What follows belongs to an exercise in optimizing a design on an open flow for small area; a production flow would make more cautious choices. RTL that was checked went through simulation tests only; none was proved equivalent to the original. The series may have gaps, and a smaller design here may also do less where the tests do not look. The RTL of runs 2, 3 and 13 was laid out without a check of its function.

==> run_1/cts_layout.png <==
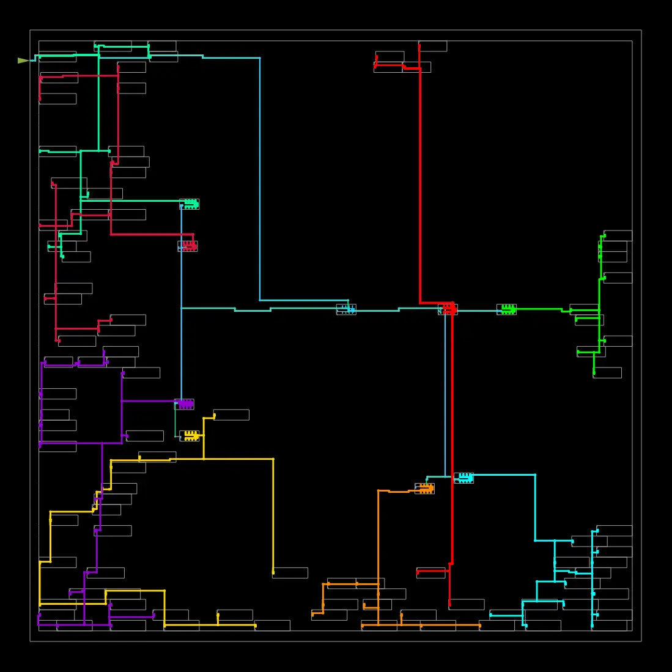
==> run_1/port_nets.png <==
The bar under the picture is 50 um long.
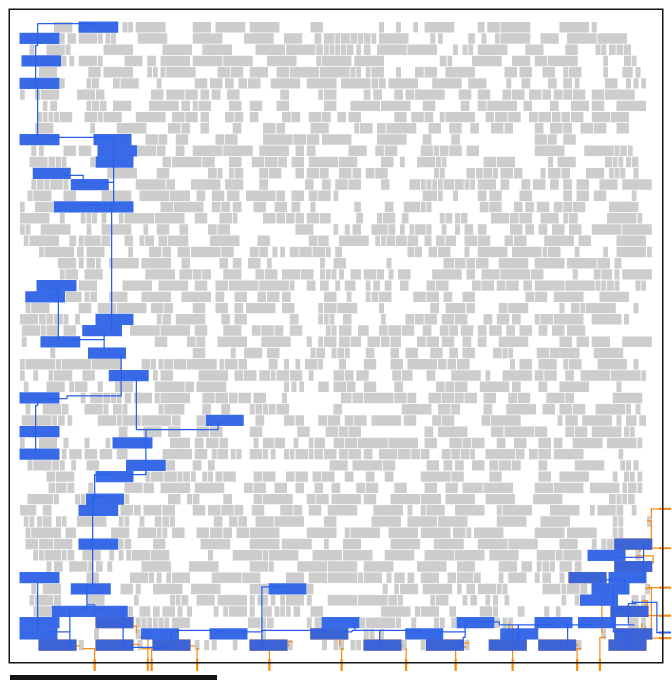
==> run_1/met2.png <==
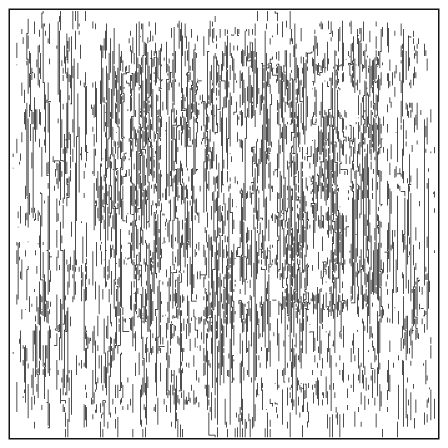
==> run_1/gate_families.png <==
The bar under the picture is 50 um long.
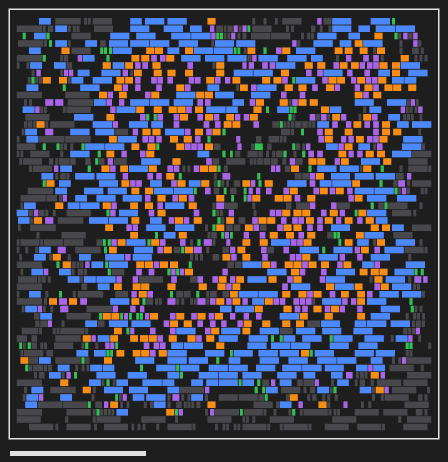
--- flow/design.v: outline only ---
// module ResonantLowPassFilter: 2312 lines
// module rlpf_fa: 4 lines
// module rlpf_ha: 4 lines
// module rlpf_xnor: 3 lines
// module rlpf_or: 3 lines
module ResonantLowPassFilter(
    input clk,
    input signed [15:0] audio_in,
    input signed [15:0] cutoff,
    input signed [15:0] resonance,
    input signed [15:0] gain,
    input reset_n,
    output reg signed [15:0] filtered_audio
);
  // ...
==> flow/flow/run.sh <==
#!/bin/bash
# The standard layout, with the smallest buffer on the ports and a clock
# tree without dummy loads.
set -euo pipefail
bash standard.sh \
  "BUFFER_PORTS_ARGS=-buffer_cell sky130_fd_sc_hd__buf_1" \
  "CTS_ARGS=-sink_clustering_enable -repair_clock_nets -dont_use_dummy_load -buf_list {sky130_fd_sc_hd__clkbuf_4 sky130_fd_sc_hd__clkbuf_8}" \
  finish > standard_flow.log 2>&1
==> flow/standard.sh <==
#!/bin/bash
# synth_recipe.tcl (not shown) runs the flow's synth.tcl, then flattens the netlist and writes it again
# the make line also repeats each setting of config.mk as NAME=value (left out here)
make -C /OpenROAD-flow-scripts/flow DESIGN_CONFIG=/design/flow/config.mk WORK_HOME=/design/flow/orfs CLKGATE_MAP_FILE= SYNTH_SCRIPT=/design/flow/synth_recipe.tcl "${@:-finish}"
==> flow/config.mk <==
export PLATFORM = sky130hd
export DESIGN_NAME = ResonantLowPassFilter
export DESIGN_NICKNAME = ResonantLowPassFilter
export VERILOG_FILES = /design/flow/design.v
export SDC_FILE = /design/flow/constraint.sdc
export NUM_CORES = 4
export LEC_CHECK = 0
export ABC_AREA = 1
export CAP_MARGIN = 20
export CORE_MARGIN = 2
export CORE_UTILIZATION = 60
export CTS_BUF_LIST = sky130_fd_sc_hd__clkbuf_4 sky130_fd_sc_hd__clkbuf_8
export SLEW_MARGIN = 20
export SYNTH_HIERARCHICAL = 1
==> flow/constraint.sdc <==
create_clock -name core_clock -period 7.0 [get_ports {clk}]
set_input_delay 1.4000 -clock core_clock [delete_from_list [all_inputs] [get_ports {clk}]]
set_output_delay 1.4000 -clock core_clock [all_outputs]
set_load 0.01 [all_outputs]
==> run notes, run 1 <==
- Status: timing/DRC/antenna clean
- CP arrival: between 6 and 7 ns
- Fin crit share: 0.924
- CP required: roughly 7.3 ns
- CP Class: reg -> reg
- Ratio of cells with drive above 1 in the final layout: 0.0691
- Setup TNS: 0 ns
- Total GRT Usage: 0.311
- Die height: around 160 um
- Post-Synth Simple-Gate Area: 0.0869
- Drt first pass iters: 5
- Synth Flop Type: dfrtp_1
- # clock sinks: 96
- Main combinational cell family by area after synthesis: adder cells
- First-pass GRT wire length: 60.3 mm
- Final Instance Area: around 15000 um2
- Multiplexer share of the synthesized area: 0
- Yosys warning total: 7
- Diode count: 0
- Clock Skews: approximately 0.047 ns
- Worst skew pair latency: approximately 0.40 ns
- RSZ-0062 raised after global routing: no
- Synth top area cells: fa_1 (27%), xor2_1 (18%), o22ai_1 (11%)
- Fmax: 155 MHz
- Chip Width: about 160 um
- Mapped cell area: 14200 um2
- Post-CTS Resized: 0
- Crit path time final: 6.47 ns
- Cells after Synth: ~1500
- Final setup fails: 0
- CP Max Fanout: 32
- Most frequent cells in the layout: xor2_1 (287), o22ai_1 (239), fa_1 (190), nand2_1 (139), inv_1 (125)
- Slew headroom: 0.447
- Yosys reg bits: 96
- Startpoint Class: flop
- Longest Clk Path Bufs: 2
- Cells on worst reg2reg path: 24
- Final ANT Viol Nets: 0
- Post-synthesis xor/xnor area fraction: 0.177
- Routed wl met3: between 2 and 3 mm
- Max Cap Viol: 0
- Post-DP HPWL: roughly 28 mm
- CP Capture Type: flop
- DR WL/cell: 19.7 um
- R2R Setup Slk: about 0.53 ns
- Hold Path Class: reg -> reg
- Busiest layer in global routing: met2
- Met2 WL post-DR: about 17 mm
- M1 WL: ~16 mm
- Largest net degree at the start of global routing: 65
- Synth Area in Compound Gates: 0.143
- Setup Buffers After CTS: 0
- Yosys cell types: 39
- Hold buffer count at cts: 0
- Top routing layer used: met4
- Register area share after synthesis: 0.159
- Slew @ Worst Pin: 0.829 ns
- Overflow after GRT: 0
- WHS Path Cells: 0
- GRT met1 Usage: 0.448
- Leading area contributor after synthesis: fa_1
- Core ar.: 23300 um2
- EDFF count, synth: 0
- Vias per cell: 6.00
- Gp weighted congestion: just under 0.9
- Initial Util: 0.609
- Final-report hold violation count: 0
- Placement Rows: 56
- DRC Markers: 0
- Area post-placement: between 10000 and 15000 um2
- CTS buffer count: 9
- Synth-to-layout area growth: 4.55%
- Die ar.: 24900 um2
- Iter 0 DRT Violations: just over 900
- Final Slew Violations: 0
- Synth Area in Adders: 0.367
- Syn avg cell area: a little over 9 um2
- Layout Nets: roughly 1900
- CTS clk-pin slew, worst paths: between 0.1 and 0.15 ns
- Vias in the first global route: between 10000 and 15000
- Asr flop ratio synth: 0.667
- Yosys top cell area share: 0.268
- GR Layer Usage met3: 0.0512
- CTS tree: done
- Initial antenna violation count: 0
-- cts_layout.png (at the start) --
CTS root buffer: clkbuf_8
Max H-tree Level: 3

-- port_nets.png (at the start) --
[blue] reset_n | direction: input | edge: right | end cells: 64 | buffers: 2 | wire: 553 um
[orange] filtered_audio | direction: output | edge: 11 bottom, 5 right | end cells: 16 | buffers: 16 | wire: 164 um
port buffer count: 80
Top Ports: 82

-- met2.png (at the start) --
wire length on this layer: 16800 um
longest straight run: 61.2 um
final WL: 36.7 mm
Vias: 11200
GR Layer Usage met2: 0.475

-- gate_families.png (at the start) --
[orange] XOR/XNOR gates | cells: 287
[blue] adder and majority cells | cells: 303 | where: spread over the die
[green] inverters | cells: 130 | where: spread over the die
[purple] inverting AOI/OAI gates | cells: 324
leading cell type in the layout, fill and taps excluded: xor2_1
final cell count without fillers: 1867
multi-input combinational area share: 0.742

[run 1: area by class of cell]
type | count | area (um2)
Clock buffer | 9 | 124
Fill cell | 2032 | 8480
Inverter | 130 | 493
Multi-Input combinational cell | 1200 | 11000
Sequential cell | 96 | 2270
Tap cell | 319 | 399
Timing Repair Buffer | 113 | 549
[run 1: critical path, stage by stage (launching register included)]
cell and delay [ns]:
dfrtp_1 0.75, nand2_2 0.19, nand2_4 0.36, inv_2 0.09, o21ai_0 0.25, xor2_1 0.35, fa_1 0.51, fa_1 0.45
fa_1 0.53, fa_1 0.42, ha_1 0.35, nand2_1 0.08, nor2_1 0.04, a211oi_1 0.29, o221a_2 0.26, nand2_2 0.08
nand2_1 0.08, nand2_2 0.06, nand2_1 0.06, nand2_1 0.06, ha_1 0.18, nor2_1 0.13, xor2_1 0.24, nand2_1 0.35
o21ai_0 0.20
[run 1: cells in the mapped netlist, types with 2 or more instances]
cell type	count
buf_1	17
o22ai_1	239
nor2_1	75
a21oi_1	28
dfrtp_1	48
a211oi_1	4
ha_1	113
nand3_1	19
nand3_2	2
xor2_1	287
fa_1	190
nand4_1	9
buf_2	14
dfxtp_1	32
nor4_1	9
o21ai_2	7
nand2_2	12
buf_6	2
inv_1	125
clkbuf_1	80
nand2_4	3
o21ai_1	10
nor3_1	5
inv_2	3
o21a_1	2
o221a_2	3
a22o_1	2
o21ai_0	35
nand2_1	139
dfstp_2	16
[run 1: through the flow]
step	hold WS [ns]	util	worst slack [ns]	instances
after detailed placement	0.336	0.631	0.609	1858
after global routing	0.364	0.636	0.0448	1867
final	0.354	0.636	0.532	1867
after CTS	0.357	0.636	0.565	1867
after floorplan	0.331	-	1.34	1539
after global placement	0.331	0.631	0.687	1858
## Run 2: what changed since run 1
--- a/flow/design.v
+++ b/flow/design.v
@@ -9,7 +9,8 @@
 );
-    reg signed [15:0] state, nfeedback, sum_reg;    
+    reg signed [15:0] state, nfeedback;    
+    reg signed [16:0] sum_reg;    
     reg signed [15:0] alpha, beta;
+    genvar i;
     wire [16:0] sx = {state, 1'b0};
     wire [7:0] neg, one, two, nz;
-    genvar i;
     generate for (i = 0; i < 8; i = i + 1) begin : enc
@@ -2302,3 +2303,3 @@
             nfeedback <= 16'hffff;
-            sum_reg <= 16'sd0;
+            sum_reg <= 17'sd0;
             filtered_audio <= 16'sd0;
@@ -2307,4 +2308,4 @@
             state <= sat17(st_full);
-            sum_reg <= sat17(fa_full);
-            filtered_audio <= sum_reg;
+            sum_reg <= fa_full;
+            filtered_audio <= sat17(sum_reg);
         end
==> flow/flow/run.sh (replaced) <==
#!/bin/bash
# The standard layout, with the smallest buffer on the ports and a clock
# tree without dummy loads.
set -euo pipefail
bash standard.sh \
  "BUFFER_PORTS_ARGS=-buffer_cell sky130_fd_sc_hd__buf_1" \
  "CTS_ARGS=-sink_clustering_enable -repair_clock_nets -dont_use_dummy_load -buf_list {sky130_fd_sc_hd__clkbuf_8 sky130_fd_sc_hd__clkbuf_16}" \
  finish > standard_flow.log 2>&1
==> run 2 against run 1 <==
  * Clock skew decreased by 0.019 ns
  * Synthesized cell count is 0.91% higher
  * Largest cell class unchanged
  * Worst setup slack improved by 0.63 ns
  * Non-clock buffer count increased by 1
  * Via count up 1.3%
  * Register-to-register slack better by 0.63 ns
  * Routed wire length grew 1.2%
  * Still clean
  * Core utilization increased by 0.50 points
  * Count of clock-buffer cells in the layout did not move
  * Die area rose by 0.28%
==> run notes, run 2 <==
- Final Slew Violations: 0 (unchanged)
- First-pass GRT wire length: 60.1 mm (was 60.3 mm)
- Chip Width: 158 um (about the same)
- Cells on worst reg2reg path: 22 (was 24)
- Max incr delay on CP: 0.61 ns (was 0.75 ns)
- Placed Cells: 1871 (was 1858)
- Slew @ Worst Pin: 0.869 ns (was 0.829 ns)
- Kind of cell adding the most delay to the critical path: adder cells (unchanged)
- Hold Path Class: reg -> reg (unchanged)
- Hold buffer count at cts: 0 (unchanged)
- Final core occ: 0.641 (was 0.636)
- Post-Synth Simple-Gate Area: 0.0864 (was 0.0869)
- Final-report hold violation count: 0 (unchanged)
- Setup TNS: 0 ns (unchanged)
- Multiplexer share of the synthesized area: 0 (unchanged)
- CP cell instances: nor2_1 -> inv_1 -> nand2_1 -> o22ai_1 -> xor2_1 -> fa_1 -> fa_1 -> fa_1 -> fa_1 -> ha_1 -> a21oi_1 -> nor2_1 -> a211oi_1 -> o221a_2 -> nand2_2 -> nand2_1 -> nand2_2 -> nand2_1 -> nand2_1 -> ha_1 -> nor2_1 -> xnor2_1 (was nand2_2 -> nand2_4 -> inv_2 -> o21ai_0 -> xor2_1 -> fa_1 -> fa_1 -> fa_1 -> fa_1 -> ha_1 -> nand2_1 -> nor2_1 -> a211oi_1 -> o221a_2 -> nand2_2 -> nand2_1 -> nand2_2 -> nand2_1 -> nand2_1 -> ha_1 -> nor2_1 -> xor2_1 -> nand2_1 -> o21ai_0)
- Diode count: 0 (unchanged)
- Final setup fails: 0 (unchanged)
- Count leader, synth: xor2_1 (unchanged)
- Synth-to-layout area growth: 5.39% (was 4.55%)
- Post-synthesis xor/xnor area fraction: 0.177 (about the same)
- DR WL/cell: 19.8 um (was 19.7 um)
- Startpoint Class: flop (unchanged)
- Fmax: 171 MHz (was 155 MHz)
- Final Instance Area: 15000 um2 (was 14800 um2)
- Max H-tree Level: 3 (unchanged)
- CP Capture Type: flop (unchanged)
- Vias per cell: 6.03 (was 6.00)
- CP Class: reg -> reg (unchanged)
- Yosys reg bits: 97 (was 96)
- R2R Setup Slk: 1.16 ns (was 0.53 ns)
- Mapped cell area: 14200 um2 (about the same)
- DRC Markers: 0 (unchanged)
- Synth top area cells: fa_1 (27%), xor2_1 (17%), o22ai_1 (11%) (was fa_1 (27%), xor2_1 (18%), o22ai_1 (11%))
- Longest Clk Path Bufs: 2 (unchanged)
- Status: timing/DRC/antenna clean (unchanged)
- Overflow after GRT: 0 (unchanged)
- RSZ-0062 raised after global routing: no (unchanged)
- Final setup margin: 1.16 ns (was 0.532 ns)
- Initial antenna violation count: 0 (unchanged)
- Worst skew pair latency: 0.37 ns (was 0.40 ns)
- CP required: 7.29 ns (about the same)
- Placement Rows: 56 (unchanged)
- Worst Path Buf+Inv: 1 (unchanged)
- Vias in the first global route: 11300 (was 11200)
- Syn avg cell area: 9.17 um2 (was 9.23 um2)
- Total GRT Usage: 0.312 (was 0.311)
- Leading area contributor after synthesis: fa_1 (unchanged)
- Final ANT Viol Nets: 0 (unchanged)
==> run 2: cell count changes in the layout (fill, tap and decap cells not counted), moves of 6 or more <==
cell / delta
clkbuf_8: -9
o21ai_2: -6
clkbuf_16: +9
clkinv_1: +7
nor2_1: -6
nand2_1: +14
xor2_1: -6
xnor2_1: +7
==> run 2: cells by family (layout without fill, tap and decap cells) <==
kind of cell	Yosys count	in the layout
simple gates	286	286
xor+xnor	288	288
compound gates	329	329
flops	97	97
fa+ha+maj	305	305
buf+inv	248	256
==> run 2: per-layer routing <==
| metal | track usage | part of all wire | up-vias |
|---|---|---|---|
| met3 | 0.0641 | 0.084 | 77 |
| met2 | 0.500 | 0.47 | 479 |
| met4 | 0.100 | 0.025 | 0 |
| met1 | 0.426 | 0.42 | 5559 |
| li1 | - | - | 5227 |
| met5 | 0 | 0 | - |
==> run 2: cell type report <==
cell class / instances / area, um2
clock buffer: 9 / 225
fill: 2023 / 8390
inverter: 133 / 499
multi-input combinational: 1208 / 11000
sequential: 97 / 2300
tap: 319 / 399
timing repair buffer: 114 / 572
==> run 2: worst reg2reg max path, delay by kind of cell (launching register included) <==
| kind | cells | cell delay (ns) |
|---|---|---|
| buffers and inverters | 1 | 0.09 |
| AO/OA/AOI/OAI | 4 | 1.20 |
| adder cells (fa/ha/maj) | 6 | 2.41 |
| flip-flops | 1 | 0.61 |
| XOR/XNOR | 2 | 0.39 |
| AND/OR/NAND/NOR | 9 | 1.09 |
==> run_2/gate_families.png <==
The bar under the picture is 50 um long.
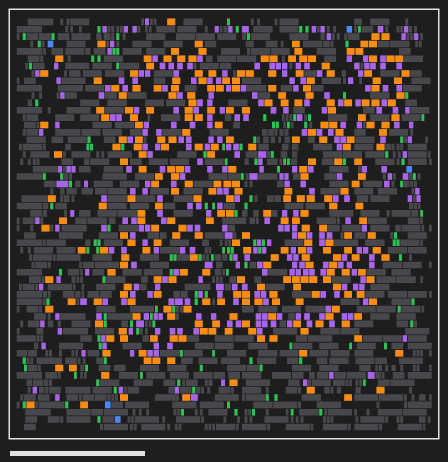
[orange] XOR/XNOR gates | cells: 288
[green] inverters | cells: 133 | where: spread over the die
[blue] AND and OR gates | cells: 5 | where: spread over the die
[purple] inverting AOI/OAI gates | cells: 322 | where: spread over the die
final cell count without fillers: 1880
multi-input combinational area share: 0.734

==> run_2/cts_layout.png <==
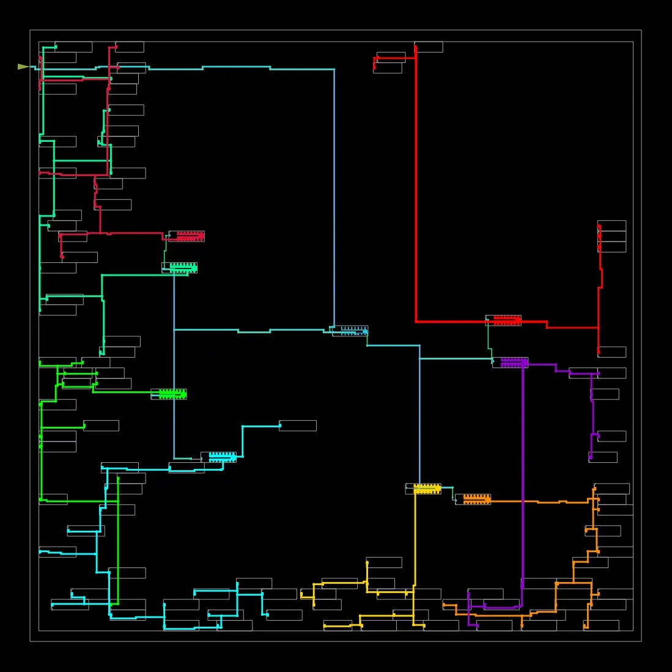
CTS root buffer: clkbuf_16
CTS buffer count: 9
seq_cells: 97
# clock sinks: 97

==> run_2/port_nets.png <==
The bar under the picture is 50 um long.
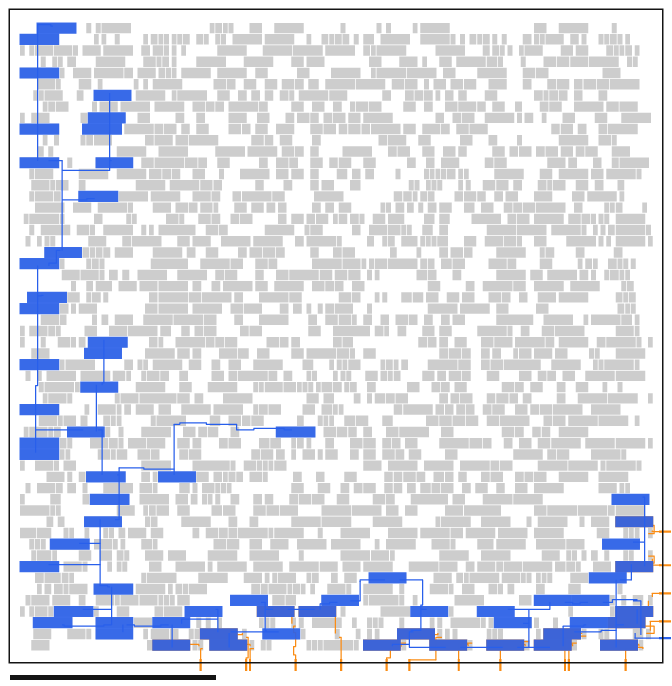
[blue] reset_n | direction: input | edge: right | end cells: 65 | buffers: 2 | wire: 603 um
[orange] filtered_audio | direction: output | edge: 12 bottom, 4 right | end cells: 16 | buffers: 16 | wire: 144 um

## Run 3: what changed since run 2
==> flow/flow/run.sh (replaced) <==
#!/bin/bash
# The standard layout, with the smallest buffer on the ports and a clock
# tree without dummy loads.
set -euo pipefail
bash standard.sh \
  "BUFFER_PORTS_ARGS=-buffer_cell sky130_fd_sc_hd__buf_1" \
  "CTS_ARGS=-sink_clustering_enable -repair_clock_nets -dont_use_dummy_load -buf_list {sky130_fd_sc_hd__clkbuf_4 sky130_fd_sc_hd__clkbuf_8 sky130_fd_sc_hd__clkbuf_16}" \
  finish > standard_flow.log 2>&1
==> run 3 against run 2 <==
  * Die area stayed put
  * Worst setup slack unchanged
  * Critical path type unchanged
  * Critical endpoint unchanged
  * Highest routed layer unchanged
==> run notes, run 3 <==
- Status: timing/DRC/antenna clean (unchanged)
- Gp weighted congestion: 0.913 (unchanged)
- CP Capture Type: flop (unchanged)
- Hold Path Class: reg -> reg (unchanged)
- Cells on worst reg2reg path: 22 (unchanged)
- Final-report hold violation count: 0 (unchanged)
- WHS: 0.441 ns (unchanged)
- CTS buffer count: 9 (unchanged)
- CP Class: reg -> reg (unchanged)
- R2R Setup Slk: 1.16 ns (about the same)
- Busiest layer in global routing: met2 (unchanged)
- Cells after Synth: 1553 (unchanged)
- Yosys cell types: 42 (unchanged)
- Slew headroom: 0.421 (unchanged)
- First-pass GRT wire length: 60.1 mm (unchanged)
- Clock Skews: 0.0275 ns (unchanged)
- Leading cell type in the layout, fill and taps excluded: xor2_1 (unchanged)
- Synth Flop Type: dfrtp_1 (unchanged)
- CTS tree: done (unchanged)
- Port buffer count: 80 (unchanged)
- Post-synth top cells: xor2_1 (281), o22ai_1 (240), fa_1 (190) (unchanged)
- GRT met1 Usage: 0.426 (unchanged)
- Initial Util: 0.609 (unchanged)
- Initial antenna violation count: 0 (unchanged)
- Syn avg cell area: 9.17 um2 (unchanged)
- Yosys reg bits: 97 (unchanged)
- Synth top area cells: fa_1 (27%), xor2_1 (17%), o22ai_1 (11%) (unchanged)
- DRC Markers: 0 (unchanged)
- Hold buffer count at cts: 0 (unchanged)
- Setup TNS: 0 ns (unchanged)
- Layout Nets: 1934 (unchanged)
- Top Ports: 82 (unchanged)
- EDFF count, synth: 0 (unchanged)
- Overflow after GRT: 0 (unchanged)
- Worst Path Buf+Inv: 1 (unchanged)
- Yosys warning total: 7 (unchanged)
- Startpoint Class: flop (unchanged)
- Asr flop ratio synth: 0.670 (unchanged)
- Leading area contributor after synthesis: fa_1 (unchanged)
- Register area share after synthesis: 0.161 (unchanged)
- Final setup fails: 0 (unchanged)
- Worst path slowest cell: dfrtp_2 (unchanged)
- CP arrival: 6.14 ns (about the same)
- DR WL/cell: 19.8 um (unchanged)
- RSZ-0062 raised after global routing: no (unchanged)
- Core ar.: 23400 um2 (unchanged)
- Worst skew pair latency: 0.37 ns (about the same)
- Levels on crit path: 22 (unchanged)
- CP Max Fanout: 18 (unchanged)
- Mapped cell area: 14200 um2 (unchanged)
- Diode count: 0 (unchanged)
- Kind of cell adding the most delay to the critical path: adder cells (unchanged)
## run 3: cell counts in the layout (fill, tap and decap cells not counted)
Identical to the previous run, type by type.
## run 3: per-stage QoR
stage                     utilization  instance area (um2)  setup WS (ns)  cells
after floorplan                     -                14200           1.94   1553
after global placement          0.632                14800           1.29   1871
after detailed placement        0.632                14800           1.23   1871
after CTS                       0.641                15000           1.22   1880
after global routing            0.641                15000          0.848   1880
final                           0.641                15000           1.16   1880
## run 3: worst register-to-register path, delay by kind of cell, from the launching register on
kind / cells / cell delay [ns]
adders and majority gates: 6 / 2.41
AOI/OAI and AO/OA: 4 / 1.20
and+or+nand+nor: 9 / 1.09
DFF: 1 / 0.61
xor gates and xnor gates: 2 / 0.39
buffers and inverters: 1 / 0.09
## run 3: cell type report
type	instances	area [um2]	area share
clock buffer	9	225	0.0150
inverter	133	499	0.0333
multi-input combinational	1208	11000	0.734
sequential	97	2300	0.153
tap	319	399	0.0266
timing repair buffer	114	572	0.0381
## run 3: cells by family (layout without fill, tap and decap cells)
family / count (synthesis) / in the layout / synth area share
adders and majority gates: 305 / 305 / 0.368
DFF: 97 / 97 / 0.161
buffers and inverters: 248 / 256 / 0.0676
AOI/OAI and AO/OA: 329 / 329 / 0.140
xor gates and xnor gates: 288 / 288 / 0.177
and+or+nand+nor: 286 / 286 / 0.0864
## run 3: layer usage
metal  vias to the layer above  wire [um]
met5                         -          0
met4                         0        948
met3                        77       3110
met2                       479      17400
met1                      5559      15700
li1                       5227          -
==> run_3/met2.png <==
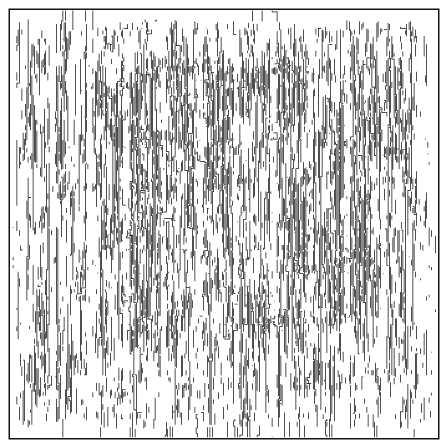
nets with wire on the layer: 1580
main direction: vertical
Vias: 11300
final WL: 37.2 mm
GR Layer Usage met2: 0.500

==> run_3/final_all.png <==
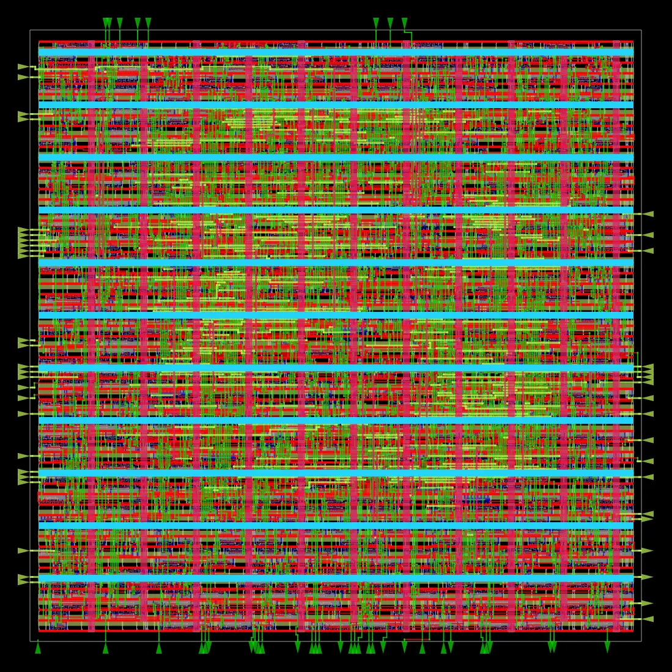
Placement Rows: 56
die height: 158 um
Chip Width: 158 um

==> run_3/registers.png <==
The bar under the picture is 50 um long. Other sequential cells in the stronger grey, the rest of the logic in the fainter grey.
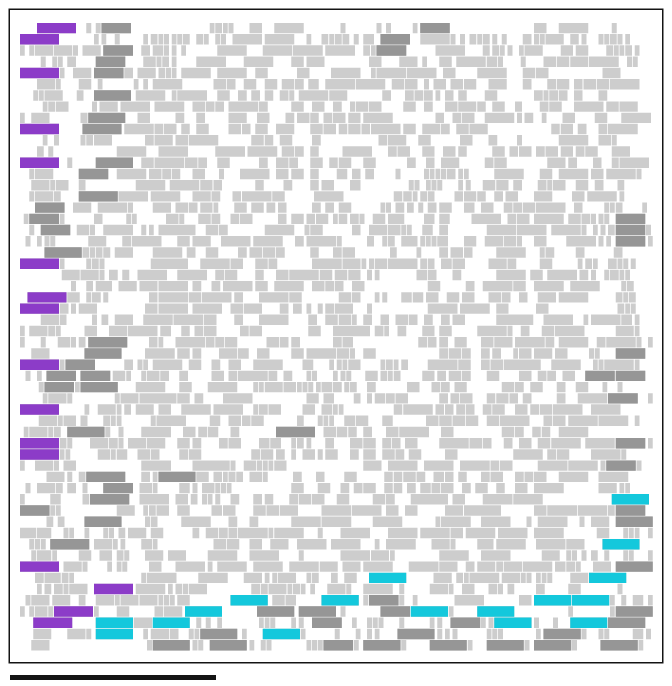
[cyan] sum_reg | placed flops: 17
[purple] nfeedback | placed flops: 16
register area: 2300 um2
final core occ: 0.641
sequential cell area share: 0.153

## Run 4: large edit since run 3, in outline
flow/design.v: 2327 -> 2316 lines; modules unchanged: 4
  ResonantLowPassFilter: edited, 2313 -> 2302 lines
==> flow/flow/run.sh (replaced) <==
#!/bin/bash
# The standard layout, with the smallest buffer on the ports, upsized
# synthesis cells downsized after floorplan, and a clock tree without dummy
# loads.
set -euo pipefail
bash standard.sh \
  "BUFFER_PORTS_ARGS=-buffer_cell sky130_fd_sc_hd__buf_1" \
  "POST_FLOORPLAN_TCL=$PWD/flow/downsize.tcl" \
  "CTS_ARGS=-sink_clustering_enable -repair_clock_nets -dont_use_dummy_load -buf_list {sky130_fd_sc_hd__clkbuf_8 sky130_fd_sc_hd__clkbuf_16}" \
  finish > standard_flow.log 2>&1
==> flow/flow/downsize.tcl (new file) <==
# After floorplan: give every combinational cell that synthesis upsized the
# smallest drive strength of its kind; the later repair steps upsize again
# wherever slew, capacitance or timing needs it.
set db [ord::get_db]
set n 0
foreach inst [[ord::get_db_block] getInsts] {
  set name [[$inst getMaster] getName]
  if {![regexp {^(sky130_fd_sc_hd__[a-z0-9]+)_([0-9]+)$} $name -> base size]} { continue }
  if {$size <= 1} { continue }
  if {[regexp {__(df|dl|sdf|edf|clk|tap|fill|decap|conb|buf|lpflow|probe)} $base]} { continue }
  foreach s {0 1} {
    set m [$db findMaster ${base}_$s]
    if {$m != "NULL" && $m != ""} {
      $inst swapMaster $m
      incr n
      break
    }
  }
}
puts "downsize.tcl: downsized $n cells"
--- a/flow/config.mk
+++ b/flow/config.mk
@@ -10,5 +10,4 @@
 export CORE_MARGIN = 2
 export CORE_UTILIZATION = 60
-export CTS_BUF_LIST = sky130_fd_sc_hd__clkbuf_4 sky130_fd_sc_hd__clkbuf_8
 export SLEW_MARGIN = 20
 export SYNTH_HIERARCHICAL = 1
==> run 4 against run 3 <==
  * Still clean
  * Sequential cell count down 1
  * Worst setup slack got worse by 0.62 ns
  * Register-to-register slack worse by 0.62 ns
  * First-iteration DRC count grew 25%
  * Sequential share of layout area rose by 0.19 points
  * Synthesized cell count decreased by 1.9%
  * Non-clock buffer count increased by 8
  * Via count down 0.78%
  * Critical path depth rose by 4
  * Critical path type unchanged
==> run notes, run 4 <==
- Leading cell type in the layout, fill and taps excluded: xor2_1 (unchanged)
- Drt first pass iters: 5 (was 6)
- Layout Nets: 1899 (was 1934)
- Total GRT Usage: 0.312 (about the same)
- Initial Util: 0.613 (was 0.609)
- Register area share after synthesis: 0.163 (was 0.161)
- Diode count: 0 (unchanged)
- Chip Width: 156 um (was 158 um)
- Synth Flop Type: dfrtp_1 (unchanged)
- CP required: 7.20 ns (was 7.29 ns)
- Largest net degree at the start of global routing: 65 (was 66)
- Max Cap Viol: 0 (unchanged)
- Syn avg cell area: 9.13 um2 (was 9.17 um2)
- CTS buffer count: 9 (unchanged)
- Status: timing/DRC/antenna clean (unchanged)
- Yosys reg bits: 96 (was 97)
- Mapped cell area: 13900 um2 (was 14200 um2)
- Final-report hold violation count: 0 (unchanged)
- Startpoint Class: flop (unchanged)
- Fmax: 155 MHz (was 171 MHz)
- Iter 0 DRT Violations: 1230 (was 986)
- CTS tree: done (unchanged)
- Post-synth top cells: xor2_1 (265), o22ai_1 (237), fa_1 (189) (was xor2_1 (281), o22ai_1 (240), fa_1 (190))
- Count leader, synth: xor2_1 (unchanged)
- Slew headroom: 0.427 (was 0.421)
- Yosys top cell area share: 0.272 (was 0.267)
- Setup Buffers After CTS: 0 (unchanged)
- Max H-tree Level: 3 (unchanged)
- Overflow after GRT: 0 (unchanged)
- Placed Cells: 1816 (was 1871)
- Slew @ Worst Pin: 0.860 ns (was 0.869 ns)
- Yosys warning total: 7 (unchanged)
- Final Instance Area: 14600 um2 (was 15000 um2)
- EDFF count, synth: 0 (unchanged)
- Asr flop ratio synth: 0.667 (was 0.670)
- CP Max Fanout: 22 (was 18)
- Longest Clk Path Bufs: 2 (unchanged)
- Port buffer count: 80 (unchanged)
- CP arrival: 6.66 ns (was 6.14 ns)
- Final setup fails: 0 (unchanged)
- Core ar.: 22700 um2 (was 23400 um2)
- DR WL/cell: 19.9 um (was 19.8 um)
- Initial antenna violation count: 0 (unchanged)
- WHS Path Cells: 0 (was 2)
- Gp weighted congestion: 0.912 (was 0.913)
- Filler cells: 1988 (was 2023)
- Synth-to-layout area growth: 5.09% (was 5.39%)
- CTS root buffer: clkbuf_16 (unchanged)
- Worst skew pair latency: 0.36 ns (was 0.37 ns)
- Setup TNS: 0 ns (unchanged)
- RSZ-0062 raised after global routing: no (unchanged)
- Final Slew Violations: 0 (unchanged)
- Vias in the first global route: 11500 (was 11300)
- Area post-placement: 14400 um2 (was 14800 um2)
- First-pass GRT wire length: 59.7 mm (was 60.1 mm)
- Clock Skews: 0.0255 ns (was 0.0275 ns)
- R2R Setup Slk: 0.54 ns (was 1.16 ns)
- Cells after Synth: 1524 (was 1553)
- Vias: 11300 (about the same)
- Vias per cell: 6.17 (was 6.03)
- Hold buffer count at cts: 0 (unchanged)
- Cells on worst reg2reg path: 26 (was 22)
- CTS clk-pin slew, worst paths: 0.08 ns (was 0.09 ns)
- Synth top area cells: fa_1 (27%), xor2_1 (17%), o22ai_1 (11%) (unchanged)
- Hold Path Class: reg -> reg (unchanged)
- Leading area contributor after synthesis: fa_1 (unchanged)
- Top Ports: 82 (unchanged)
- Crit path time final: 6.46 ns (was 5.84 ns)
- CP Class: reg -> reg (unchanged)
- Most frequent cells in the layout: xor2_1 (266), o22ai_1 (237), fa_1 (189), nand2_1 (154), inv_1 (134) (was xor2_1 (281), o22ai_1 (240), fa_1 (190), nand2_1 (153), inv_1 (122))
- Final ANT Viol Nets: 0 (unchanged)
- CP Capture Type: flop (unchanged)
- Post-DP HPWL: 27.4 mm (was 28.0 mm)
- Ratio of cells with drive above 1 in the final layout: 0.0500 (was 0.0653)
- Final WL: 36.4 mm (was 37.2 mm)
- Fin crit share: 0.923 (was 0.835)
- DRC Markers: 0 (unchanged)
- Yosys cell types: 47 (was 42)
-- run 4: cell count changes after synthesis, sizes merged, moves of 10 or more --
cell	before	now
buf	32	12
clkbuf	83	103
ha	115	102
nand2	166	154
o21ai	47	57
xor2	281	266
-- run 4: final cells by class --
class / count / area (um2) / share of cell area
multi-input combinational: 1177 / 10700 / 0.728
sequential: 96 / 2260 / 0.155
timing repair buffer: 122 / 617 / 0.0422
inverter: 136 / 510 / 0.0349
tap: 285 / 357 / 0.0244
clock buffer: 9 / 225 / 0.0154
-- run 4: metrics by stage --
step	utilization	hold slack, ns	worst slack, ns
final	0.644	0.337	0.537
after floorplan	-	0.331	1.27
after global routing	0.644	0.349	0.0770
after detailed placement	0.634	0.335	0.227
after global placement	0.634	0.333	0.334
after CTS	0.644	0.343	0.330
-- run 4: what timing repair did --
action	4_1_cts	5_1_grt
endpoints found under the setup margin	0	7
gates resized for setup	0	1
hold endpoints to repair	0	0
-- run 4: cells by family (layout without fill, tap and decap cells) --
logic type	after synthesis	after routing	share of synthesized area
AO/OA/AOI/OAI	339	339	0.148
adder cells (fa/ha/maj)	291	291	0.363
AND/OR/NAND/NOR	275	275	0.0839
XOR/XNOR	272	272	0.172
buffers and inverters	251	267	0.0699
flip-flops	96	96	0.163
-- run 4: worst max-delay path, stage by stage, from the launching register on --
cell and delay, ns:
dfrtp_1 0.39, buf_4 0.31, nand2_1 0.12, nand2_1 0.26, buf_4 0.38, o22ai_1 0.14
xor2_1 0.20, fa_1 0.51, fa_1 0.41, fa_1 0.51, fa_1 0.42, ha_1 0.35
a21oi_1 0.23, o21bai_1 0.08, a221oi_1 0.25, nand2_1 0.17, nand2_1 0.10, nand2_1 0.08
nand2_1 0.07, nand2_1 0.05, ha_1 0.17, nor2_1 0.12, xor2_1 0.12, nor2_2 0.38
inv_1 0.29, nand2_1 0.12, nand2_1 0.07
-- run 4: per-layer routing --
metal,vias up,share of wire,track usage
met4,0,0.030,0.110
li1,5142,-,-
met1,5551,0.44,0.443
met3,84,0.061,0.0346
met5,-,0,0
met2,477,0.47,0.497
==> run_4/final_all.png <==
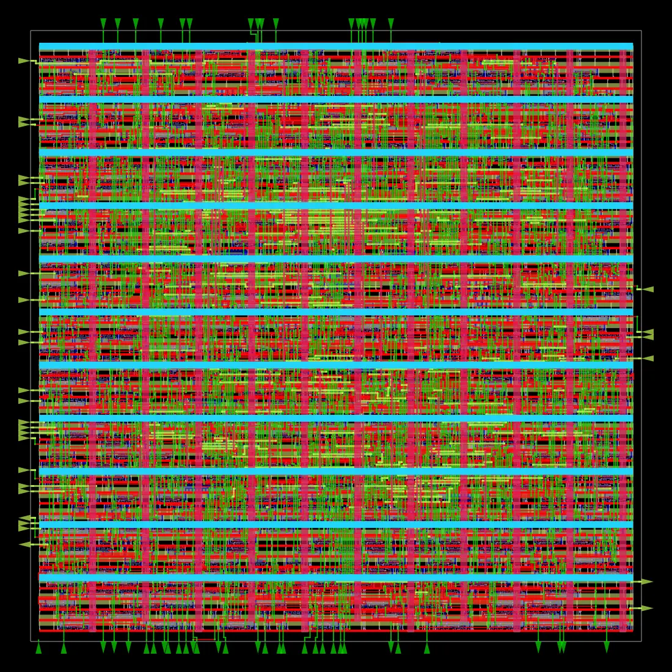
Die ar.: 24400 um2
Placement Rows: 55
final core occ: 0.644
die height: 156 um
final cell count without fillers: 1825

==> run_4/cts_layout.png <==
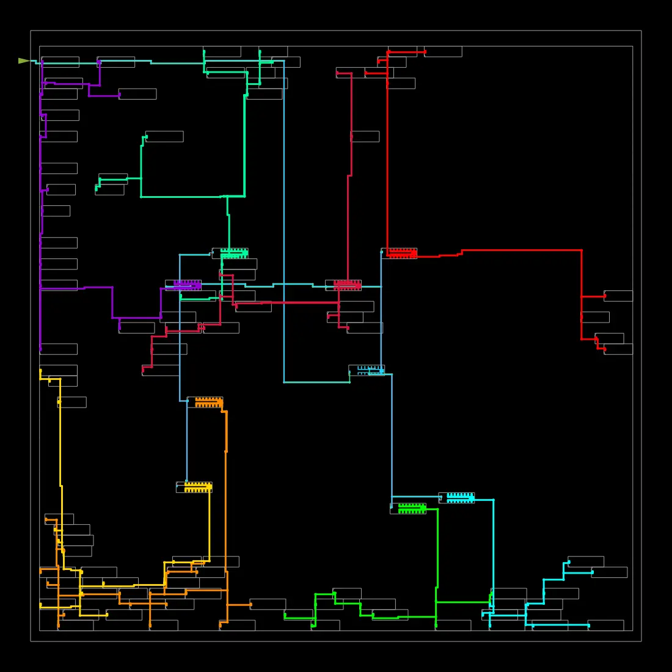
# clock sinks: 96
seq_cells: 96

==> run_4/gate_families.png <==
The bar under the picture is 50 um long.
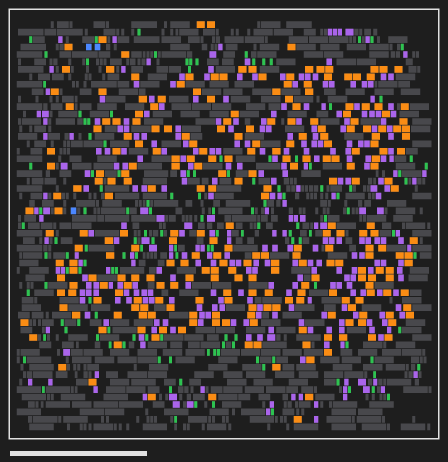
[orange] XOR/XNOR gates | cells: 272
[green] inverters | cells: 136 | where: spread over the die
[purple] inverting AOI/OAI gates | cells: 334
[blue] AND and OR gates | cells: 3
multi-input combinational area share: 0.728

## Run 5: what changed since run 4
--- a/flow/flow/run.sh
+++ b/flow/flow/run.sh
@@ -8,3 +8,3 @@
   "POST_FLOORPLAN_TCL=$PWD/flow/downsize.tcl" \
-  "CTS_ARGS=-sink_clustering_enable -repair_clock_nets -dont_use_dummy_load -buf_list {sky130_fd_sc_hd__clkbuf_8 sky130_fd_sc_hd__clkbuf_16}" \
+  "CTS_ARGS=-sink_clustering_enable -repair_clock_nets -dont_use_dummy_load -buf_list {sky130_fd_sc_hd__clkbuf_4 sky130_fd_sc_hd__clkbuf_8}" \
   finish > standard_flow.log 2>&1
--- a/flow/config.mk
+++ b/flow/config.mk
@@ -10,3 +10,4 @@
 export CORE_MARGIN = 2
-export CORE_UTILIZATION = 60
+export CORE_UTILIZATION = 70
+export PLACE_DENSITY_LB_ADDON = 0.2
 export SLEW_MARGIN = 20
==> run 5 against run 4 <==
  * Die area decreased by 14%
  * Synthesized area unchanged
  * Critical path depth decreased by 2
  * Global-route usage increased by 4.1 points
  * Sequential cell count unchanged
  * Largest cell class unchanged
  * Critical endpoint is now sum_reg[6]$_DFF_PN0_
  * Sequential share of layout area increased by 0.12 points
  * Final cell count decreased by 1.2%
  * Final area decreased by 0.80%
  * Still clean
==> run notes, run 5 <==
- Status: timing/DRC/antenna clean (unchanged)
- Syn avg cell area: 9.13 um2 (unchanged)
- Yosys top cell area share: 0.272 (unchanged)
- Largest net degree at the start of global routing: 65 (unchanged)
- # clock sinks: 96 (unchanged)
- Final setup margin: 0.514 ns (was 0.537 ns)
- Top Ports: 82 (unchanged)
- RSZ-0062 raised after global routing: no (unchanged)
- Startpoint Class: flop (unchanged)
- Final-report hold violation count: 0 (unchanged)
- Setup WS pre-CTS: 0.165 ns (was 0.227 ns)
- Asr flop ratio synth: 0.667 (unchanged)
- Slew @ Worst Pin: 0.823 ns (was 0.860 ns)
- Final WL: 35.9 mm (was 36.4 mm)
- Ratio of cells with drive above 1 in the final layout: 0.0500 (about the same)
- DRC Markers: 0 (unchanged)
- Layout Nets: 1898 (was 1899)
- Port buffer count: 80 (unchanged)
- Post-DP HPWL: 26.8 mm (was 27.4 mm)
- Total GRT Usage: 0.353 (was 0.312)
- WHS Path Cells: 0 (unchanged)
- Core ar.: 19500 um2 (was 22700 um2)
- Cells after Synth: 1524 (unchanged)
- Initial Util: 0.715 (was 0.613)
- Worst Path Buf+Inv: 3 (unchanged)
- R2R Setup Slk: 0.51 ns (was 0.54 ns)
- Yosys reg bits: 96 (unchanged)
- Setup Buffers After CTS: 0 (unchanged)
- Slew headroom: 0.451 (was 0.427)
- Vias in the first global route: 12100 (was 11500)
- Gp weighted congestion: 0.939 (was 0.912)
- Vias per cell: 6.52 (was 6.17)
- Post-synth top cells: xor2_1 (265), o22ai_1 (237), fa_1 (189) (unchanged)
- CP required: 7.28 ns (was 7.20 ns)
- Cells on worst reg2reg path: 24 (was 26)
- Vias: 11800 (was 11300)
- Levels on crit path: 24 (was 26)
- Setup TNS: 0 ns (unchanged)
- CP Capture Type: flop (unchanged)
- CTS buffer count: 9 (unchanged)
- Max Cap Viol: 0 (unchanged)
- Kind of cell adding the most delay to the critical path: adder cells (unchanged)
- CTS clk-pin slew, worst paths: 0.10 ns (was 0.08 ns)
- Drt first pass iters: 8 (was 5)
- CTS tree: done (unchanged)
- WHS: 0.325 ns (was 0.337 ns)
- Clock Skews: 0.0360 ns (was 0.0255 ns)
- Cell repeated most along the worst path: nand2_1 (unchanged)
- Fin crit share: 0.927 (was 0.923)
- Hold Path Class: reg -> reg (unchanged)
- Leading cell type in the layout, fill and taps excluded: xor2_1 (unchanged)
- Synth Flop Type: dfrtp_1 (unchanged)
- Yosys warning total: 7 (unchanged)
- Leading area contributor after synthesis: fa_1 (unchanged)
- Yosys cell types: 47 (unchanged)
- Final setup fails: 0 (unchanged)
- Register area: 2260 um2 (about the same)
- Overflow after GRT: 0 (unchanged)
- Initial antenna violation count: 0 (unchanged)
- Multi-input logic area: 10700 um2 (about the same)
run 5: cell type report:
cell class / count / area share
clock buffers: 9 / 0.00854
inverters: 136 / 0.0352
multi-input cells: 1177 / 0.735
well taps: 265 / 0.0228
flip-flops and latches: 96 / 0.156
repair buffers: 121 / 0.0420
run 5: kinds of logic after synthesis:
| logic type | synth area share |
|---|---|
| AOI/OAI and AO/OA | 0.148 |
| adders and majority gates | 0.363 |
| DFF | 0.163 |
| buffers and inverters | 0.0699 |
| xor gates and xnor gates | 0.172 |
| and+or+nand+nor | 0.0839 |
run 5: timing repair:
item	in CTS	in global routing
hold buffers	0	0
gates resized for setup	0	6
hold endpoints to repair	0	0
setup endpoints to repair	0	11
run 5: metal layers:
layer,up-vias,share of wire,GRT usage
met1,5698,0.39,0.479
met2,742,0.47,0.568
li1,5146,-,-
met5,-,0,0
met4,0,0.044,0.141
met3,172,0.091,0.0607
run 5: per-stage QoR:
stage          cells  cell area [um2]
6_report        1804            14500
5_1_grt         1804            14500
4_1_cts         1804            14500
3_5_place_dp    1795            14400
3_3_place_gp    1795            14400
2_1_floorplan   1524            13900
run 5: worst reg2reg max path, cell delays in order, from the launching register on:
cell and delay [ns]:
dfrtp_1 0.38, buf_4 0.30, inv_1 0.15, o21ai_2 0.41, buf_4 0.37, o22ai_1 0.13, xor2_1 0.20, fa_1 0.51
fa_1 0.40, fa_1 0.51, fa_1 0.42, ha_1 0.35, a21oi_1 0.21, o21bai_1 0.08, a221oi_1 0.28, nand2_1 0.17
nand2_1 0.10, nand2_1 0.07, nand2_1 0.07, nand2_1 0.05, ha_1 0.17, nor2_1 0.14, xor2_1 0.33, nand2_1 0.40
o21ai_0 0.19
==> run_5/final_all.png <==
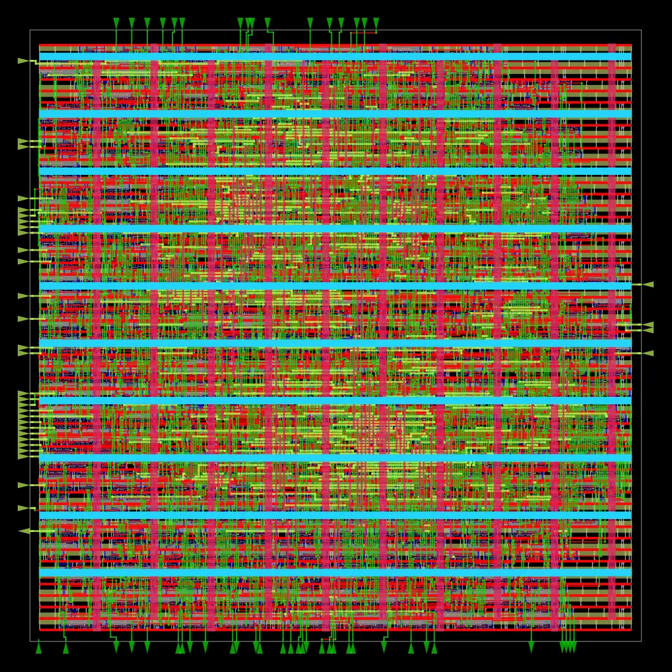
final cell count without fillers: 1804
die height: 145 um
final core occ: 0.746
Chip Width: 145 um
Placement Rows: 51

==> run_5/cts_layout.png <==
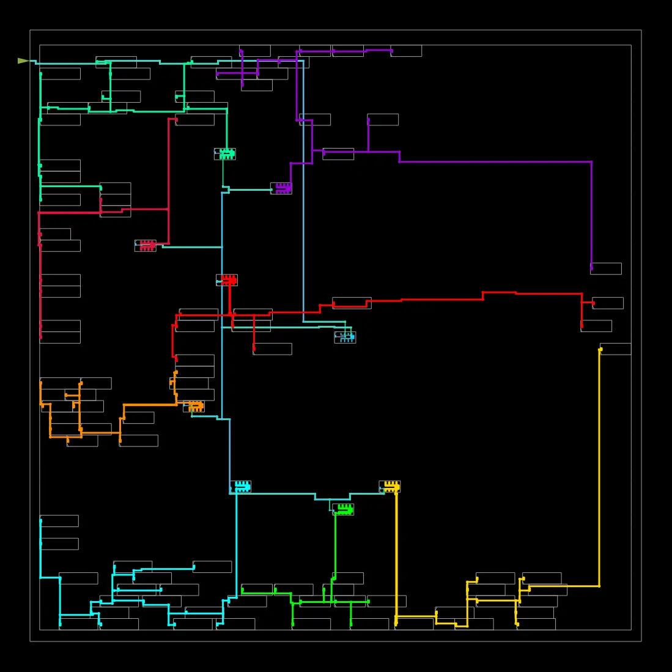
CTS root buffer: clkbuf_8

==> run_5/gate_families.png <==
The bar under the picture is 50 um long.
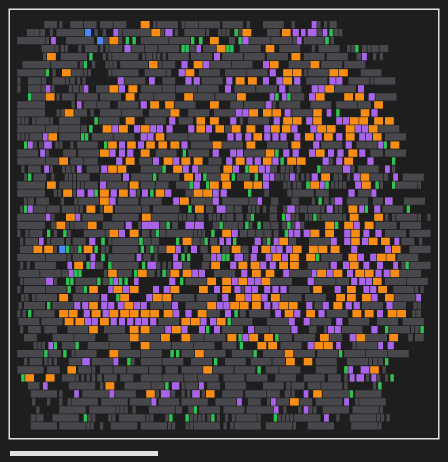
[green] inverters | cells: 136 | where: spread over the die
[orange] XOR/XNOR gates | cells: 272
[blue] AND and OR gates | cells: 3
[purple] inverting AOI/OAI gates | cells: 334
multi-input combinational area share: 0.735

## Run 6: what changed since run 5
--- a/flow/config.mk
+++ b/flow/config.mk
@@ -11,3 +11,2 @@
 export CORE_UTILIZATION = 70
-export PLACE_DENSITY_LB_ADDON = 0.2
 export SLEW_MARGIN = 20
==> run 6 against run 5 <==
  * Global-route usage decreased by 0.52 points
  * Synthesized area did not move
  * Critical endpoint is now sum_reg[5]$_DFF_PN0_
  * Synthesized cell count is the same
  * Critical path type unchanged
  * Worst hold slack improved by 0.025 ns
  * Final area hardly changed
  * Count of clock-buffer cells in the layout stayed put
  * Sequential cell count unchanged
  * Via count down 2.2%
  * Routed wire length is 1.2% lower
  * Worst setup slack lost 0.012 ns
==> run notes, run 6 <==
- Status: timing/DRC/antenna clean (unchanged)
- CTS tree: done (unchanged)
- Initial antenna violation count: 0 (unchanged)
- Final-report hold violation count: 0 (unchanged)
- Clock Skews: 0.0332 ns (was 0.0360 ns)
- Setup TNS: 0 ns (unchanged)
- Yosys top cell area share: 0.272 (unchanged)
- Iter 0 DRT Violations: 1088 (was 1420)
- Fmax: 154 MHz (about the same)
- Crit path time final: 6.50 ns (was 6.49 ns)
- Largest net degree at the start of global routing: 65 (unchanged)
- Post-DP HPWL: 27.1 mm (was 26.8 mm)
- Yosys reg bits: 96 (unchanged)
- Diode count: 0 (unchanged)
- Top Ports: 82 (unchanged)
- Slew headroom: 0.430 (was 0.451)
- Final Slew Violations: 0 (unchanged)
- Fin crit share: 0.928 (was 0.927)
- Cells on worst reg2reg path: 26 (was 24)
- Post-CTS Resized: 0 (unchanged)
- WHS Path Cells: 0 (unchanged)
- Port buffer count: 80 (unchanged)
- Filler cells: 1539 (was 1439)
- Initial Util: 0.715 (unchanged)
- Final WL: 35.5 mm (was 35.9 mm)
- Total GRT Usage: 0.347 (was 0.353)
- RSZ-0062 raised after global routing: no (unchanged)
- Yosys warning total: 7 (unchanged)
- Longest Clk Path Bufs: 2 (unchanged)
- CTS root buffer: clkbuf_8 (unchanged)
- Placement Rows: 51 (unchanged)
- DR WL/cell: 19.6 um (was 19.9 um)
- Hold buffer count at cts: 0 (unchanged)
- Ratio of cells with drive above 1 in the final layout: 0.0494 (was 0.0500)
- Startpoint Class: flop (unchanged)
- Max Cap Viol: 0 (unchanged)
- R2R Setup Slk: 0.50 ns (was 0.51 ns)
- Worst skew pair latency: 0.39 ns (about the same)
- # clock sinks: 96 (unchanged)
- Chip Width: 145 um (unchanged)
- Vias: 11500 (was 11800)
- Asr flop ratio synth: 0.667 (unchanged)
- CTS clk-pin slew, worst paths: 0.10 ns (about the same)
- Hold Path Class: reg -> reg (unchanged)
- Most frequent cells in the layout: xor2_1 (266), o22ai_1 (237), fa_1 (189), nand2_1 (154), inv_1 (134) (was xor2_1 (266), o22ai_1 (237), fa_1 (189), nand2_1 (152), inv_1 (134))
- Post-synth top cells: xor2_1 (265), o22ai_1 (237), fa_1 (189) (unchanged)
- Yosys cell types: 47 (unchanged)
- Register area share after synthesis: 0.163 (unchanged)
- DRC Markers: 0 (unchanged)
- Synth Flop Type: dfrtp_1 (unchanged)
- Die height: 145 um (unchanged)
- Drt first pass iters: 7 (was 8)
- EDFF count, synth: 0 (unchanged)
- Slew @ Worst Pin: 0.855 ns (was 0.823 ns)
- Max H-tree Level: 3 (unchanged)
- Gp weighted congestion: 0.915 (was 0.939)
- CP Class: reg -> reg (unchanged)
- Setup WS pre-CTS: 0.286 ns (was 0.165 ns)
## run 6: cell counts after synthesis
No cell type changed its count.
## run 6: critical path, cell delays in order (launching register included)
cell and delay (ns):
dfrtp_1 0.40, buf_4 0.32, nand2_1 0.11, nand2_1 0.39, buf_4 0.25, o22ai_1 0.10
xor2_1 0.20, fa_1 0.44, fa_1 0.45, fa_1 0.53, fa_1 0.39, ha_1 0.36
a21oi_1 0.24, o21ai_0 0.18, a221oi_1 0.28, nand2_1 0.17, nand2_1 0.09, nand2_1 0.07
nand2_1 0.07, nand2_1 0.05, ha_1 0.17, nor2_1 0.13, xor2_1 0.12, nor2_2 0.38
inv_1 0.28, nand2_1 0.12, nand2_1 0.05
## run 6: layout make-up
type                       instances  area, um2  share of cell area
clock buffer                       9        124             0.00854
multi-input combinational       1177      10700               0.735
tap                              265        332              0.0229
inverter                         136        510              0.0352
sequential                        96       2260               0.156
timing repair buffer             122        617              0.0425
## run 6: logic make-up after synthesis
group / after synthesis / share of synthesized area
compound gates: 339 / 0.148
fa+ha+maj: 291 / 0.363
simple gates: 275 / 0.0839
xor+xnor: 272 / 0.172
buf+inv: 251 / 0.0699
flops: 96 / 0.163
## run 6: layer usage
| metal | up-vias | GRT usage | wire length (um) |
|---|---|---|---|
| met2 | 603 | 0.555 | 16900 |
| met3 | 126 | 0.0654 | 3080 |
| met5 | - | 0 | 0 |
| li1 | 5158 | - | - |
| met4 | 0 | 0.116 | 1260 |
| met1 | 5609 | 0.482 | 14200 |
## run 6: metrics by stage
stage / instances / hold WS, ns / instance area [um2]
after floorplan: 1524 / 0.331 / 13900
after global placement: 1796 / 0.331 / 14400
after detailed placement: 1796 / 0.335 / 14400
after CTS: 1805 / 0.349 / 14500
after global routing: 1805 / 0.358 / 14500
final: 1805 / 0.350 / 14500
==> run_6/cts_layout.png <==
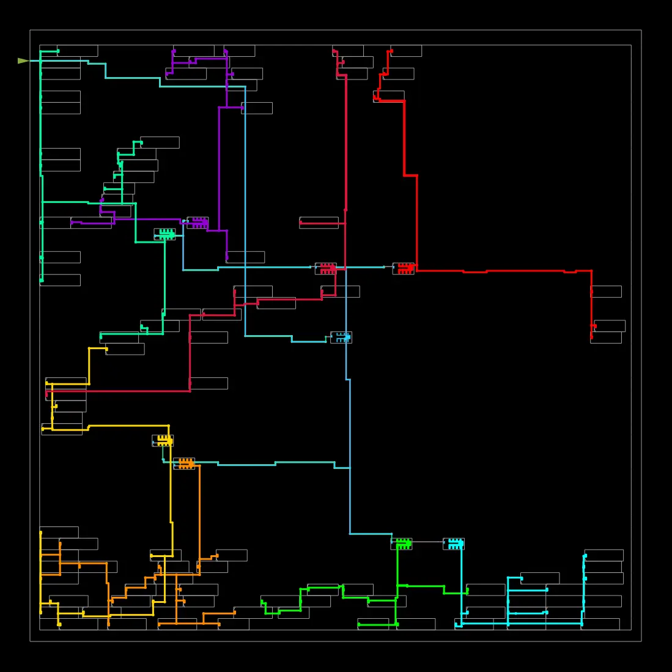

==> run_6/gate_families.png <==
The bar under the picture is 50 um long.
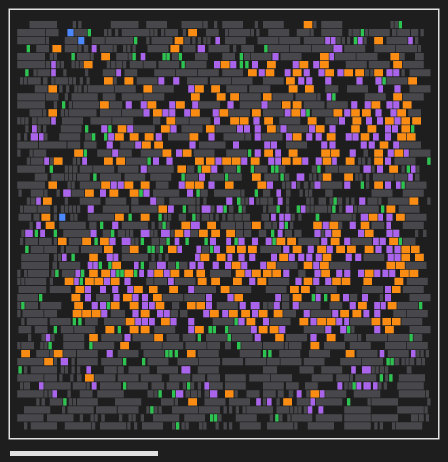
[green] inverters | cells: 136 | where: spread over the die
[purple] inverting AOI/OAI gates | cells: 334
[blue] AND and OR gates | cells: 3
[orange] XOR/XNOR gates | cells: 272
final cell count without fillers: 1805
multi-input combinational area share: 0.735

==> run_6/cell_classes.png <==
The bar under the picture is 50 um long.
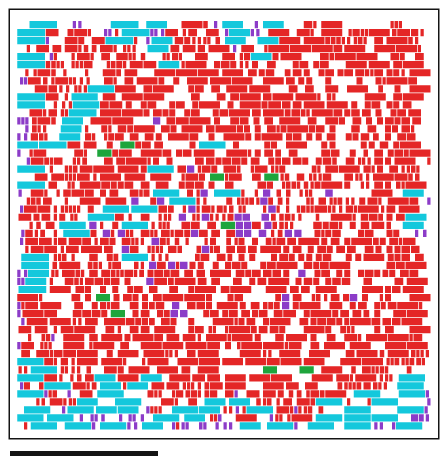
[purple] other buffers and delay cells | cells: 122 | share of their area: 4.4%
[red] all other logic | cells: 1313 | share of their area: 79%
[green] cells driving clock nets | cells: 9 | share of their area: 0.87%
[cyan] flip-flops | cells: 96 | share of their area: 16%
Final Instance Area: 14500 um2
final core occ: 0.745
Core ar.: 19500 um2

## Run 7: what changed since run 6
--- a/flow/config.mk
+++ b/flow/config.mk
@@ -10,3 +10,3 @@
 export CORE_MARGIN = 2
-export CORE_UTILIZATION = 70
+export CORE_UTILIZATION = 80
 export SLEW_MARGIN = 20
==> run 7 against run 6 <==
  * Largest cell class unchanged
  * Register-to-register slack got worse by 0.05 ns
  * Synthesized area did not move
  * Still clean on timing, DRC and antenna
  * Routed wire length rose by 4.7%
==> run notes, run 7 <==
- GR Layer Usage met2: 0.672 (was 0.555)
- DRC Markers: 0 (unchanged)
- Status: timing/DRC/antenna clean (unchanged)
- CTS tree: done (unchanged)
- Initial antenna violation count: 0 (unchanged)
- CP Class: reg -> reg (unchanged)
- EDFF count, synth: 0 (unchanged)
- CTS root buffer: clkbuf_8 (unchanged)
- Setup Buffers After CTS: 0 (unchanged)
- RSZ-0062 raised after global routing: yes (was no)
- Synth top area cells: fa_1 (27%), xor2_1 (17%), o22ai_1 (11%) (unchanged)
- Synth Flop Type: dfrtp_1 (unchanged)
- Final ANT Viol Nets: 0 (unchanged)
- Fin crit share: 0.936 (was 0.928)
- CP Max Fanout: 17 (was 18)
- Vias: 11900 (was 11500)
- Total GRT Usage: 0.412 (was 0.347)
- Yosys cell types: 47 (unchanged)
- Largest net degree at the start of global routing: 65 (unchanged)
- Max incr delay on CP: 0.57 ns (was 0.53 ns)
- Setup TNS: 0 ns (unchanged)
- Core ar.: 17200 um2 (was 19500 um2)
- Register area share after synthesis: 0.163 (unchanged)
- Final Slew Violations: 0 (unchanged)
- Crit path time final: 6.55 ns (was 6.50 ns)
- Filler cells: 1058 (was 1539)
- Top Ports: 82 (unchanged)
- CTS clk-pin slew, worst paths: 0.11 ns (was 0.10 ns)
- Count leader, synth: xor2_1 (unchanged)
- GR Layer Usage met3: 0.0776 (was 0.0654)
- WHS Path Cells: 0 (unchanged)
- Drt first pass iters: 6 (was 7)
- Asr flop ratio synth: 0.667 (unchanged)
- Leading area contributor after synthesis: fa_1 (unchanged)
- Port buffer count: 80 (unchanged)
- Worst path slowest cell: fa_1 (unchanged)
- Ratio of cells with drive above 1 in the final layout: 0.0481 (was 0.0494)
- Slew headroom: 0.421 (was 0.430)
- Clock Skews: 0.0427 ns (was 0.0332 ns)
- Vias per cell: 6.77 (was 6.37)
- Startpoint Class: flop (unchanged)
- Layout Nets: 1897 (was 1899)
- Longest Clk Path Bufs: 2 (unchanged)
- Max H-tree Level: 3 (unchanged)
- Yosys top cell area share: 0.272 (unchanged)
- Syn avg cell area: 9.13 um2 (unchanged)
- # clock sinks: 96 (unchanged)
- Post-synth top cells: xor2_1 (265), o22ai_1 (237), fa_1 (189) (unchanged)
## run 7: cell counts after synthesis
No cell type changed its count.
## run 7: cells by family (layout without fill, tap and decap cells)
family          count (synthesis)  in the layout  synth area share
fa+ha+maj                     291            291             0.363
compound gates                339            339             0.148
buf+inv                       251            265            0.0699
flops                          96             96             0.163
simple gates                  275            275            0.0839
xor+xnor                      272            272             0.172
## run 7: metal layers
metal | wire length (um) | up-vias
met5 | 0 | -
met4 | 1550 | 0
met3 | 3480 | 166
met2 | 17900 | 819
met1 | 14200 | 5798
li1 | - | 5148
## run 7: through the flow
step	instance area, um2	hold slack [ns]
CTS	14400	0.344
detailed placement	14300	0.335
finish	14400	0.340
global route	14400	0.345
floorplan	13900	0.331
global placement	14300	0.332
## run 7: cell type report
type | count | area [um2] | area share
clock buffer | 9 | 124 | 0.00858
inverter | 136 | 510 | 0.0353
multi-input combinational | 1177 | 10700 | 0.738
sequential | 96 | 2260 | 0.157
tap | 225 | 282 | 0.0195
timing repair buffer | 120 | 602 | 0.0417
## run 7: critical path: cells and delay by family, from the launching register on
kind | cells | cell delay (ns)
buffers and inverters | 3 | 0.55
AND/OR/NAND/NOR | 11 | 1.86
XOR/XNOR | 2 | 0.33
flip-flops | 1 | 0.36
AO/OA/AOI/OAI | 4 | 0.88
adder cells (fa/ha/maj) | 6 | 2.44
==> run_7/cts_layout.png <==
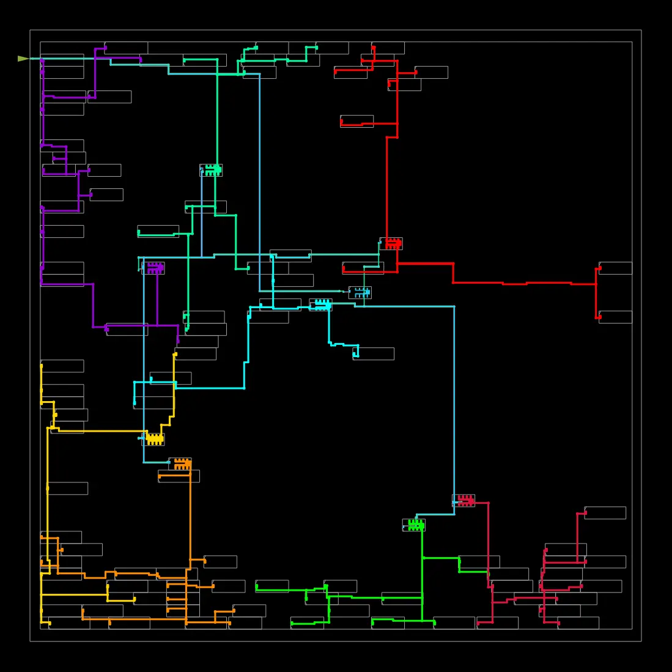

==> run_7/gate_families.png <==
The bar under the picture is 50 um long.
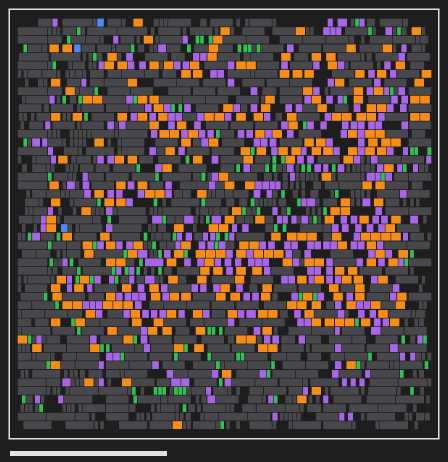
[orange] XOR/XNOR gates | cells: 272
[purple] inverting AOI/OAI gates | cells: 334
[blue] AND and OR gates | cells: 3
[green] inverters | cells: 136 | where: spread over the die
final cell count without fillers: 1763
multi-input combinational area share: 0.738

==> run_7/final_all.png <==
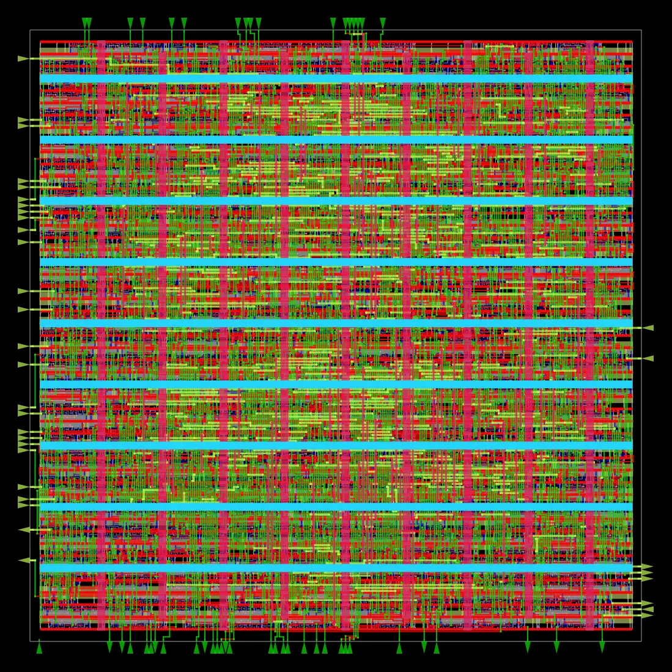
Chip Width: 136 um
final WL: 37.1 mm
Die ar.: 18500 um2
Final Instance Area: 14400 um2
final core occ: 0.841

## Run 8: what changed since run 7
--- a/flow/flow/run.sh
+++ b/flow/flow/run.sh
@@ -8,2 +8,3 @@
   "POST_FLOORPLAN_TCL=$PWD/flow/downsize.tcl" \
+  "POST_RESIZE_TCL=$PWD/flow/bufdown.tcl" \
   "CTS_ARGS=-sink_clustering_enable -repair_clock_nets -dont_use_dummy_load -buf_list {sky130_fd_sc_hd__clkbuf_4 sky130_fd_sc_hd__clkbuf_8}" \
==> flow/flow/bufdown.tcl (new file) <==
# After the placement repair: try the smallest buffer in place of each
# buffer that repair inserted, then repair slew and capacitance again.
set db [ord::get_db]
set b1 [$db findMaster sky130_fd_sc_hd__buf_1]
set n 0
foreach inst [[ord::get_db_block] getInsts] {
  set name [[$inst getMaster] getName]
  if {[string match "place*" [$inst getName]] && [regexp {^sky130_fd_sc_hd__buf_[2-9]} $name]} {
    $inst swapMaster $b1
    incr n
  }
}
puts "bufdown.tcl: downsized $n buffers"
estimate_parasitics -placement
repair_design -slew_margin 20 -cap_margin 20
--- a/flow/config.mk
+++ b/flow/config.mk
@@ -10,3 +10,3 @@
 export CORE_MARGIN = 2
-export CORE_UTILIZATION = 80
+export CORE_UTILIZATION = 70
 export SLEW_MARGIN = 20
==> run 8 against run 7 <==
  * Worst setup slack worse by 0.068 ns
  * Register-to-register slack got worse by 0.07 ns
  * Worst hold slack improved by 0.0046 ns
  * Core utilization fell by 9.7 points
  * Maximum frequency shrank 1.0%
  * Synthesized area stayed put
  * Routed wire length is 4.3% lower
  * Critical path type unchanged
==> run notes, run 8 <==
- Yosys top cell area share: 0.272 (unchanged)
- Gp weighted congestion: 0.915 (was 0.959)
- Syn avg cell area: 9.13 um2 (unchanged)
- CP Class: reg -> reg (unchanged)
- Chip Width: 145 um (was 136 um)
- Die height: 145 um (was 136 um)
- Final Slew Violations: 0 (unchanged)
- Mapped cell area: 13900 um2 (unchanged)
- Final setup margin: 0.382 ns (was 0.451 ns)
- Max H-tree Level: 3 (unchanged)
- Final setup fails: 0 (unchanged)
- CP Capture Type: flop (unchanged)
- Ratio of cells with drive above 1 in the final layout: 0.0376 (was 0.0481)
- Placement Rows: 51 (was 48)
- Count leader, synth: xor2_1 (unchanged)
- Clock Skews: 0.0224 ns (was 0.0427 ns)
- Slew @ Worst Pin: 1.11 ns (was 0.868 ns)
- DR WL/cell: 19.7 um (was 21.1 um)
- Vias: 11500 (was 11900)
- Vias per cell: 6.35 (was 6.77)
- Crit path time final: 6.62 ns (was 6.55 ns)
- Synth-to-layout area growth: 3.97% (was 3.77%)
- Leading area contributor after synthesis: fa_1 (unchanged)
- Post-synth top cells: xor2_1 (265), o22ai_1 (237), fa_1 (189) (unchanged)
- Setup WS pre-CTS: -0.538 ns (was 0.169 ns)
- # clock sinks: 96 (unchanged)
- Drt first pass iters: 5 (was 6)
- CP Max Fanout: 17 (unchanged)
- Initial Util: 0.715 (was 0.810)
- Largest net degree at the start of global routing: 52 (was 65)
- Initial antenna violation count: 0 (unchanged)
- Port buffer count: 80 (unchanged)
- RSZ-0062 raised after global routing: yes (unchanged)
- CTS root buffer: clkbuf_8 (unchanged)
- Longest Clk Path Bufs: 2 (unchanged)
- Synth top area cells: fa_1 (27%), xor2_1 (17%), o22ai_1 (11%) (unchanged)
- EDFF count, synth: 0 (unchanged)
- Final ANT Viol Nets: 0 (unchanged)
- Leading cell type in the layout, fill and taps excluded: xor2_1 (unchanged)
- Synth Flop Type: dfrtp_1 (unchanged)
- Status: timing/DRC/antenna clean (unchanged)
- Vias in the first global route: 11500 (was 12200)
- CTS clk-pin slew, worst paths: 0.10 ns (was 0.11 ns)
- Register area share after synthesis: 0.163 (unchanged)
- Hold Path Class: reg -> reg (unchanged)
- Overflow after GRT: 0 (unchanged)
- Final-report hold violation count: 0 (unchanged)
- DRC Markers: 0 (unchanged)
- Yosys warning total: 7 (unchanged)
- Startpoint Class: flop (unchanged)
- Cells on worst reg2reg path: 22 (was 26)
- R2R Setup Slk: 0.38 ns (was 0.45 ns)
- Fmax: 151 MHz (was 153 MHz)
- Iter 0 DRT Violations: 1130 (was 1488)
- CP arrival: 6.93 ns (was 6.79 ns)
- Core ar.: 19500 um2 (was 17200 um2)
- Cells after Synth: 1524 (unchanged)
- Top Ports: 82 (unchanged)
- CTS tree: done (unchanged)
run 8: cell counts after synthesis:
No cell type changed its count.
run 8: layout make-up:
class / instances / area (um2)
sequential: 96 / 2260
fill: 1513 / 4990
inverter: 136 / 510
timing repair buffer: 125 / 579
clock buffer: 9 / 124
tap: 265 / 332
multi-input combinational: 1177 / 10700
run 8: repair_timing:
item                       CTS  global route
hold endpoints to repair     0             0
resized for setup            7            18
buffers inserted             0             0
setup endpoints to repair   15            22
run 8: kinds of logic (layout without fill, tap and decap cells):
| kind of cell | count (synthesis) | count (layout) | synth area share |
|---|---|---|---|
| fa+ha+maj | 291 | 291 | 0.363 |
| flops | 96 | 96 | 0.163 |
| buf+inv | 251 | 270 | 0.0699 |
| compound gates | 339 | 339 | 0.148 |
| xor+xnor | 272 | 272 | 0.172 |
| simple gates | 275 | 275 | 0.0839 |
run 8: through the flow:
step,std cells,instance area (um2)
floorplan,1524,13900
global placement,1796,14400
detailed placement,1799,14300
CTS,1808,14500
global route,1808,14500
finish,1808,14500
run 8: critical path, cell delays in order, from the launching register on:
cell and delay [ns]:
dfrtp_2 0.46, nor2_1 0.19, inv_1 0.08, nand2_1 0.38, buf_1 0.38, buf_1 0.73, o22ai_1 0.18, xor2_1 0.21
fa_1 0.58, fa_1 0.43, fa_1 0.48, fa_1 0.39, ha_1 0.37, a21oi_1 0.20, nor2_1 0.06, a211oi_1 0.35
o221a_1 0.25, nand2_1 0.13, nand2_1 0.09, nand2_1 0.09, ha_1 0.19, nor2_1 0.12, xor2_1 0.21
run 8: per-layer routing:
layer / share of wire / GRT usage / up-vias / wire length, um
met5: 0 / 0 / - / 0
met4: 0.039 / 0.133 / 0 / 1390
met3: 0.085 / 0.0635 / 126 / 3020
met2: 0.47 / 0.549 / 613 / 16800
met1: 0.40 / 0.477 / 5568 / 14300
li1: - / - / 5169 / -
==> run_8/cts_layout.png <==
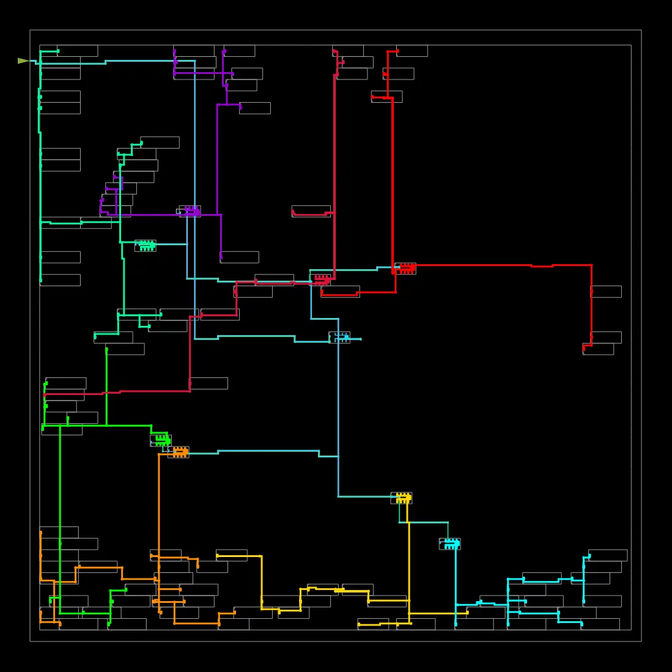

==> run_8/cell_classes.png <==
The bar under the picture is 50 um long.
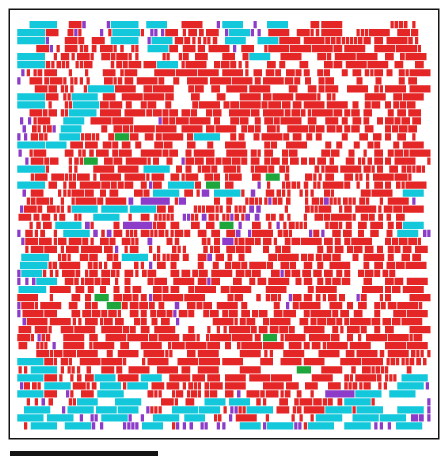
[red] all other logic | cells: 1313 | share of their area: 79%
[purple] other buffers and delay cells | cells: 125 | share of their area: 4.1%
[green] cells driving clock nets | cells: 9 | share of their area: 0.88%
[cyan] flip-flops | cells: 96 | share of their area: 16%
Final Instance Area: 14500 um2
final core occ: 0.744
sequential cell area share: 0.156

==> run_8/final_all.png <==
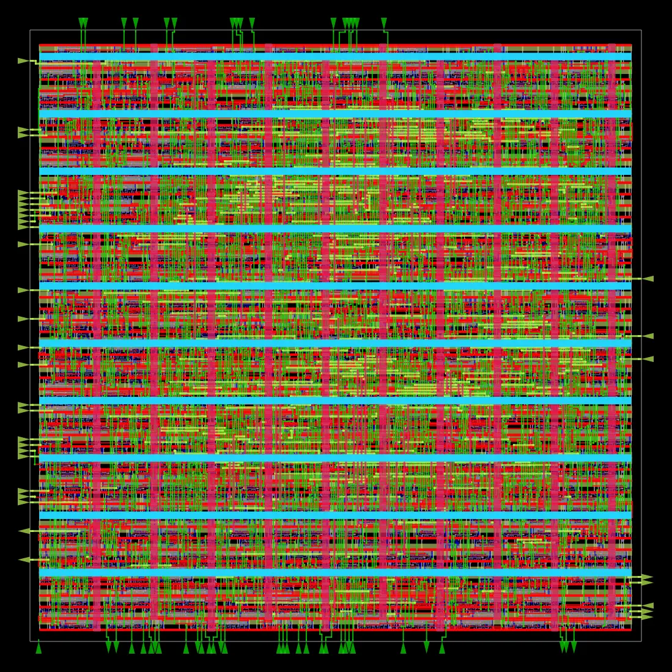
final cell count without fillers: 1808
final WL: 35.5 mm

## Run 9: what changed since run 8
--- a/flow/flow/run.sh
+++ b/flow/flow/run.sh
@@ -1,7 +1,11 @@
 #!/bin/bash
-# The standard layout, with the smallest buffer on the ports, upsized
-# synthesis cells downsized after floorplan, and a clock tree without dummy
-# loads.
+# The standard layout, with: the standard flow's synthesis but a stronger ABC area
+# script; the smallest buffer on the ports; upsized synthesis cells
+# downsized after floorplan; buffers from placement repair retried at the
+# smallest size; a clock tree without dummy loads.
 set -euo pipefail
+export FLOW_WORK=$PWD
+export FLOW_ABC_SCRIPT=$PWD/flow/abc_area2.script
 bash standard.sh \
+  "SYNTH_SCRIPT=$PWD/flow/synth.tcl" \
   "BUFFER_PORTS_ARGS=-buffer_cell sky130_fd_sc_hd__buf_1" \
==> flow/flow/abc_area2.script (new file) <==
strash
&get -n
&st
&dch
&nf -R 1000
&put
strash
dch -f
map -a
topo
==> flow/flow/synth.tcl (new file) <==
# The standard flow's own synthesis script (synth_recipe.tcl, sourced unchanged), with
# Yosys's abc call given a stronger area script (abc_area2.script).
proc abc {args} {
  set i [lsearch -exact $args -script]
  if {$i >= 0} { set args [lreplace $args [expr {$i + 1}] [expr {$i + 1}] $::env(FLOW_ABC_SCRIPT)] }
  yosys abc {*}$args
}
source $::env(FLOW_WORK)/synth_recipe.tcl
==> run 9 against run 8 <==
  * Still clean on timing, DRC and antenna
  * Final area is 0.75% lower
  * Clock skew is 0.018 ns higher
  * Global-route usage is 3.1 points higher
  * Worst setup slack worse by 0.12 ns
  * Sequential share of layout area is 0.18 points higher
  * Critical path depth stayed put
  * Sequential cell count stayed put
  * Critical path type unchanged
  * Largest cell class unchanged
==> run notes, run 9 <==
- Filler cells: 1350 (was 1513)
- Slew headroom: 0.222 (was 0.257)
- Final setup margin: 0.263 ns (was 0.382 ns)
- CP Capture Type: flop (unchanged)
- Slew @ Worst Pin: 1.17 ns (was 1.11 ns)
- Multi-input logic area: 10500 um2 (was 10700 um2)
- Final WL: 36.0 mm (was 35.5 mm)
- Startpoint Class: flop (unchanged)
- Vias per cell: 6.65 (was 6.35)
- Diode count: 0 (unchanged)
- Post-synth top cells: xor2_1 (270), o22ai_1 (236), fa_1 (189) (was xor2_1 (265), o22ai_1 (237), fa_1 (189))
- Cell repeated most along the worst path: fa_1
- Fmax: 148 MHz (was 151 MHz)
- Cells on worst reg2reg path: 22 (unchanged)
- Yosys cell types: 34 (was 47)
- Iter 0 DRT Violations: 1290 (was 1130)
- Synth Flop Type: dfrtp_1 (unchanged)
- DRC Markers: 0 (unchanged)
- Layout Nets: 1837 (was 1902)
- EDFF count, synth: 0 (unchanged)
- CP cell instances: clkinv_1 -> o21ai_2 -> clkbuf_2 -> o22ai_1 -> xor2_1 -> fa_1 -> fa_1 -> fa_1 -> fa_1 -> ha_1 -> a21oi_1 -> nor3_1 -> a211oi_1 -> nor2_1 -> a2111o_1 -> a31oi_1 -> o21ai_0 -> nand3_1 -> nand2_1 -> ha_1 -> nor2_1 -> xor2_1 (was nor2_1 -> inv_1 -> nand2_1 -> buf_1 -> buf_1 -> o22ai_1 -> xor2_1 -> fa_1 -> fa_1 -> fa_1 -> fa_1 -> ha_1 -> a21oi_1 -> nor2_1 -> a211oi_1 -> o221a_1 -> nand2_1 -> nand2_1 -> nand2_1 -> ha_1 -> nor2_1 -> xor2_1)
- Asr flop ratio synth: 0.667 (unchanged)
- Area post-placement: 14100 um2 (was 14300 um2)
- Port buffer count: 80 (unchanged)
- Final-report hold violation count: 0 (unchanged)
- CTS clk-pin slew, worst paths: 0.12 ns (was 0.10 ns)
- Syn avg cell area: 9.90 um2 (was 9.13 um2)
- Status: timing/DRC/antenna clean (unchanged)
- Top Ports: 82 (unchanged)
- Synth-to-layout area growth: 9.54% (was 3.97%)
- Worst path slowest cell: clkbuf_2 (was buf_1)
- Register area: 2270 um2 (was 2260 um2)
- Mapped cell area: 13100 um2 (was 13900 um2)
- Final Slew Violations: 0 (unchanged)
- Drt first pass iters: 6 (was 5)
- Leading area contributor after synthesis: fa_1 (unchanged)
- CTS tree: done (unchanged)
- WHS: 0.352 ns (was 0.345 ns)
- Cells after Synth: 1325 (was 1524)
- Final setup fails: 0 (unchanged)
- CTS buffer count: 9 (unchanged)
- Initial antenna violation count: 0 (unchanged)
- Max Cap Viol: 0 (unchanged)
- CTS root buffer: clkbuf_8 (unchanged)
- WHS Path Cells: 0 (unchanged)
- Yosys warning total: 7 (unchanged)
- Initial Util: 0.708 (was 0.715)
- Ratio of cells with drive above 1 in the final layout: 0.0616 (was 0.0376)
- First-pass GRT wire length: 58.8 mm (was 58.3 mm)
- R2R Setup Slk: 0.26 ns (was 0.38 ns)
- CP Class: reg -> reg (unchanged)
- Final ANT Viol Nets: 0 (unchanged)
- Register area share after synthesis: 0.173 (was 0.163)
- Vias in the first global route: 11700 (was 11500)
- DR WL/cell: 21.0 um (was 19.7 um)
- Largest net degree at the start of global routing: 36 (was 52)
- Setup WS pre-CTS: -1.12 ns (was -0.538 ns)
- Max incr delay on CP: 0.63 ns (was 0.73 ns)
- Total GRT Usage: 0.377 (was 0.346)
- CP arrival: 7.07 ns (was 6.93 ns)
- Count leader, synth: xor2_1 (unchanged)
- # clock sinks: 96 (unchanged)
- Vias: 11400 (was 11500)
- Yosys top cell area share: 0.289 (was 0.272)
- Fin crit share: 0.962 (was 0.945)
- Gp weighted congestion: 0.957 (was 0.915)
- Hold Path Class: reg -> reg (unchanged)
- Core ar.: 18500 um2 (was 19500 um2)
- Longest Clk Path Bufs: 2 (unchanged)
- Max H-tree Level: 3 (unchanged)
- Synth top area cells: fa_1 (29%), xor2_1 (18%), o22ai_1 (11%) (was fa_1 (27%), xor2_1 (17%), o22ai_1 (11%))
- Crit path time final: 6.74 ns (was 6.62 ns)
- Clock Skews: 0.0409 ns (was 0.0224 ns)
- CP Max Fanout: 27 (was 17)
- Most frequent cells in the layout: xor2_1 (270), o22ai_1 (236), fa_1 (189), clkinv_1 (120), buf_1 (106) (was xor2_1 (266), o22ai_1 (237), fa_1 (189), nand2_1 (153), inv_1 (134))
- Worst skew pair latency: 0.40 ns (about the same)
- Die ar.: 19800 um2 (was 21000 um2)
- Yosys reg bits: 96 (unchanged)
- Overflow after GRT: 0 (unchanged)
- Leading cell type in the layout, fill and taps excluded: xor2_1 (unchanged)
- Post-DP HPWL: 27.3 mm (was 27.2 mm)
- CP required: 7.33 ns (was 7.31 ns)
-- run 9: changes by cell type after synthesis, sizes merged, moves of 4 or more --
cell / delta
a21oi: +16
a22oi: +5
a31oi: +4
buf: -12
clkbuf: -103
clkinv: +119
inv: -134
nand2: -69
nand3: -14
nor2: +12
o21ai: -27
o21bai: -5
xor2: +4
-- run 9: routing by layer --
metal | share of wire | global-route usage
met1 | 0.38 | 0.505
met2 | 0.48 | 0.605
met3 | 0.086 | 0.0628
met4 | 0.052 | 0.182
met5 | 0 | 0
-- run 9: layout make-up --
type	instances	area share
Clock buffer	9	0.00862
Inverter	121	0.0319
Multi-Input combinational cell	1108	0.731
Sequential cell	96	0.158
Tap cell	234	0.0204
Timing Repair Buffer	144	0.0502
-- run 9: metrics by stage --
| step | setup TNS [ns] | instances |
|---|---|---|
| after floorplan | 0 | 1325 |
| after global placement | 0 | 1696 |
| after detailed placement | -16.40 | 1702 |
| after CTS | 0 | 1711 |
| after global routing | -0.0283 | 1712 |
| final | 0 | 1712 |
-- run 9: cell families after synthesis --
logic type | after synthesis | synth area share
AOI/OAI and AO/OA | 339 | 0.160
adders and majority gates | 293 | 0.387
xor gates and xnor gates | 273 | 0.182
and+or+nand+nor | 203 | 0.0636
buffers and inverters | 121 | 0.0346
DFF | 96 | 0.173
-- run 9: repair_timing --
| action | CTS | global route |
|---|---|---|
| pin swaps | 0 | 2 |
| setup buffers | 0 | 3 |
| endpoints found under the setup margin | 20 | 21 |
| hold endpoints to repair | 0 | 0 |
| cloned | 0 | 0 |
| hold buffers | 0 | 0 |
| gates resized for setup | 21 | 41 |
-- run 9: critical path: cells and delay by family, from the launching register on --
kind | cells | cell delay (ns)
buffers and inverters | 2 | 1.00
AOI/OAI and AO/OA | 7 | 1.94
and+or+nand+nor | 5 | 0.46
adders and majority gates | 6 | 2.42
DFF | 1 | 0.38
xor gates and xnor gates | 2 | 0.47
==> run_9/final_all.png <==
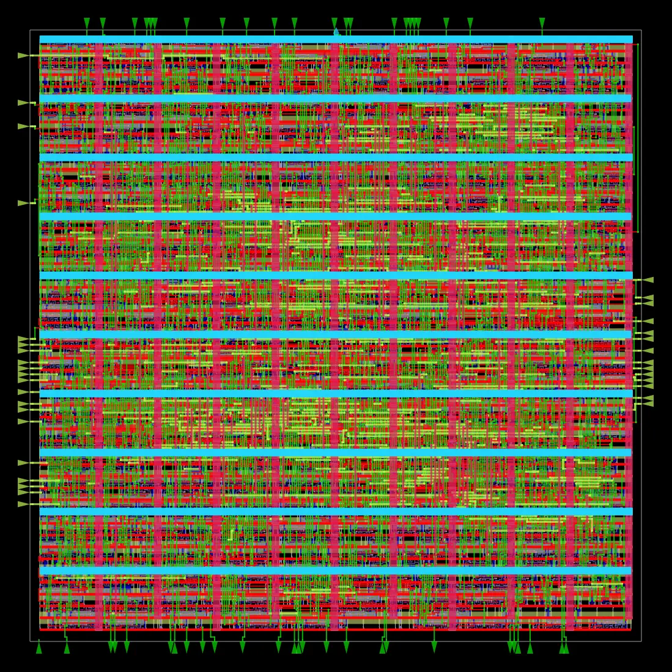
final core occ: 0.776
die height: 141 um
Chip Width: 141 um

==> run_9/cell_classes.png <==
The bar under the picture is 50 um long.
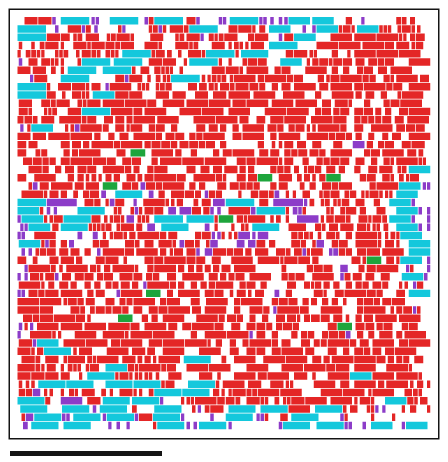
[purple] other buffers and delay cells | cells: 144 | share of their area: 5.1%
[red] all other logic | cells: 1229 | share of their area: 78%
[cyan] flip-flops | cells: 96 | share of their area: 16%
[green] cells driving clock nets | cells: 9 | share of their area: 0.88%
Placement Rows: 50
Final Instance Area: 14400 um2

==> run_9/port_nets.png <==
The bar under the picture is 50 um long.
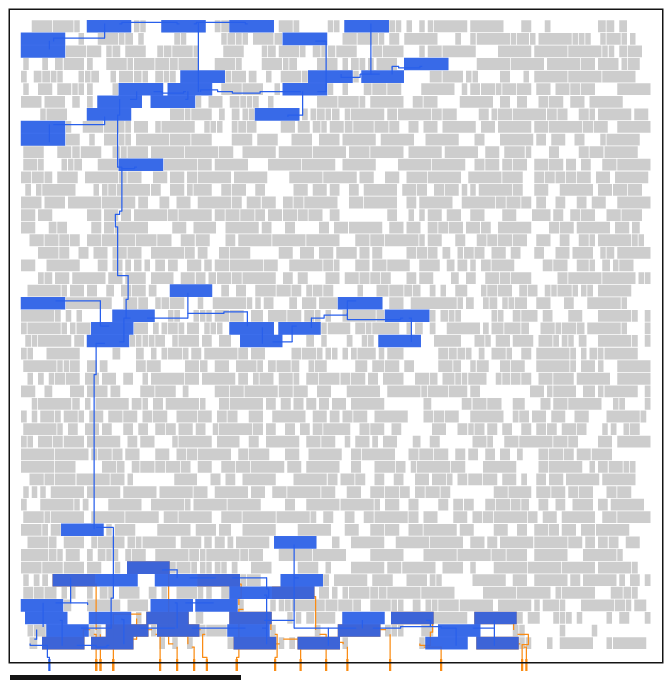
[orange] filtered_audio | direction: output | edge: bottom | end cells: 16 | buffers: 16 | wire: 185 um
[blue] reset_n | direction: input | edge: bottom | end cells: 64 | buffers: 3 | wire: 587 um

## Run 10: what changed since run 9
--- a/flow/flow/run.sh
+++ b/flow/flow/run.sh
@@ -3,4 +3,3 @@
 # script; the smallest buffer on the ports; upsized synthesis cells
-# downsized after floorplan; buffers from placement repair retried at the
-# smallest size; a clock tree without dummy loads.
+# downsized after floorplan; a clock tree without dummy loads.
 set -euo pipefail
@@ -12,3 +11,2 @@
   "POST_FLOORPLAN_TCL=$PWD/flow/downsize.tcl" \
-  "POST_RESIZE_TCL=$PWD/flow/bufdown.tcl" \
   "CTS_ARGS=-sink_clustering_enable -repair_clock_nets -dont_use_dummy_load -buf_list {sky130_fd_sc_hd__clkbuf_4 sky130_fd_sc_hd__clkbuf_8}" \
==> flow/flow/abc_area2.script (replaced) <==
strash
&get -n
&st
&dch
&nf -R 1000
&put
removed: flow/flow/bufdown.tcl
==> run 10 against run 9 <==
  * Still clean on timing, DRC and antenna
  * Sequential cell count stayed put
  * Routed wire length shrank 2.5%
  * Count of clock-buffer cells in the layout is the same
  * Final area up 1.5%
  * Die area is 1.5% higher
  * Register-to-register slack better by 0.21 ns
  * Sequential share of layout area fell by 0.23 points
  * Global-route usage fell by 1.3 points
  * Worst hold slack worse by 0.0062 ns
  * Core utilization increased by 0.37 points
==> run notes, run 10 <==
- Final Slew Violations: 0 (unchanged)
- Setup WS pre-CTS: 0.283 ns (was -1.12 ns)
- Asr flop ratio synth: 0.667 (unchanged)
- Largest net degree at the start of global routing: 65 (was 36)
- CP arrival: 6.84 ns (was 7.07 ns)
- Worst skew pair latency: 0.39 ns (was 0.40 ns)
- Most frequent cells in the layout: a22oi_1 (239), xnor2_1 (228), fa_1 (189), ha_1 (102), buf_1 (79) (was xor2_1 (270), o22ai_1 (236), fa_1 (189), clkinv_1 (120), buf_1 (106))
- Final ANT Viol Nets: 0 (unchanged)
- Vias in the first global route: 11400 (was 11700)
- Final setup margin: 0.474 ns (was 0.263 ns)
- Post-DP HPWL: 26.3 mm (was 27.3 mm)
- Gp weighted congestion: 0.942 (was 0.957)
- Cells after Synth: 1258 (was 1325)
- DRC Markers: 0 (unchanged)
- Yosys reg bits: 96 (unchanged)
- Levels on crit path: 25 (was 22)
- Final Instance Area: 14600 um2 (was 14400 um2)
- Yosys top cell area share: 0.284 (was 0.289)
- Die height: 142 um (was 141 um)
- Placed Cells: 1627 (was 1702)
- Synth-to-layout area growth: 9.49% (was 9.54%)
- Core ar.: 18700 um2 (was 18500 um2)
- Count leader, synth: a22oi_1 (was xor2_1)
- Layout Nets: 1761 (was 1837)
- WHS Path Cells: 0 (unchanged)
- Mapped cell area: 13300 um2 (was 13100 um2)
- Synth top area cells: fa_1 (28%), xnor2_1 (15%), a22oi_1 (13%) (was fa_1 (29%), xor2_1 (18%), o22ai_1 (11%))
- Worst path slowest cell: fa_1 (was clkbuf_2)
- Port buffer count: 80 (unchanged)
- Kind of cell adding the most delay to the critical path: adder cells (unchanged)
- CP required: 7.32 ns (was 7.33 ns)
- DR WL/cell: 21.5 um (was 21.0 um)
- Slew @ Worst Pin: 0.872 ns (was 1.17 ns)
- CP Max Fanout: 19 (was 27)
- Fin crit share: 0.932 (was 0.962)
- CP Capture Type: flop (unchanged)
- Chip Width: 142 um (was 141 um)
- Setup TNS: 0 ns (unchanged)
- Post-synth top cells: a22oi_1 (239), xnor2_1 (228), fa_1 (189) (was xor2_1 (270), o22ai_1 (236), fa_1 (189))
- Yosys cell types: 39 (was 34)
- Startpoint Class: flop (unchanged)
- # clock sinks: 96 (unchanged)
- Overflow after GRT: 0 (unchanged)
- Fmax: 153 MHz (was 148 MHz)
- Max Cap Viol: 0 (unchanged)
- Register area share after synthesis: 0.170 (was 0.173)
- CTS root buffer: clkbuf_8 (unchanged)
- Area post-placement: 14400 um2 (was 14100 um2)
- WHS: 0.346 ns (was 0.352 ns)
- Die ar.: 20100 um2 (was 19800 um2)
- Placement Rows: 50 (unchanged)
- Synth Flop Type: dfrtp_1 (unchanged)
- CTS tree: done (unchanged)
- First-pass GRT wire length: 57.5 mm (was 58.8 mm)
- Hold Path Class: reg -> reg (unchanged)
- Initial Util: 0.712 (was 0.708)
- Leading area contributor after synthesis: fa_1 (unchanged)
- Top Ports: 82 (unchanged)
- R2R Setup Slk: 0.47 ns (was 0.26 ns)
- RSZ-0062 raised after global routing: no
- Drt first pass iters: 6 (unchanged)
- EDFF count, synth: 0 (unchanged)
- Status: timing/DRC/antenna clean (unchanged)
- Ratio of cells with drive above 1 in the final layout: 0.0756 (was 0.0616)
- Total GRT Usage: 0.364 (was 0.377)
- Cells on worst reg2reg path: 25 (was 22)
-- run 10: cell types whose count changed in the layout (fill, tap and decap cells not counted), moves of 13 or more --
cell,delta
a21oi_1,-13
a22oi_1,+234
buf_1,-27
buf_4,+48
clkbuf_2,-14
clkinv_1,-77
nor2_1,-28
o21ai_0,+21
o22ai_1,-228
xnor2_1,+226
xor2_1,-224
-- run 10: worst register-to-register path, stage by stage (launching register included) --
cell and delay, ns:
dfrtp_2 0.40, buf_4 0.33, nand2_1 0.15, o21ai_4 0.32, a22oi_1 0.14, xnor2_1 0.22, fa_1 0.46, fa_1 0.48
fa_1 0.53, fa_1 0.42, ha_1 0.31, o21ai_0 0.12, a21oi_1 0.07, nor3_1 0.49, o41ai_1 0.22, buf_4 0.18
nand2_1 0.05, o211ai_1 0.15, nand3_1 0.13, nand2_1 0.06, ha_1 0.18, nor2_1 0.18, xor2_2 0.31, xor2_2 0.37
nand2_1 0.10, nand2_1 0.08
-- run 10: cell families after synthesis --
kind of cell,after synthesis,synth area share
compound gates,357,0.186
fa+ha+maj,293,0.381
xor+xnor,283,0.186
simple gates,184,0.0623
flops,96,0.170
buf+inv,43,0.0121
mux,2,0.00169
-- run 10: layout make-up --
type / count / area, um2
repair buffers: 135 / 714
clock buffers: 9 / 124
well taps: 234 / 293
flip-flops and latches: 96 / 2270
inverters: 43 / 161
multi-input cells: 1119 / 11000
fillers: 1338 / 4130
-- run 10: timing repair --
action / 4_1_cts / 5_1_grt
resized for setup: 0 / 6
setup buffers: 0 / 0
setup endpoints to repair: 0 / 15
hold buffers: 0 / 0
-- run 10: metal layers --
layer	wire length, um	part of all wire	global-route usage
met5	0	0	0
met3	3140	0.089	0.0699
met2	17300	0.49	0.609
met4	941	0.027	0.115
met1	13700	0.39	0.485
==> run_10/gate_families.png <==
The bar under the picture is 50 um long.
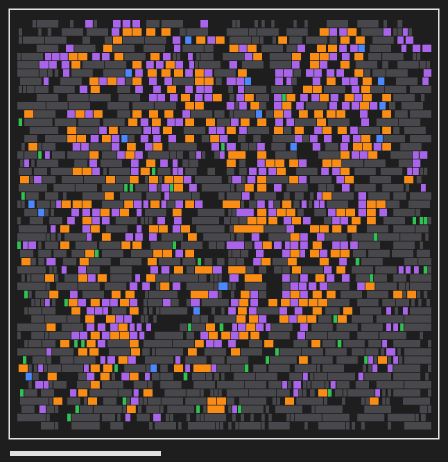
[purple] inverting AOI/OAI gates | cells: 352 | where: spread over the die
[orange] XOR/XNOR gates | cells: 283 | where: spread over the die
[blue] AND and OR gates | cells: 16 | where: spread over the die
[green] inverters | cells: 43
final cell count without fillers: 1636
leading cell type in the layout, fill and taps excluded: a22oi_1
multi-input combinational area share: 0.756

==> run_10/cts_layout.png <==
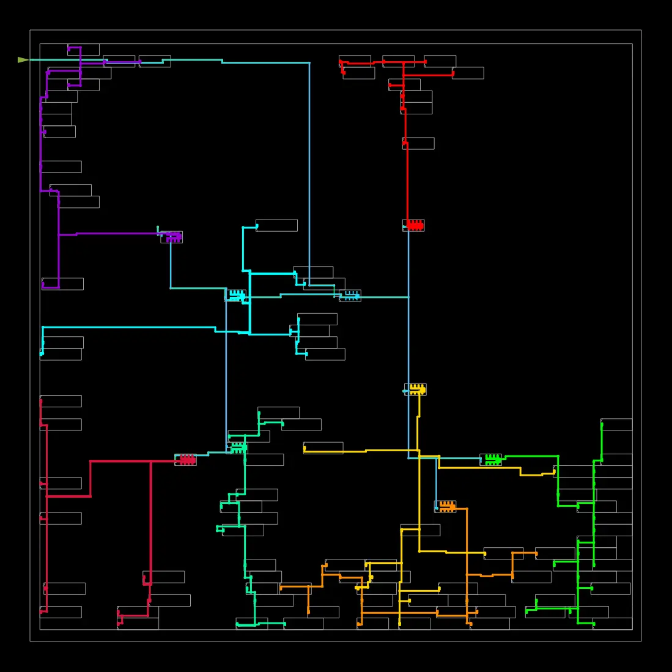

==> run_10/met2.png <==
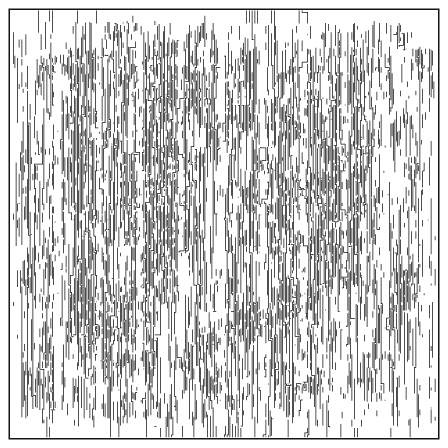
wire length on this layer: 17300 um
main direction: vertical
share of all routed wire: 49%
Vias: 11000
GR Layer Usage met2: 0.609
final WL: 35.1 mm

## Run 11: what changed since run 10
==> flow/flow/abc_area2.script (replaced) <==
strash
&get -n
&st
&dch
&nf -R 1000
&put
strash
dch -f
map -a
topo
==> run 11 against run 10 <==
  * Final cell count grew 4.5%
  * Sequential cell count is the same
  * Sequential share of layout area grew 0.22 points
  * First-iteration DRC count grew 6.1%
  * Die area shrank 1.5%
  * Final area shrank 1.4%
==> run notes, run 11 <==
- # clock sinks: 96 (unchanged)
- Worst path slowest cell: fa_1 (unchanged)
- DRC Markers: 0 (unchanged)
- Ratio of cells with drive above 1 in the final layout: 0.0766 (was 0.0756)
- CP Capture Type: flop (unchanged)
- Worst Path Buf+Inv: 5 (was 2)
- CP arrival: 6.83 ns (was 6.84 ns)
- First-pass GRT wire length: 59.1 mm (was 57.5 mm)
- Status: timing/DRC/antenna clean (unchanged)
- R2R Setup Slk: 0.46 ns (was 0.47 ns)
- Most frequent cells in the layout: xor2_1 (270), o22ai_1 (235), fa_1 (189), clkinv_1 (121), ha_1 (102) (was a22oi_1 (239), xnor2_1 (228), fa_1 (189), ha_1 (102), buf_1 (79))
- Total GRT Usage: 0.380 (was 0.364)
- Kind of cell adding the most delay to the critical path: adder cells (unchanged)
- Max incr delay on CP: 0.55 ns (was 0.53 ns)
- Drt first pass iters: 7 (was 6)
- Gp weighted congestion: 0.957 (was 0.942)
- Synth Flop Type: dfrtp_1 (unchanged)
- Hold Path Class: reg -> reg (unchanged)
- Final-report hold violation count: 0 (unchanged)
- Chip Width: 141 um (was 142 um)
- Leading area contributor after synthesis: fa_1 (unchanged)
- Initial Util: 0.708 (was 0.712)
- CTS clk-pin slew, worst paths: 0.08 ns (was 0.10 ns)
- Yosys warning total: 7 (unchanged)
- Hold buffer count at cts: 0 (unchanged)
- Largest net degree at the start of global routing: 65 (unchanged)
- Cells after Synth: 1325 (was 1258)
- Max H-tree Level: 3 (unchanged)
- Overflow after GRT: 0 (unchanged)
- Post-synth top cells: xor2_1 (270), o22ai_1 (236), fa_1 (189) (was a22oi_1 (239), xnor2_1 (228), fa_1 (189))
- Initial antenna violation count: 0 (unchanged)
- Asr flop ratio synth: 0.667 (unchanged)
- Vias in the first global route: 11900 (was 11400)
- WHS Path Cells: 0 (unchanged)
- Iter 0 DRT Violations: 1276 (was 1203)
- Synth top area cells: fa_1 (29%), xor2_1 (18%), o22ai_1 (11%) (was fa_1 (28%), xnor2_1 (15%), a22oi_1 (13%))
- CP required: 7.29 ns (was 7.32 ns)
- Die height: 141 um (was 142 um)
- Top Ports: 82 (unchanged)
- Final WL: 36.6 mm (was 35.1 mm)
- Final setup fails: 0 (unchanged)
- Max Cap Viol: 0 (unchanged)
- DR WL/cell: 21.4 um (was 21.5 um)
- Synth-to-layout area growth: 9.64% (was 9.49%)
- Syn avg cell area: 9.90 um2 (was 10.6 um2)
- Levels on crit path: 27 (was 25)
- Port buffer count: 80 (unchanged)
- Core ar.: 18500 um2 (was 18700 um2)
- CTS tree: done (unchanged)
- Slew @ Worst Pin: 0.841 ns (was 0.872 ns)
- Longest Clk Path Bufs: 2 (unchanged)
- Clock Skews: 0.0371 ns (was 0.0295 ns)
## run 11: cell types whose count changed in the layout (fill, tap and decap cells not counted), moves of 8 or more
cell	previous run	this run
and2_0	11	0
a22oi_1	239	5
xor2_2	8	0
o22ai_1	8	235
o21ai_0	44	23
xnor2_1	228	2
nor2_1	48	77
clkinv_1	43	121
xor2_1	46	270
a21oi_1	27	40
nor2b_1	11	0
## run 11: layer usage
| metal | vias up | share of wire | track usage | wire, um |
|---|---|---|---|---|
| li1 | 4971 | - | - | - |
| met1 | 5615 | 0.38 | 0.496 | 14000 |
| met2 | 691 | 0.47 | 0.609 | 17200 |
| met3 | 181 | 0.088 | 0.0764 | 3230 |
| met4 | 0 | 0.056 | 0.196 | 2030 |
| met5 | - | 0 | 0 | 0 |
## run 11: final cells by class
cell class	instances	area, um2
fill	1312	4140
clock buffer	9	124
tap	234	293
inverter	121	454
sequential	96	2270
multi-input combinational	1108	10500
timing repair buffer	141	759
## run 11: kinds of logic after synthesis
family,share of synthesized area
AO/OA/AOI/OAI,0.160
XOR/XNOR,0.182
adder cells (fa/ha/maj),0.387
buffers and inverters,0.0346
flip-flops,0.173
AND/OR/NAND/NOR,0.0636
## run 11: per-stage QoR
step | hold WS (ns) | std cells | util | worst slack [ns]
after floorplan | 0.331 | 1325 | - | 0.00149
after global placement | 0.333 | 1696 | 0.765 | 0.368
after detailed placement | 0.335 | 1696 | 0.765 | 0.0236
after CTS | 0.352 | 1705 | 0.772 | 0.0295
after global routing | 0.358 | 1709 | 0.776 | -0.0172
final | 0.351 | 1709 | 0.776 | 0.461
## run 11: what timing repair did
item	in CTS	in global routing
endpoints found under the hold margin	0	0
buffers inserted	0	4
cloned	0	0
resized for setup	1	14
endpoints found under the setup margin	1	15
pin swaps	0	1
==> run_11/cts_layout.png <==
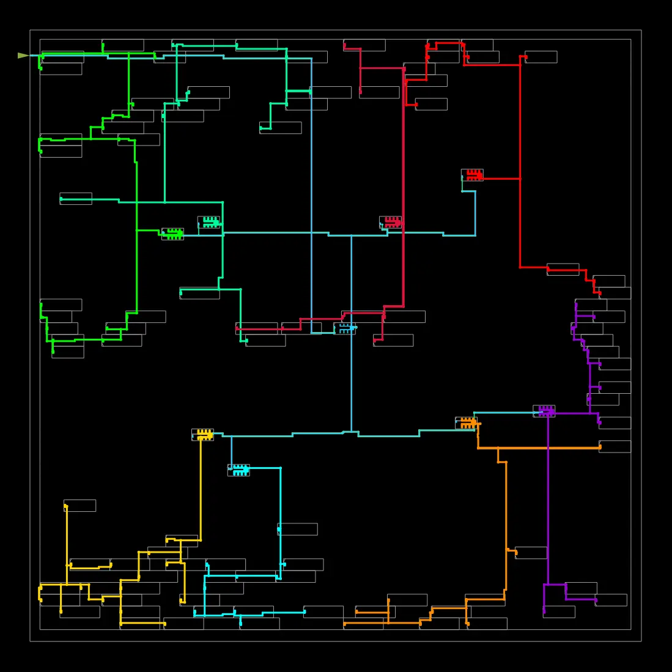

==> run_11/final_all.png <==
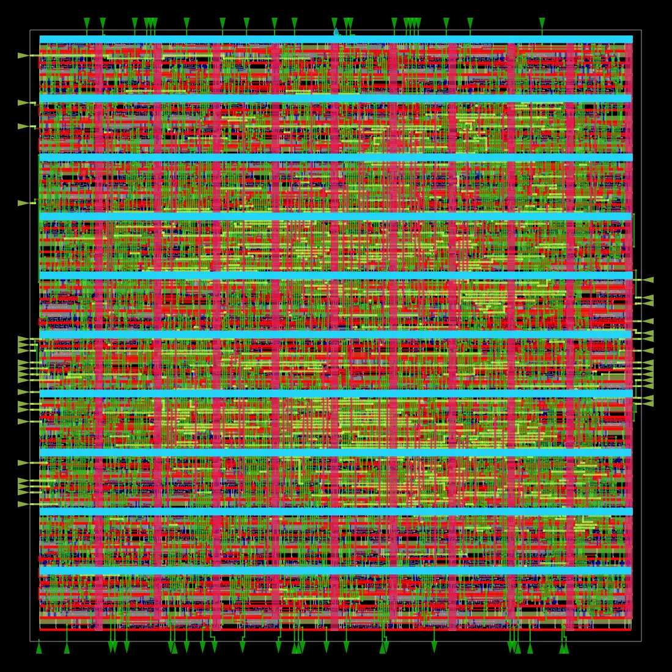
Final Instance Area: 14400 um2
Die ar.: 19800 um2
final cell count without fillers: 1709

==> run_11/gate_families.png <==
The bar under the picture is 50 um long.
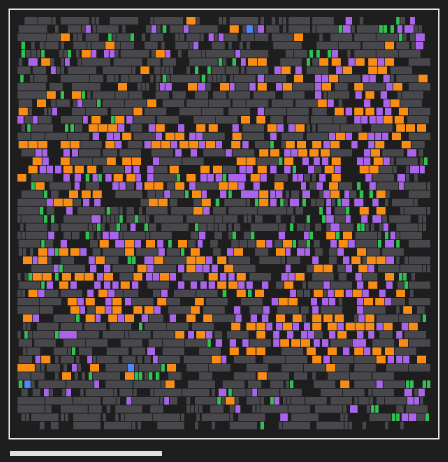
[blue] AND and OR gates | cells: 3
[orange] XOR/XNOR gates | cells: 273
[purple] inverting AOI/OAI gates | cells: 335 | where: spread over the die
[green] inverters | cells: 121 | where: spread over the die
leading cell type in the layout, fill and taps excluded: xor2_1
multi-input combinational area share: 0.729

## Run 12: what changed since run 11
--- a/flow/config.mk
+++ b/flow/config.mk
@@ -10,3 +10,3 @@
 export CORE_MARGIN = 2
-export CORE_UTILIZATION = 70
+export CORE_UTILIZATION = 80
 export SLEW_MARGIN = 20
==> run 12 against run 11 <==
  * Still clean on timing, DRC and antenna
  * Final cell count shrank 1.6%
  * Synthesized area is the same
  * Register-to-register slack lost 0.21 ns
  * Highest routed layer unchanged
==> run notes, run 12 <==
- Synth Flop Type: dfrtp_1 (unchanged)
- Final-report hold violation count: 0 (unchanged)
- # clock sinks: 96 (unchanged)
- First-pass GRT wire length: 62.7 mm (was 59.1 mm)
- Vias per cell: 7.28 (was 6.70)
- Most frequent cells in the layout: xor2_1 (270), o22ai_1 (236), fa_1 (189), clkinv_1 (121), ha_1 (102) (was xor2_1 (270), o22ai_1 (235), fa_1 (189), clkinv_1 (121), ha_1 (102))
- Hold buffer count at cts: 0 (unchanged)
- Overflow after GRT: 0 (unchanged)
- CTS root buffer: clkbuf_8 (unchanged)
- Leading area contributor after synthesis: fa_1 (unchanged)
- Iter 0 DRT Violations: 2328 (was 1276)
- Longest Clk Path Bufs: 2 (unchanged)
- Worst path slowest cell: dfrtp_4 (was fa_1)
- Drt first pass iters: 9 (was 7)
- Hold Path Class: reg -> reg (unchanged)
- Crit path time final: 6.75 ns (was 6.54 ns)
- Ratio of cells with drive above 1 in the final layout: 0.0716 (was 0.0766)
- Vias in the first global route: 12400 (was 11900)
- WHS: 0.356 ns (was 0.351 ns)
- Max Cap Viol: 0 (unchanged)
- Final setup margin: 0.254 ns (was 0.461 ns)
- CTS buffer count: 9 (unchanged)
- EDFF count, synth: 0 (unchanged)
- Asr flop ratio synth: 0.667 (unchanged)
- Startpoint Class: flop (unchanged)
- CTS tree: done (unchanged)
- CP Class: reg -> reg (unchanged)
- Total GRT Usage: 0.458 (was 0.380)
- Status: timing/DRC/antenna clean (unchanged)
- Mapped cell area: 13100 um2 (unchanged)
- M1 WL: 13.2 mm (was 14.0 mm)
- Register area share after synthesis: 0.173 (unchanged)
- Cell repeated most along the worst path: fa_1 (unchanged)
- Fmax: 148 MHz (was 153 MHz)
- Clock Skews: 0.0318 ns (was 0.0371 ns)
- Gp weighted congestion: 0.962 (was 0.957)
- DRC Markers: 0 (unchanged)
- Yosys cell types: 34 (unchanged)
- Layout Nets: 1825 (was 1834)
- Diode count: 0 (unchanged)
- CP Max Fanout: 25 (was 21)
- Routed wl met3: 5.00 mm (was 3.23 mm)
- Slew headroom: 0.426 (was 0.439)
- Synth-to-layout area growth: 9.34% (was 9.64%)
- R2R Setup Slk: 0.25 ns (was 0.46 ns)
- Count leader, synth: xor2_1 (unchanged)
- Port buffer count: 80 (unchanged)
- Post-DP HPWL: 28.1 mm (was 27.1 mm)
- Initial antenna violation count: 0 (unchanged)
- Max incr delay on CP: 0.62 ns (was 0.55 ns)
- Syn avg cell area: 9.90 um2 (unchanged)
- Initial Util: 0.823 (was 0.708)
- CP cell instances: clkinv_1 -> buf_4 -> nand2_1 -> o21ai_2 -> buf_4 -> o22ai_1 -> xor2_1 -> fa_1 -> fa_1 -> fa_1 -> fa_1 -> ha_1 -> a21oi_1 -> nor3_1 -> a211oi_1 -> nor2_1 -> a2111o_1 -> a31oi_1 -> o21ai_0 -> nand3_1 -> nand2_1 -> ha_1 -> nor2_1 -> xor2_1
[run 12: logic make-up (layout without fill, tap and decap cells)]
logic type / after synthesis / in the layout / synth area share
AOI/OAI and AO/OA: 339 / 339 / 0.160
DFF: 96 / 96 / 0.173
adders and majority gates: 293 / 293 / 0.387
and+or+nand+nor: 203 / 203 / 0.0636
buffers and inverters: 121 / 262 / 0.0346
xor gates and xnor gates: 273 / 273 / 0.182
[run 12: repair_timing]
item	CTS	global route
hold endpoints to repair	0	0
setup buffers	0	1
setup endpoints to repair	8	16
resized for setup	4	21
pin swaps	0	1
[run 12: layout make-up]
cell class	count	area, um2
Clock buffer	9	124
Fill cell	732	1600
Inverter	121	454
Multi-Input combinational cell	1108	10500
Sequential cell	96	2280
Tap cell	216	270
Timing Repair Buffer	132	716
[run 12: layer usage]
layer | vias up | track usage
met5 | - | 0
met4 | 0 | 0.268
met3 | 345 | 0.106
met2 | 1156 | 0.728
met1 | 5777 | 0.579
li1 | 4961 | -
[run 12: through the flow]
step | std cells | TNS [ns] | instance area [um2]
6_report | 1682 | 0 | 14300
5_1_grt | 1682 | -0.149 | 14300
4_1_cts | 1681 | 0 | 14200
3_5_place_dp | 1672 | 0 | 14100
3_3_place_gp | 1672 | 0 | 14100
2_1_floorplan | 1325 | 0 | 13200
==> run_12/gate_families.png <==
The bar under the picture is 50 um long.
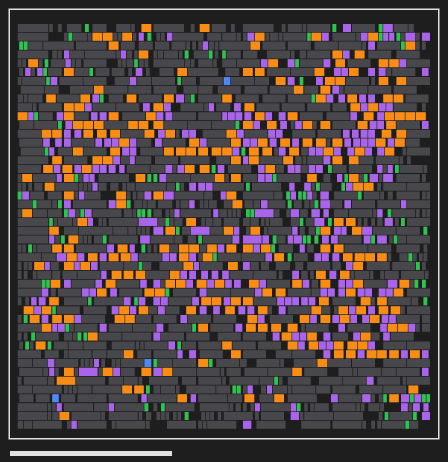
[purple] inverting AOI/OAI gates | cells: 335
[green] inverters | cells: 121 | where: spread over the die
[orange] XOR/XNOR gates | cells: 273 | where: spread over the die
[blue] AND and OR gates | cells: 3
multi-input combinational area share: 0.732
final cell count without fillers: 1682

==> run_12/met2.png <==
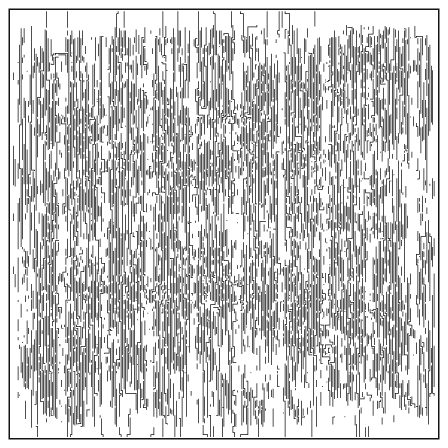
nets with wire on the layer: 1623
share of all routed wire: 46%
longest straight run: 48.3 um
wire length on this layer: 18100 um
main direction: vertical
GR Layer Usage met2: 0.728
Vias: 12200
final WL: 39.4 mm

==> run_12/final_all.png <==
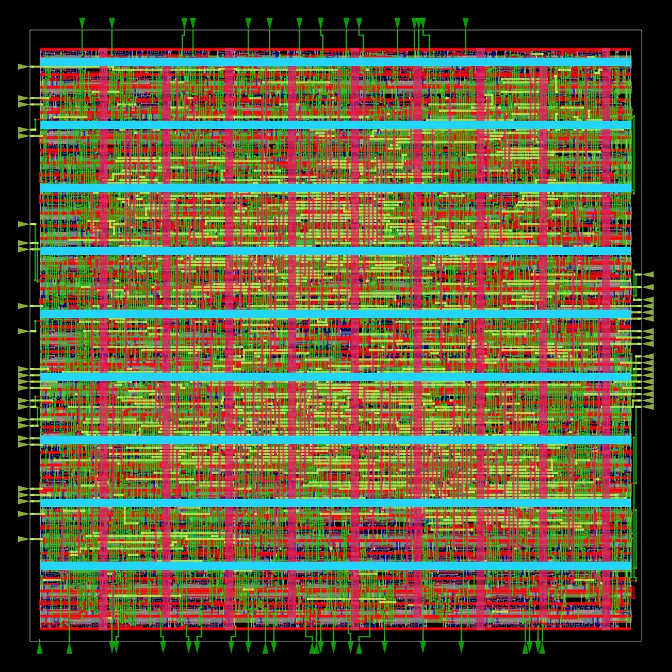
Placement Rows: 46
Die ar.: 17400 um2
die height: 132 um

## Run 13: what changed since run 12
--- a/flow/design.v
+++ b/flow/design.v
@@ -341,4 +341,3 @@
     wire fc164;
-    assign fs163 = ~(ppbeta_17 ^ ppbeta_33);
-    assign fc164 = ppbeta_17 | ppbeta_33;
+    rlpf_fa u_fs163 (.a(ppbeta_17), .b(ppbeta_33), .c(1'b1), .s(fs163), .co(fc164));
     wire fs165;
@@ -351,4 +350,3 @@
     wire fc170;
-    assign fs169 = ~(ppbeta_34 ^ ppbeta_50);
-    assign fc170 = ppbeta_34 | ppbeta_50;
+    rlpf_fa u_fs169 (.a(ppbeta_34), .b(ppbeta_50), .c(1'b1), .s(fs169), .co(fc170));
     wire fs171;
@@ -367,4 +365,3 @@
     wire fc180;
-    assign fs179 = ~(ppbeta_52 ^ ppbeta_68);
-    assign fc180 = ppbeta_52 | ppbeta_68;
+    rlpf_fa u_fs179 (.a(ppbeta_52), .b(ppbeta_68), .c(1'b1), .s(fs179), .co(fc180));
     wire fs181;
@@ -471,4 +468,3 @@
     wire fc248;
-    assign fs247 = ~(ppbeta_88 ^ ppbeta_104);
-    assign fc248 = ppbeta_88 | ppbeta_104;
+    rlpf_fa u_fs247 (.a(ppbeta_88), .b(ppbeta_104), .c(1'b1), .s(fs247), .co(fc248));
     wire fs249;
@@ -929,4 +925,3 @@
     wire oc502;
-    assign os501 = ~(gain[2] ^ ppalpha_371);
-    assign oc502 = gain[2] | ppalpha_371;
+    rlpf_fa u_os501 (.a(gain[2]), .b(ppalpha_371), .c(1'b1), .s(os501), .co(oc502));
     wire os503;
@@ -991,4 +986,3 @@
     wire oc542;
-    assign os541 = ~(gain[5] ^ ppalpha_406);
-    assign oc542 = gain[5] | ppalpha_406;
+    rlpf_fa u_os541 (.a(gain[5]), .b(ppalpha_406), .c(1'b1), .s(os541), .co(oc542));
     wire os543;
@@ -1007,4 +1001,3 @@
     wire oc552;
-    assign os551 = ~(gain[7] ^ ppalpha_424);
-    assign oc552 = gain[7] | ppalpha_424;
+    rlpf_fa u_os551 (.a(gain[7]), .b(ppalpha_424), .c(1'b1), .s(os551), .co(oc552));
     wire os553;
@@ -1123,4 +1116,3 @@
     wire oc628;
-    assign os627 = ~(gain[11] ^ ppalpha_460);
-    assign oc628 = gain[11] | ppalpha_460;
+    rlpf_fa u_os627 (.a(gain[11]), .b(ppalpha_460), .c(1'b1), .s(os627), .co(oc628));
     wire os629;
==> flow/flow/run.sh (replaced) <==
#!/bin/bash
# The standard layout, with the smallest buffer on the ports, upsized
# synthesis cells downsized after floorplan, and a clock tree without dummy
# loads.
set -euo pipefail
bash standard.sh \
  "BUFFER_PORTS_ARGS=-buffer_cell sky130_fd_sc_hd__buf_1" \
  "POST_FLOORPLAN_TCL=$PWD/flow/downsize.tcl" \
  "CTS_ARGS=-sink_clustering_enable -repair_clock_nets -dont_use_dummy_load -buf_list {sky130_fd_sc_hd__clkbuf_8 sky130_fd_sc_hd__clkbuf_16}" \
  finish > standard_flow.log 2>&1
--- a/flow/config.mk
+++ b/flow/config.mk
@@ -10,3 +10,3 @@
 export CORE_MARGIN = 2
-export CORE_UTILIZATION = 80
+export CORE_UTILIZATION = 60
 export SLEW_MARGIN = 20
removed: flow/flow/abc_area2.script
removed: flow/flow/synth.tcl
==> run 13 against run 12 <==
  * Routed wire length decreased by 6.2%
  * Via count shrank 9.3%
  * Still clean on timing, DRC and antenna
  * Count of clock-buffer cells in the layout is the same
==> run notes, run 13 <==
- Synth-to-layout area growth: 5.85% (was 9.34%)
- Yosys top cell area share: 0.284 (was 0.289)
- Register area share after synthesis: 0.163 (was 0.173)
- Worst Path Buf+Inv: 2 (was 3)
- Final-report hold violation count: 0 (unchanged)
- CTS buffer count: 9 (unchanged)
- Top Ports: 82 (unchanged)
- CTS clk-pin slew, worst paths: 0.08 ns (was 0.12 ns)
- Die height: 156 um (was 132 um)
- Setup TNS: 0 ns (unchanged)
- Max Cap Viol: 0 (unchanged)
- Yosys cell types: 46 (was 34)
- Final Slew Violations: 0 (unchanged)
- CP Capture Type: flop (unchanged)
- Post-DP HPWL: 27.7 mm (was 28.1 mm)
- Final WL: 37.0 mm (was 39.4 mm)
- Yosys reg bits: 96 (unchanged)
- CP required: 7.28 ns (was 7.34 ns)
- Fin crit share: 0.927 (was 0.964)
- Port buffer count: 80 (unchanged)
- Status: timing/DRC/antenna clean (unchanged)
- Startpoint Class: flop (unchanged)
- WHS Path Cells: 0 (unchanged)
- Slew @ Worst Pin: 0.795 ns (was 0.860 ns)
- Hold Path Class: reg -> reg (unchanged)
- Asr flop ratio synth: 0.667 (unchanged)
- Crit path time final: 6.49 ns (was 6.75 ns)
- Leading cell type in the layout, fill and taps excluded: xor2_1 (unchanged)
- Final ANT Viol Nets: 0 (unchanged)
- Clock Skews: 0.0223 ns (was 0.0318 ns)
- Ratio of cells with drive above 1 in the final layout: 0.0596 (was 0.0716)
- Yosys warning total: 7 (unchanged)
- Most frequent cells in the layout: xor2_1 (266), o22ai_1 (238), fa_1 (197), nand2_1 (147), inv_1 (110) (was xor2_1 (270), o22ai_1 (236), fa_1 (189), clkinv_1 (121), ha_1 (102))
- Leading area contributor after synthesis: fa_1 (unchanged)
- DR WL/cell: 20.4 um (was 23.4 um)
- EDFF count, synth: 0 (unchanged)
- Core ar.: 22700 um2 (was 15900 um2)
- Placed Cells: 1804 (was 1672)
- RSZ-0062 raised after global routing: no
- Max incr delay on CP: 0.52 ns (was 0.62 ns)
- CP arrival: 6.77 ns (was 7.09 ns)
- DRC Markers: 0 (unchanged)
- Cells after Synth: 1497 (was 1325)
- # clock sinks: 96 (unchanged)
- Drt first pass iters: 6 (was 9)
- Cells on worst reg2reg path: 26 (was 24)
- Max H-tree Level: 3 (unchanged)
-- run 13: changes by cell type after synthesis, moves of 9 or more --
cell / before / now
clkinv_1: 121 / 2
inv_1: 0 / 109
clkbuf_1: 0 / 101
nand2_1: 85 / 144
o21ai_0: 30 / 54
a21oi_1: 40 / 23
nor2_1: 78 / 68
nand3_1: 14 / 23
-- run 13: stage by stage --
step,hold slack [ns],area (um2),worst slack [ns]
after global placement,0.333,14500,-0.0923
after floorplan,0.331,13900,1.02
after CTS,0.326,14700,0.283
after global routing,0.332,14700,0.0254
final,0.328,14700,0.512
after detailed placement,0.336,14500,-0.218
-- run 13: kinds of logic (layout without fill, tap and decap cells) --
group,count (synthesis),in the layout,synth area share
compound gates,340,340,0.150
flops,96,96,0.163
buf+inv,227,251,0.0638
other cells,1,9,0.000270
simple gates,270,270,0.0824
xor+xnor,272,272,0.172
fa+ha+maj,291,291,0.369
-- run 13: routing by layer --
layer	vias to the layer above	GRT usage	share of wire
met5	-	0	0
met4	0	0.0970	0.028
met1	5466	0.454	0.43
met3	78	0.0594	0.078
met2	441	0.500	0.46
li1	5119	-	-
-- run 13: layout make-up --
cell class	instances	area (um2)	share of cell area
antenna	1	2.50	0.000170
clock buffer	9	225	0.0153
inverter	112	420	0.0286
multi-input combinational	1181	10700	0.731
sequential	96	2270	0.154
tap	285	357	0.0243
timing repair buffer	130	677	0.0461
-- run 13: timing repair --
item                                    CTS  global route
endpoints found under the setup margin    2            15
resized for setup                         1             3
pin swaps                                 0             0
buffers inserted                          0             0
==> run_13/cts_layout.png <==
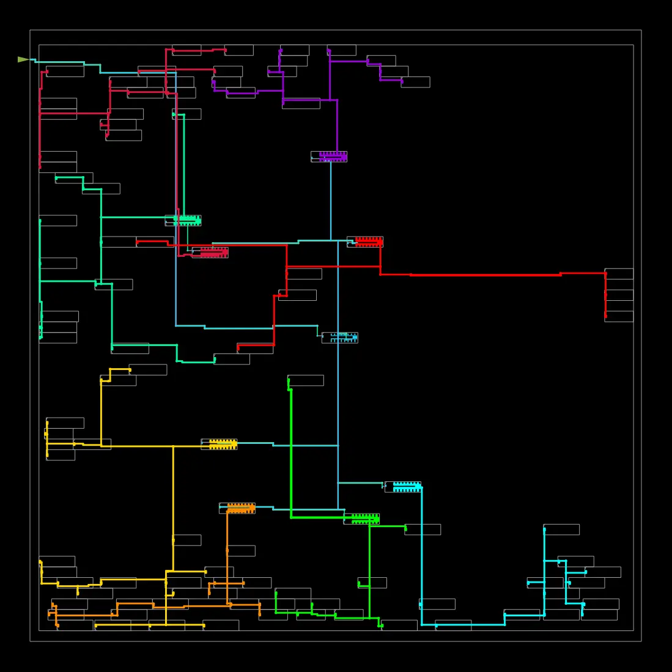
CTS root buffer: clkbuf_16

==> run_13/gate_families.png <==
The bar under the picture is 50 um long.
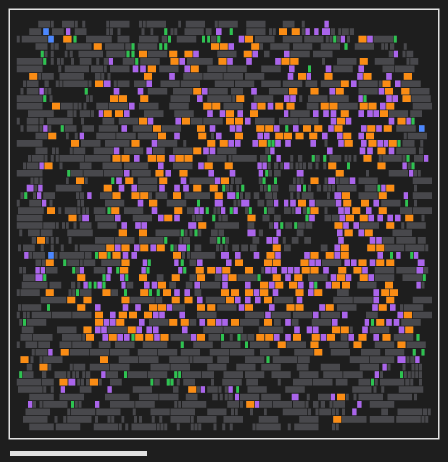
[purple] inverting AOI/OAI gates | cells: 333
[green] inverters | cells: 112 | where: spread over the die
[blue] AND and OR gates | cells: 4
[orange] XOR/XNOR gates | cells: 272
final cell count without fillers: 1814
multi-input combinational area share: 0.731

==> run_13/cell_classes.png <==
The bar under the picture is 50 um long.
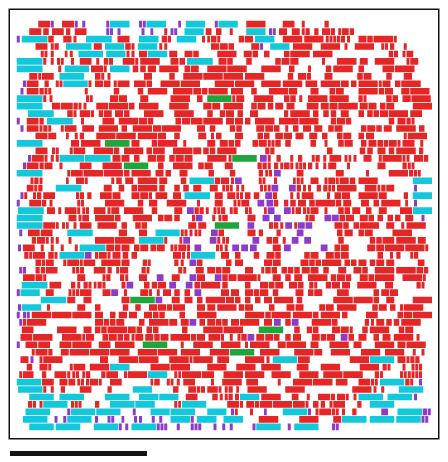
[purple] other buffers and delay cells | cells: 130 | share of their area: 4.7%
[red] all other logic | cells: 1293 | share of their area: 78%
[green] cells driving clock nets | cells: 9 | share of their area: 1.6%
[cyan] flip-flops | cells: 96 | share of their area: 16%
Final Instance Area: 14700 um2
sequential cell area share: 0.154

## re-timing with driven ports
No port has a modelled driver above. Below, the same layouts with a new extraction and two added sets of constraints.
Step 1, drivers: a clkbuf_16 drives clk and a buf_2 each remaining input, both assumed.
Step 2 also shifts input and output timing later by t, the mid clock arrival at the registers, as if the neighbouring blocks saw the same clock.
Three values: ideal ports, drivers, drivers and shift; two values: the first two.
run	shift t [ns]	setup slack, ns	worst hold slack (ns)	slew at the worst register clock pin (ns)	pins driven straight from the clock port
run 1	0.422	0.532 / 0.532 / 0.532	0.354 / 0.354 / 0.354	0.12 / 0.12	1
run 2	0.404	1.158 / 1.158 / 1.158	0.441 / 0.441 / 0.441	0.09 / 0.09	1
run 3	0.404	1.158 / 1.158 / 1.158	0.441 / 0.441 / 0.441	0.09 / 0.09	1
run 4	0.401	0.537 / 0.537 / 0.439	0.337 / 0.337 / 0.337	0.08 / 0.08	1
run 5	0.417	0.514 / 0.514 / 0.514	0.325 / 0.325 / 0.325	0.11 / 0.11	1
run 6	0.419	0.502 / 0.502 / 0.485	0.350 / 0.350 / 0.350	0.11 / 0.11	1
run 7	0.427	0.451 / 0.451 / 0.440	0.340 / 0.340 / 0.340	0.12 / 0.12	1
run 8	0.430	0.382 / 0.382 / 0.382	0.345 / 0.345 / 0.345	0.11 / 0.11	1
run 9	0.421	0.263 / 0.263 / 0.263	0.352 / 0.352 / 0.352	0.12 / 0.12	1
run 10	0.418	0.474 / 0.474 / 0.474	0.346 / 0.346 / 0.346	0.10 / 0.10	1
run 11	0.430	0.461 / 0.461 / 0.461	0.351 / 0.351 / 0.351	0.12 / 0.12	1
run 12	0.435	0.254 / 0.254 / 0.254	0.356 / 0.356 / 0.356	0.12 / 0.12	1
run 13	0.404	0.512 / 0.512 / 0.169	0.328 / 0.328 / 0.328	0.08 / 0.08	1
After both steps every run listed still meets setup and hold. The setup slack of run 13, which loses most, moves by 0.000 ns with the drivers and by -0.343 ns with both steps.
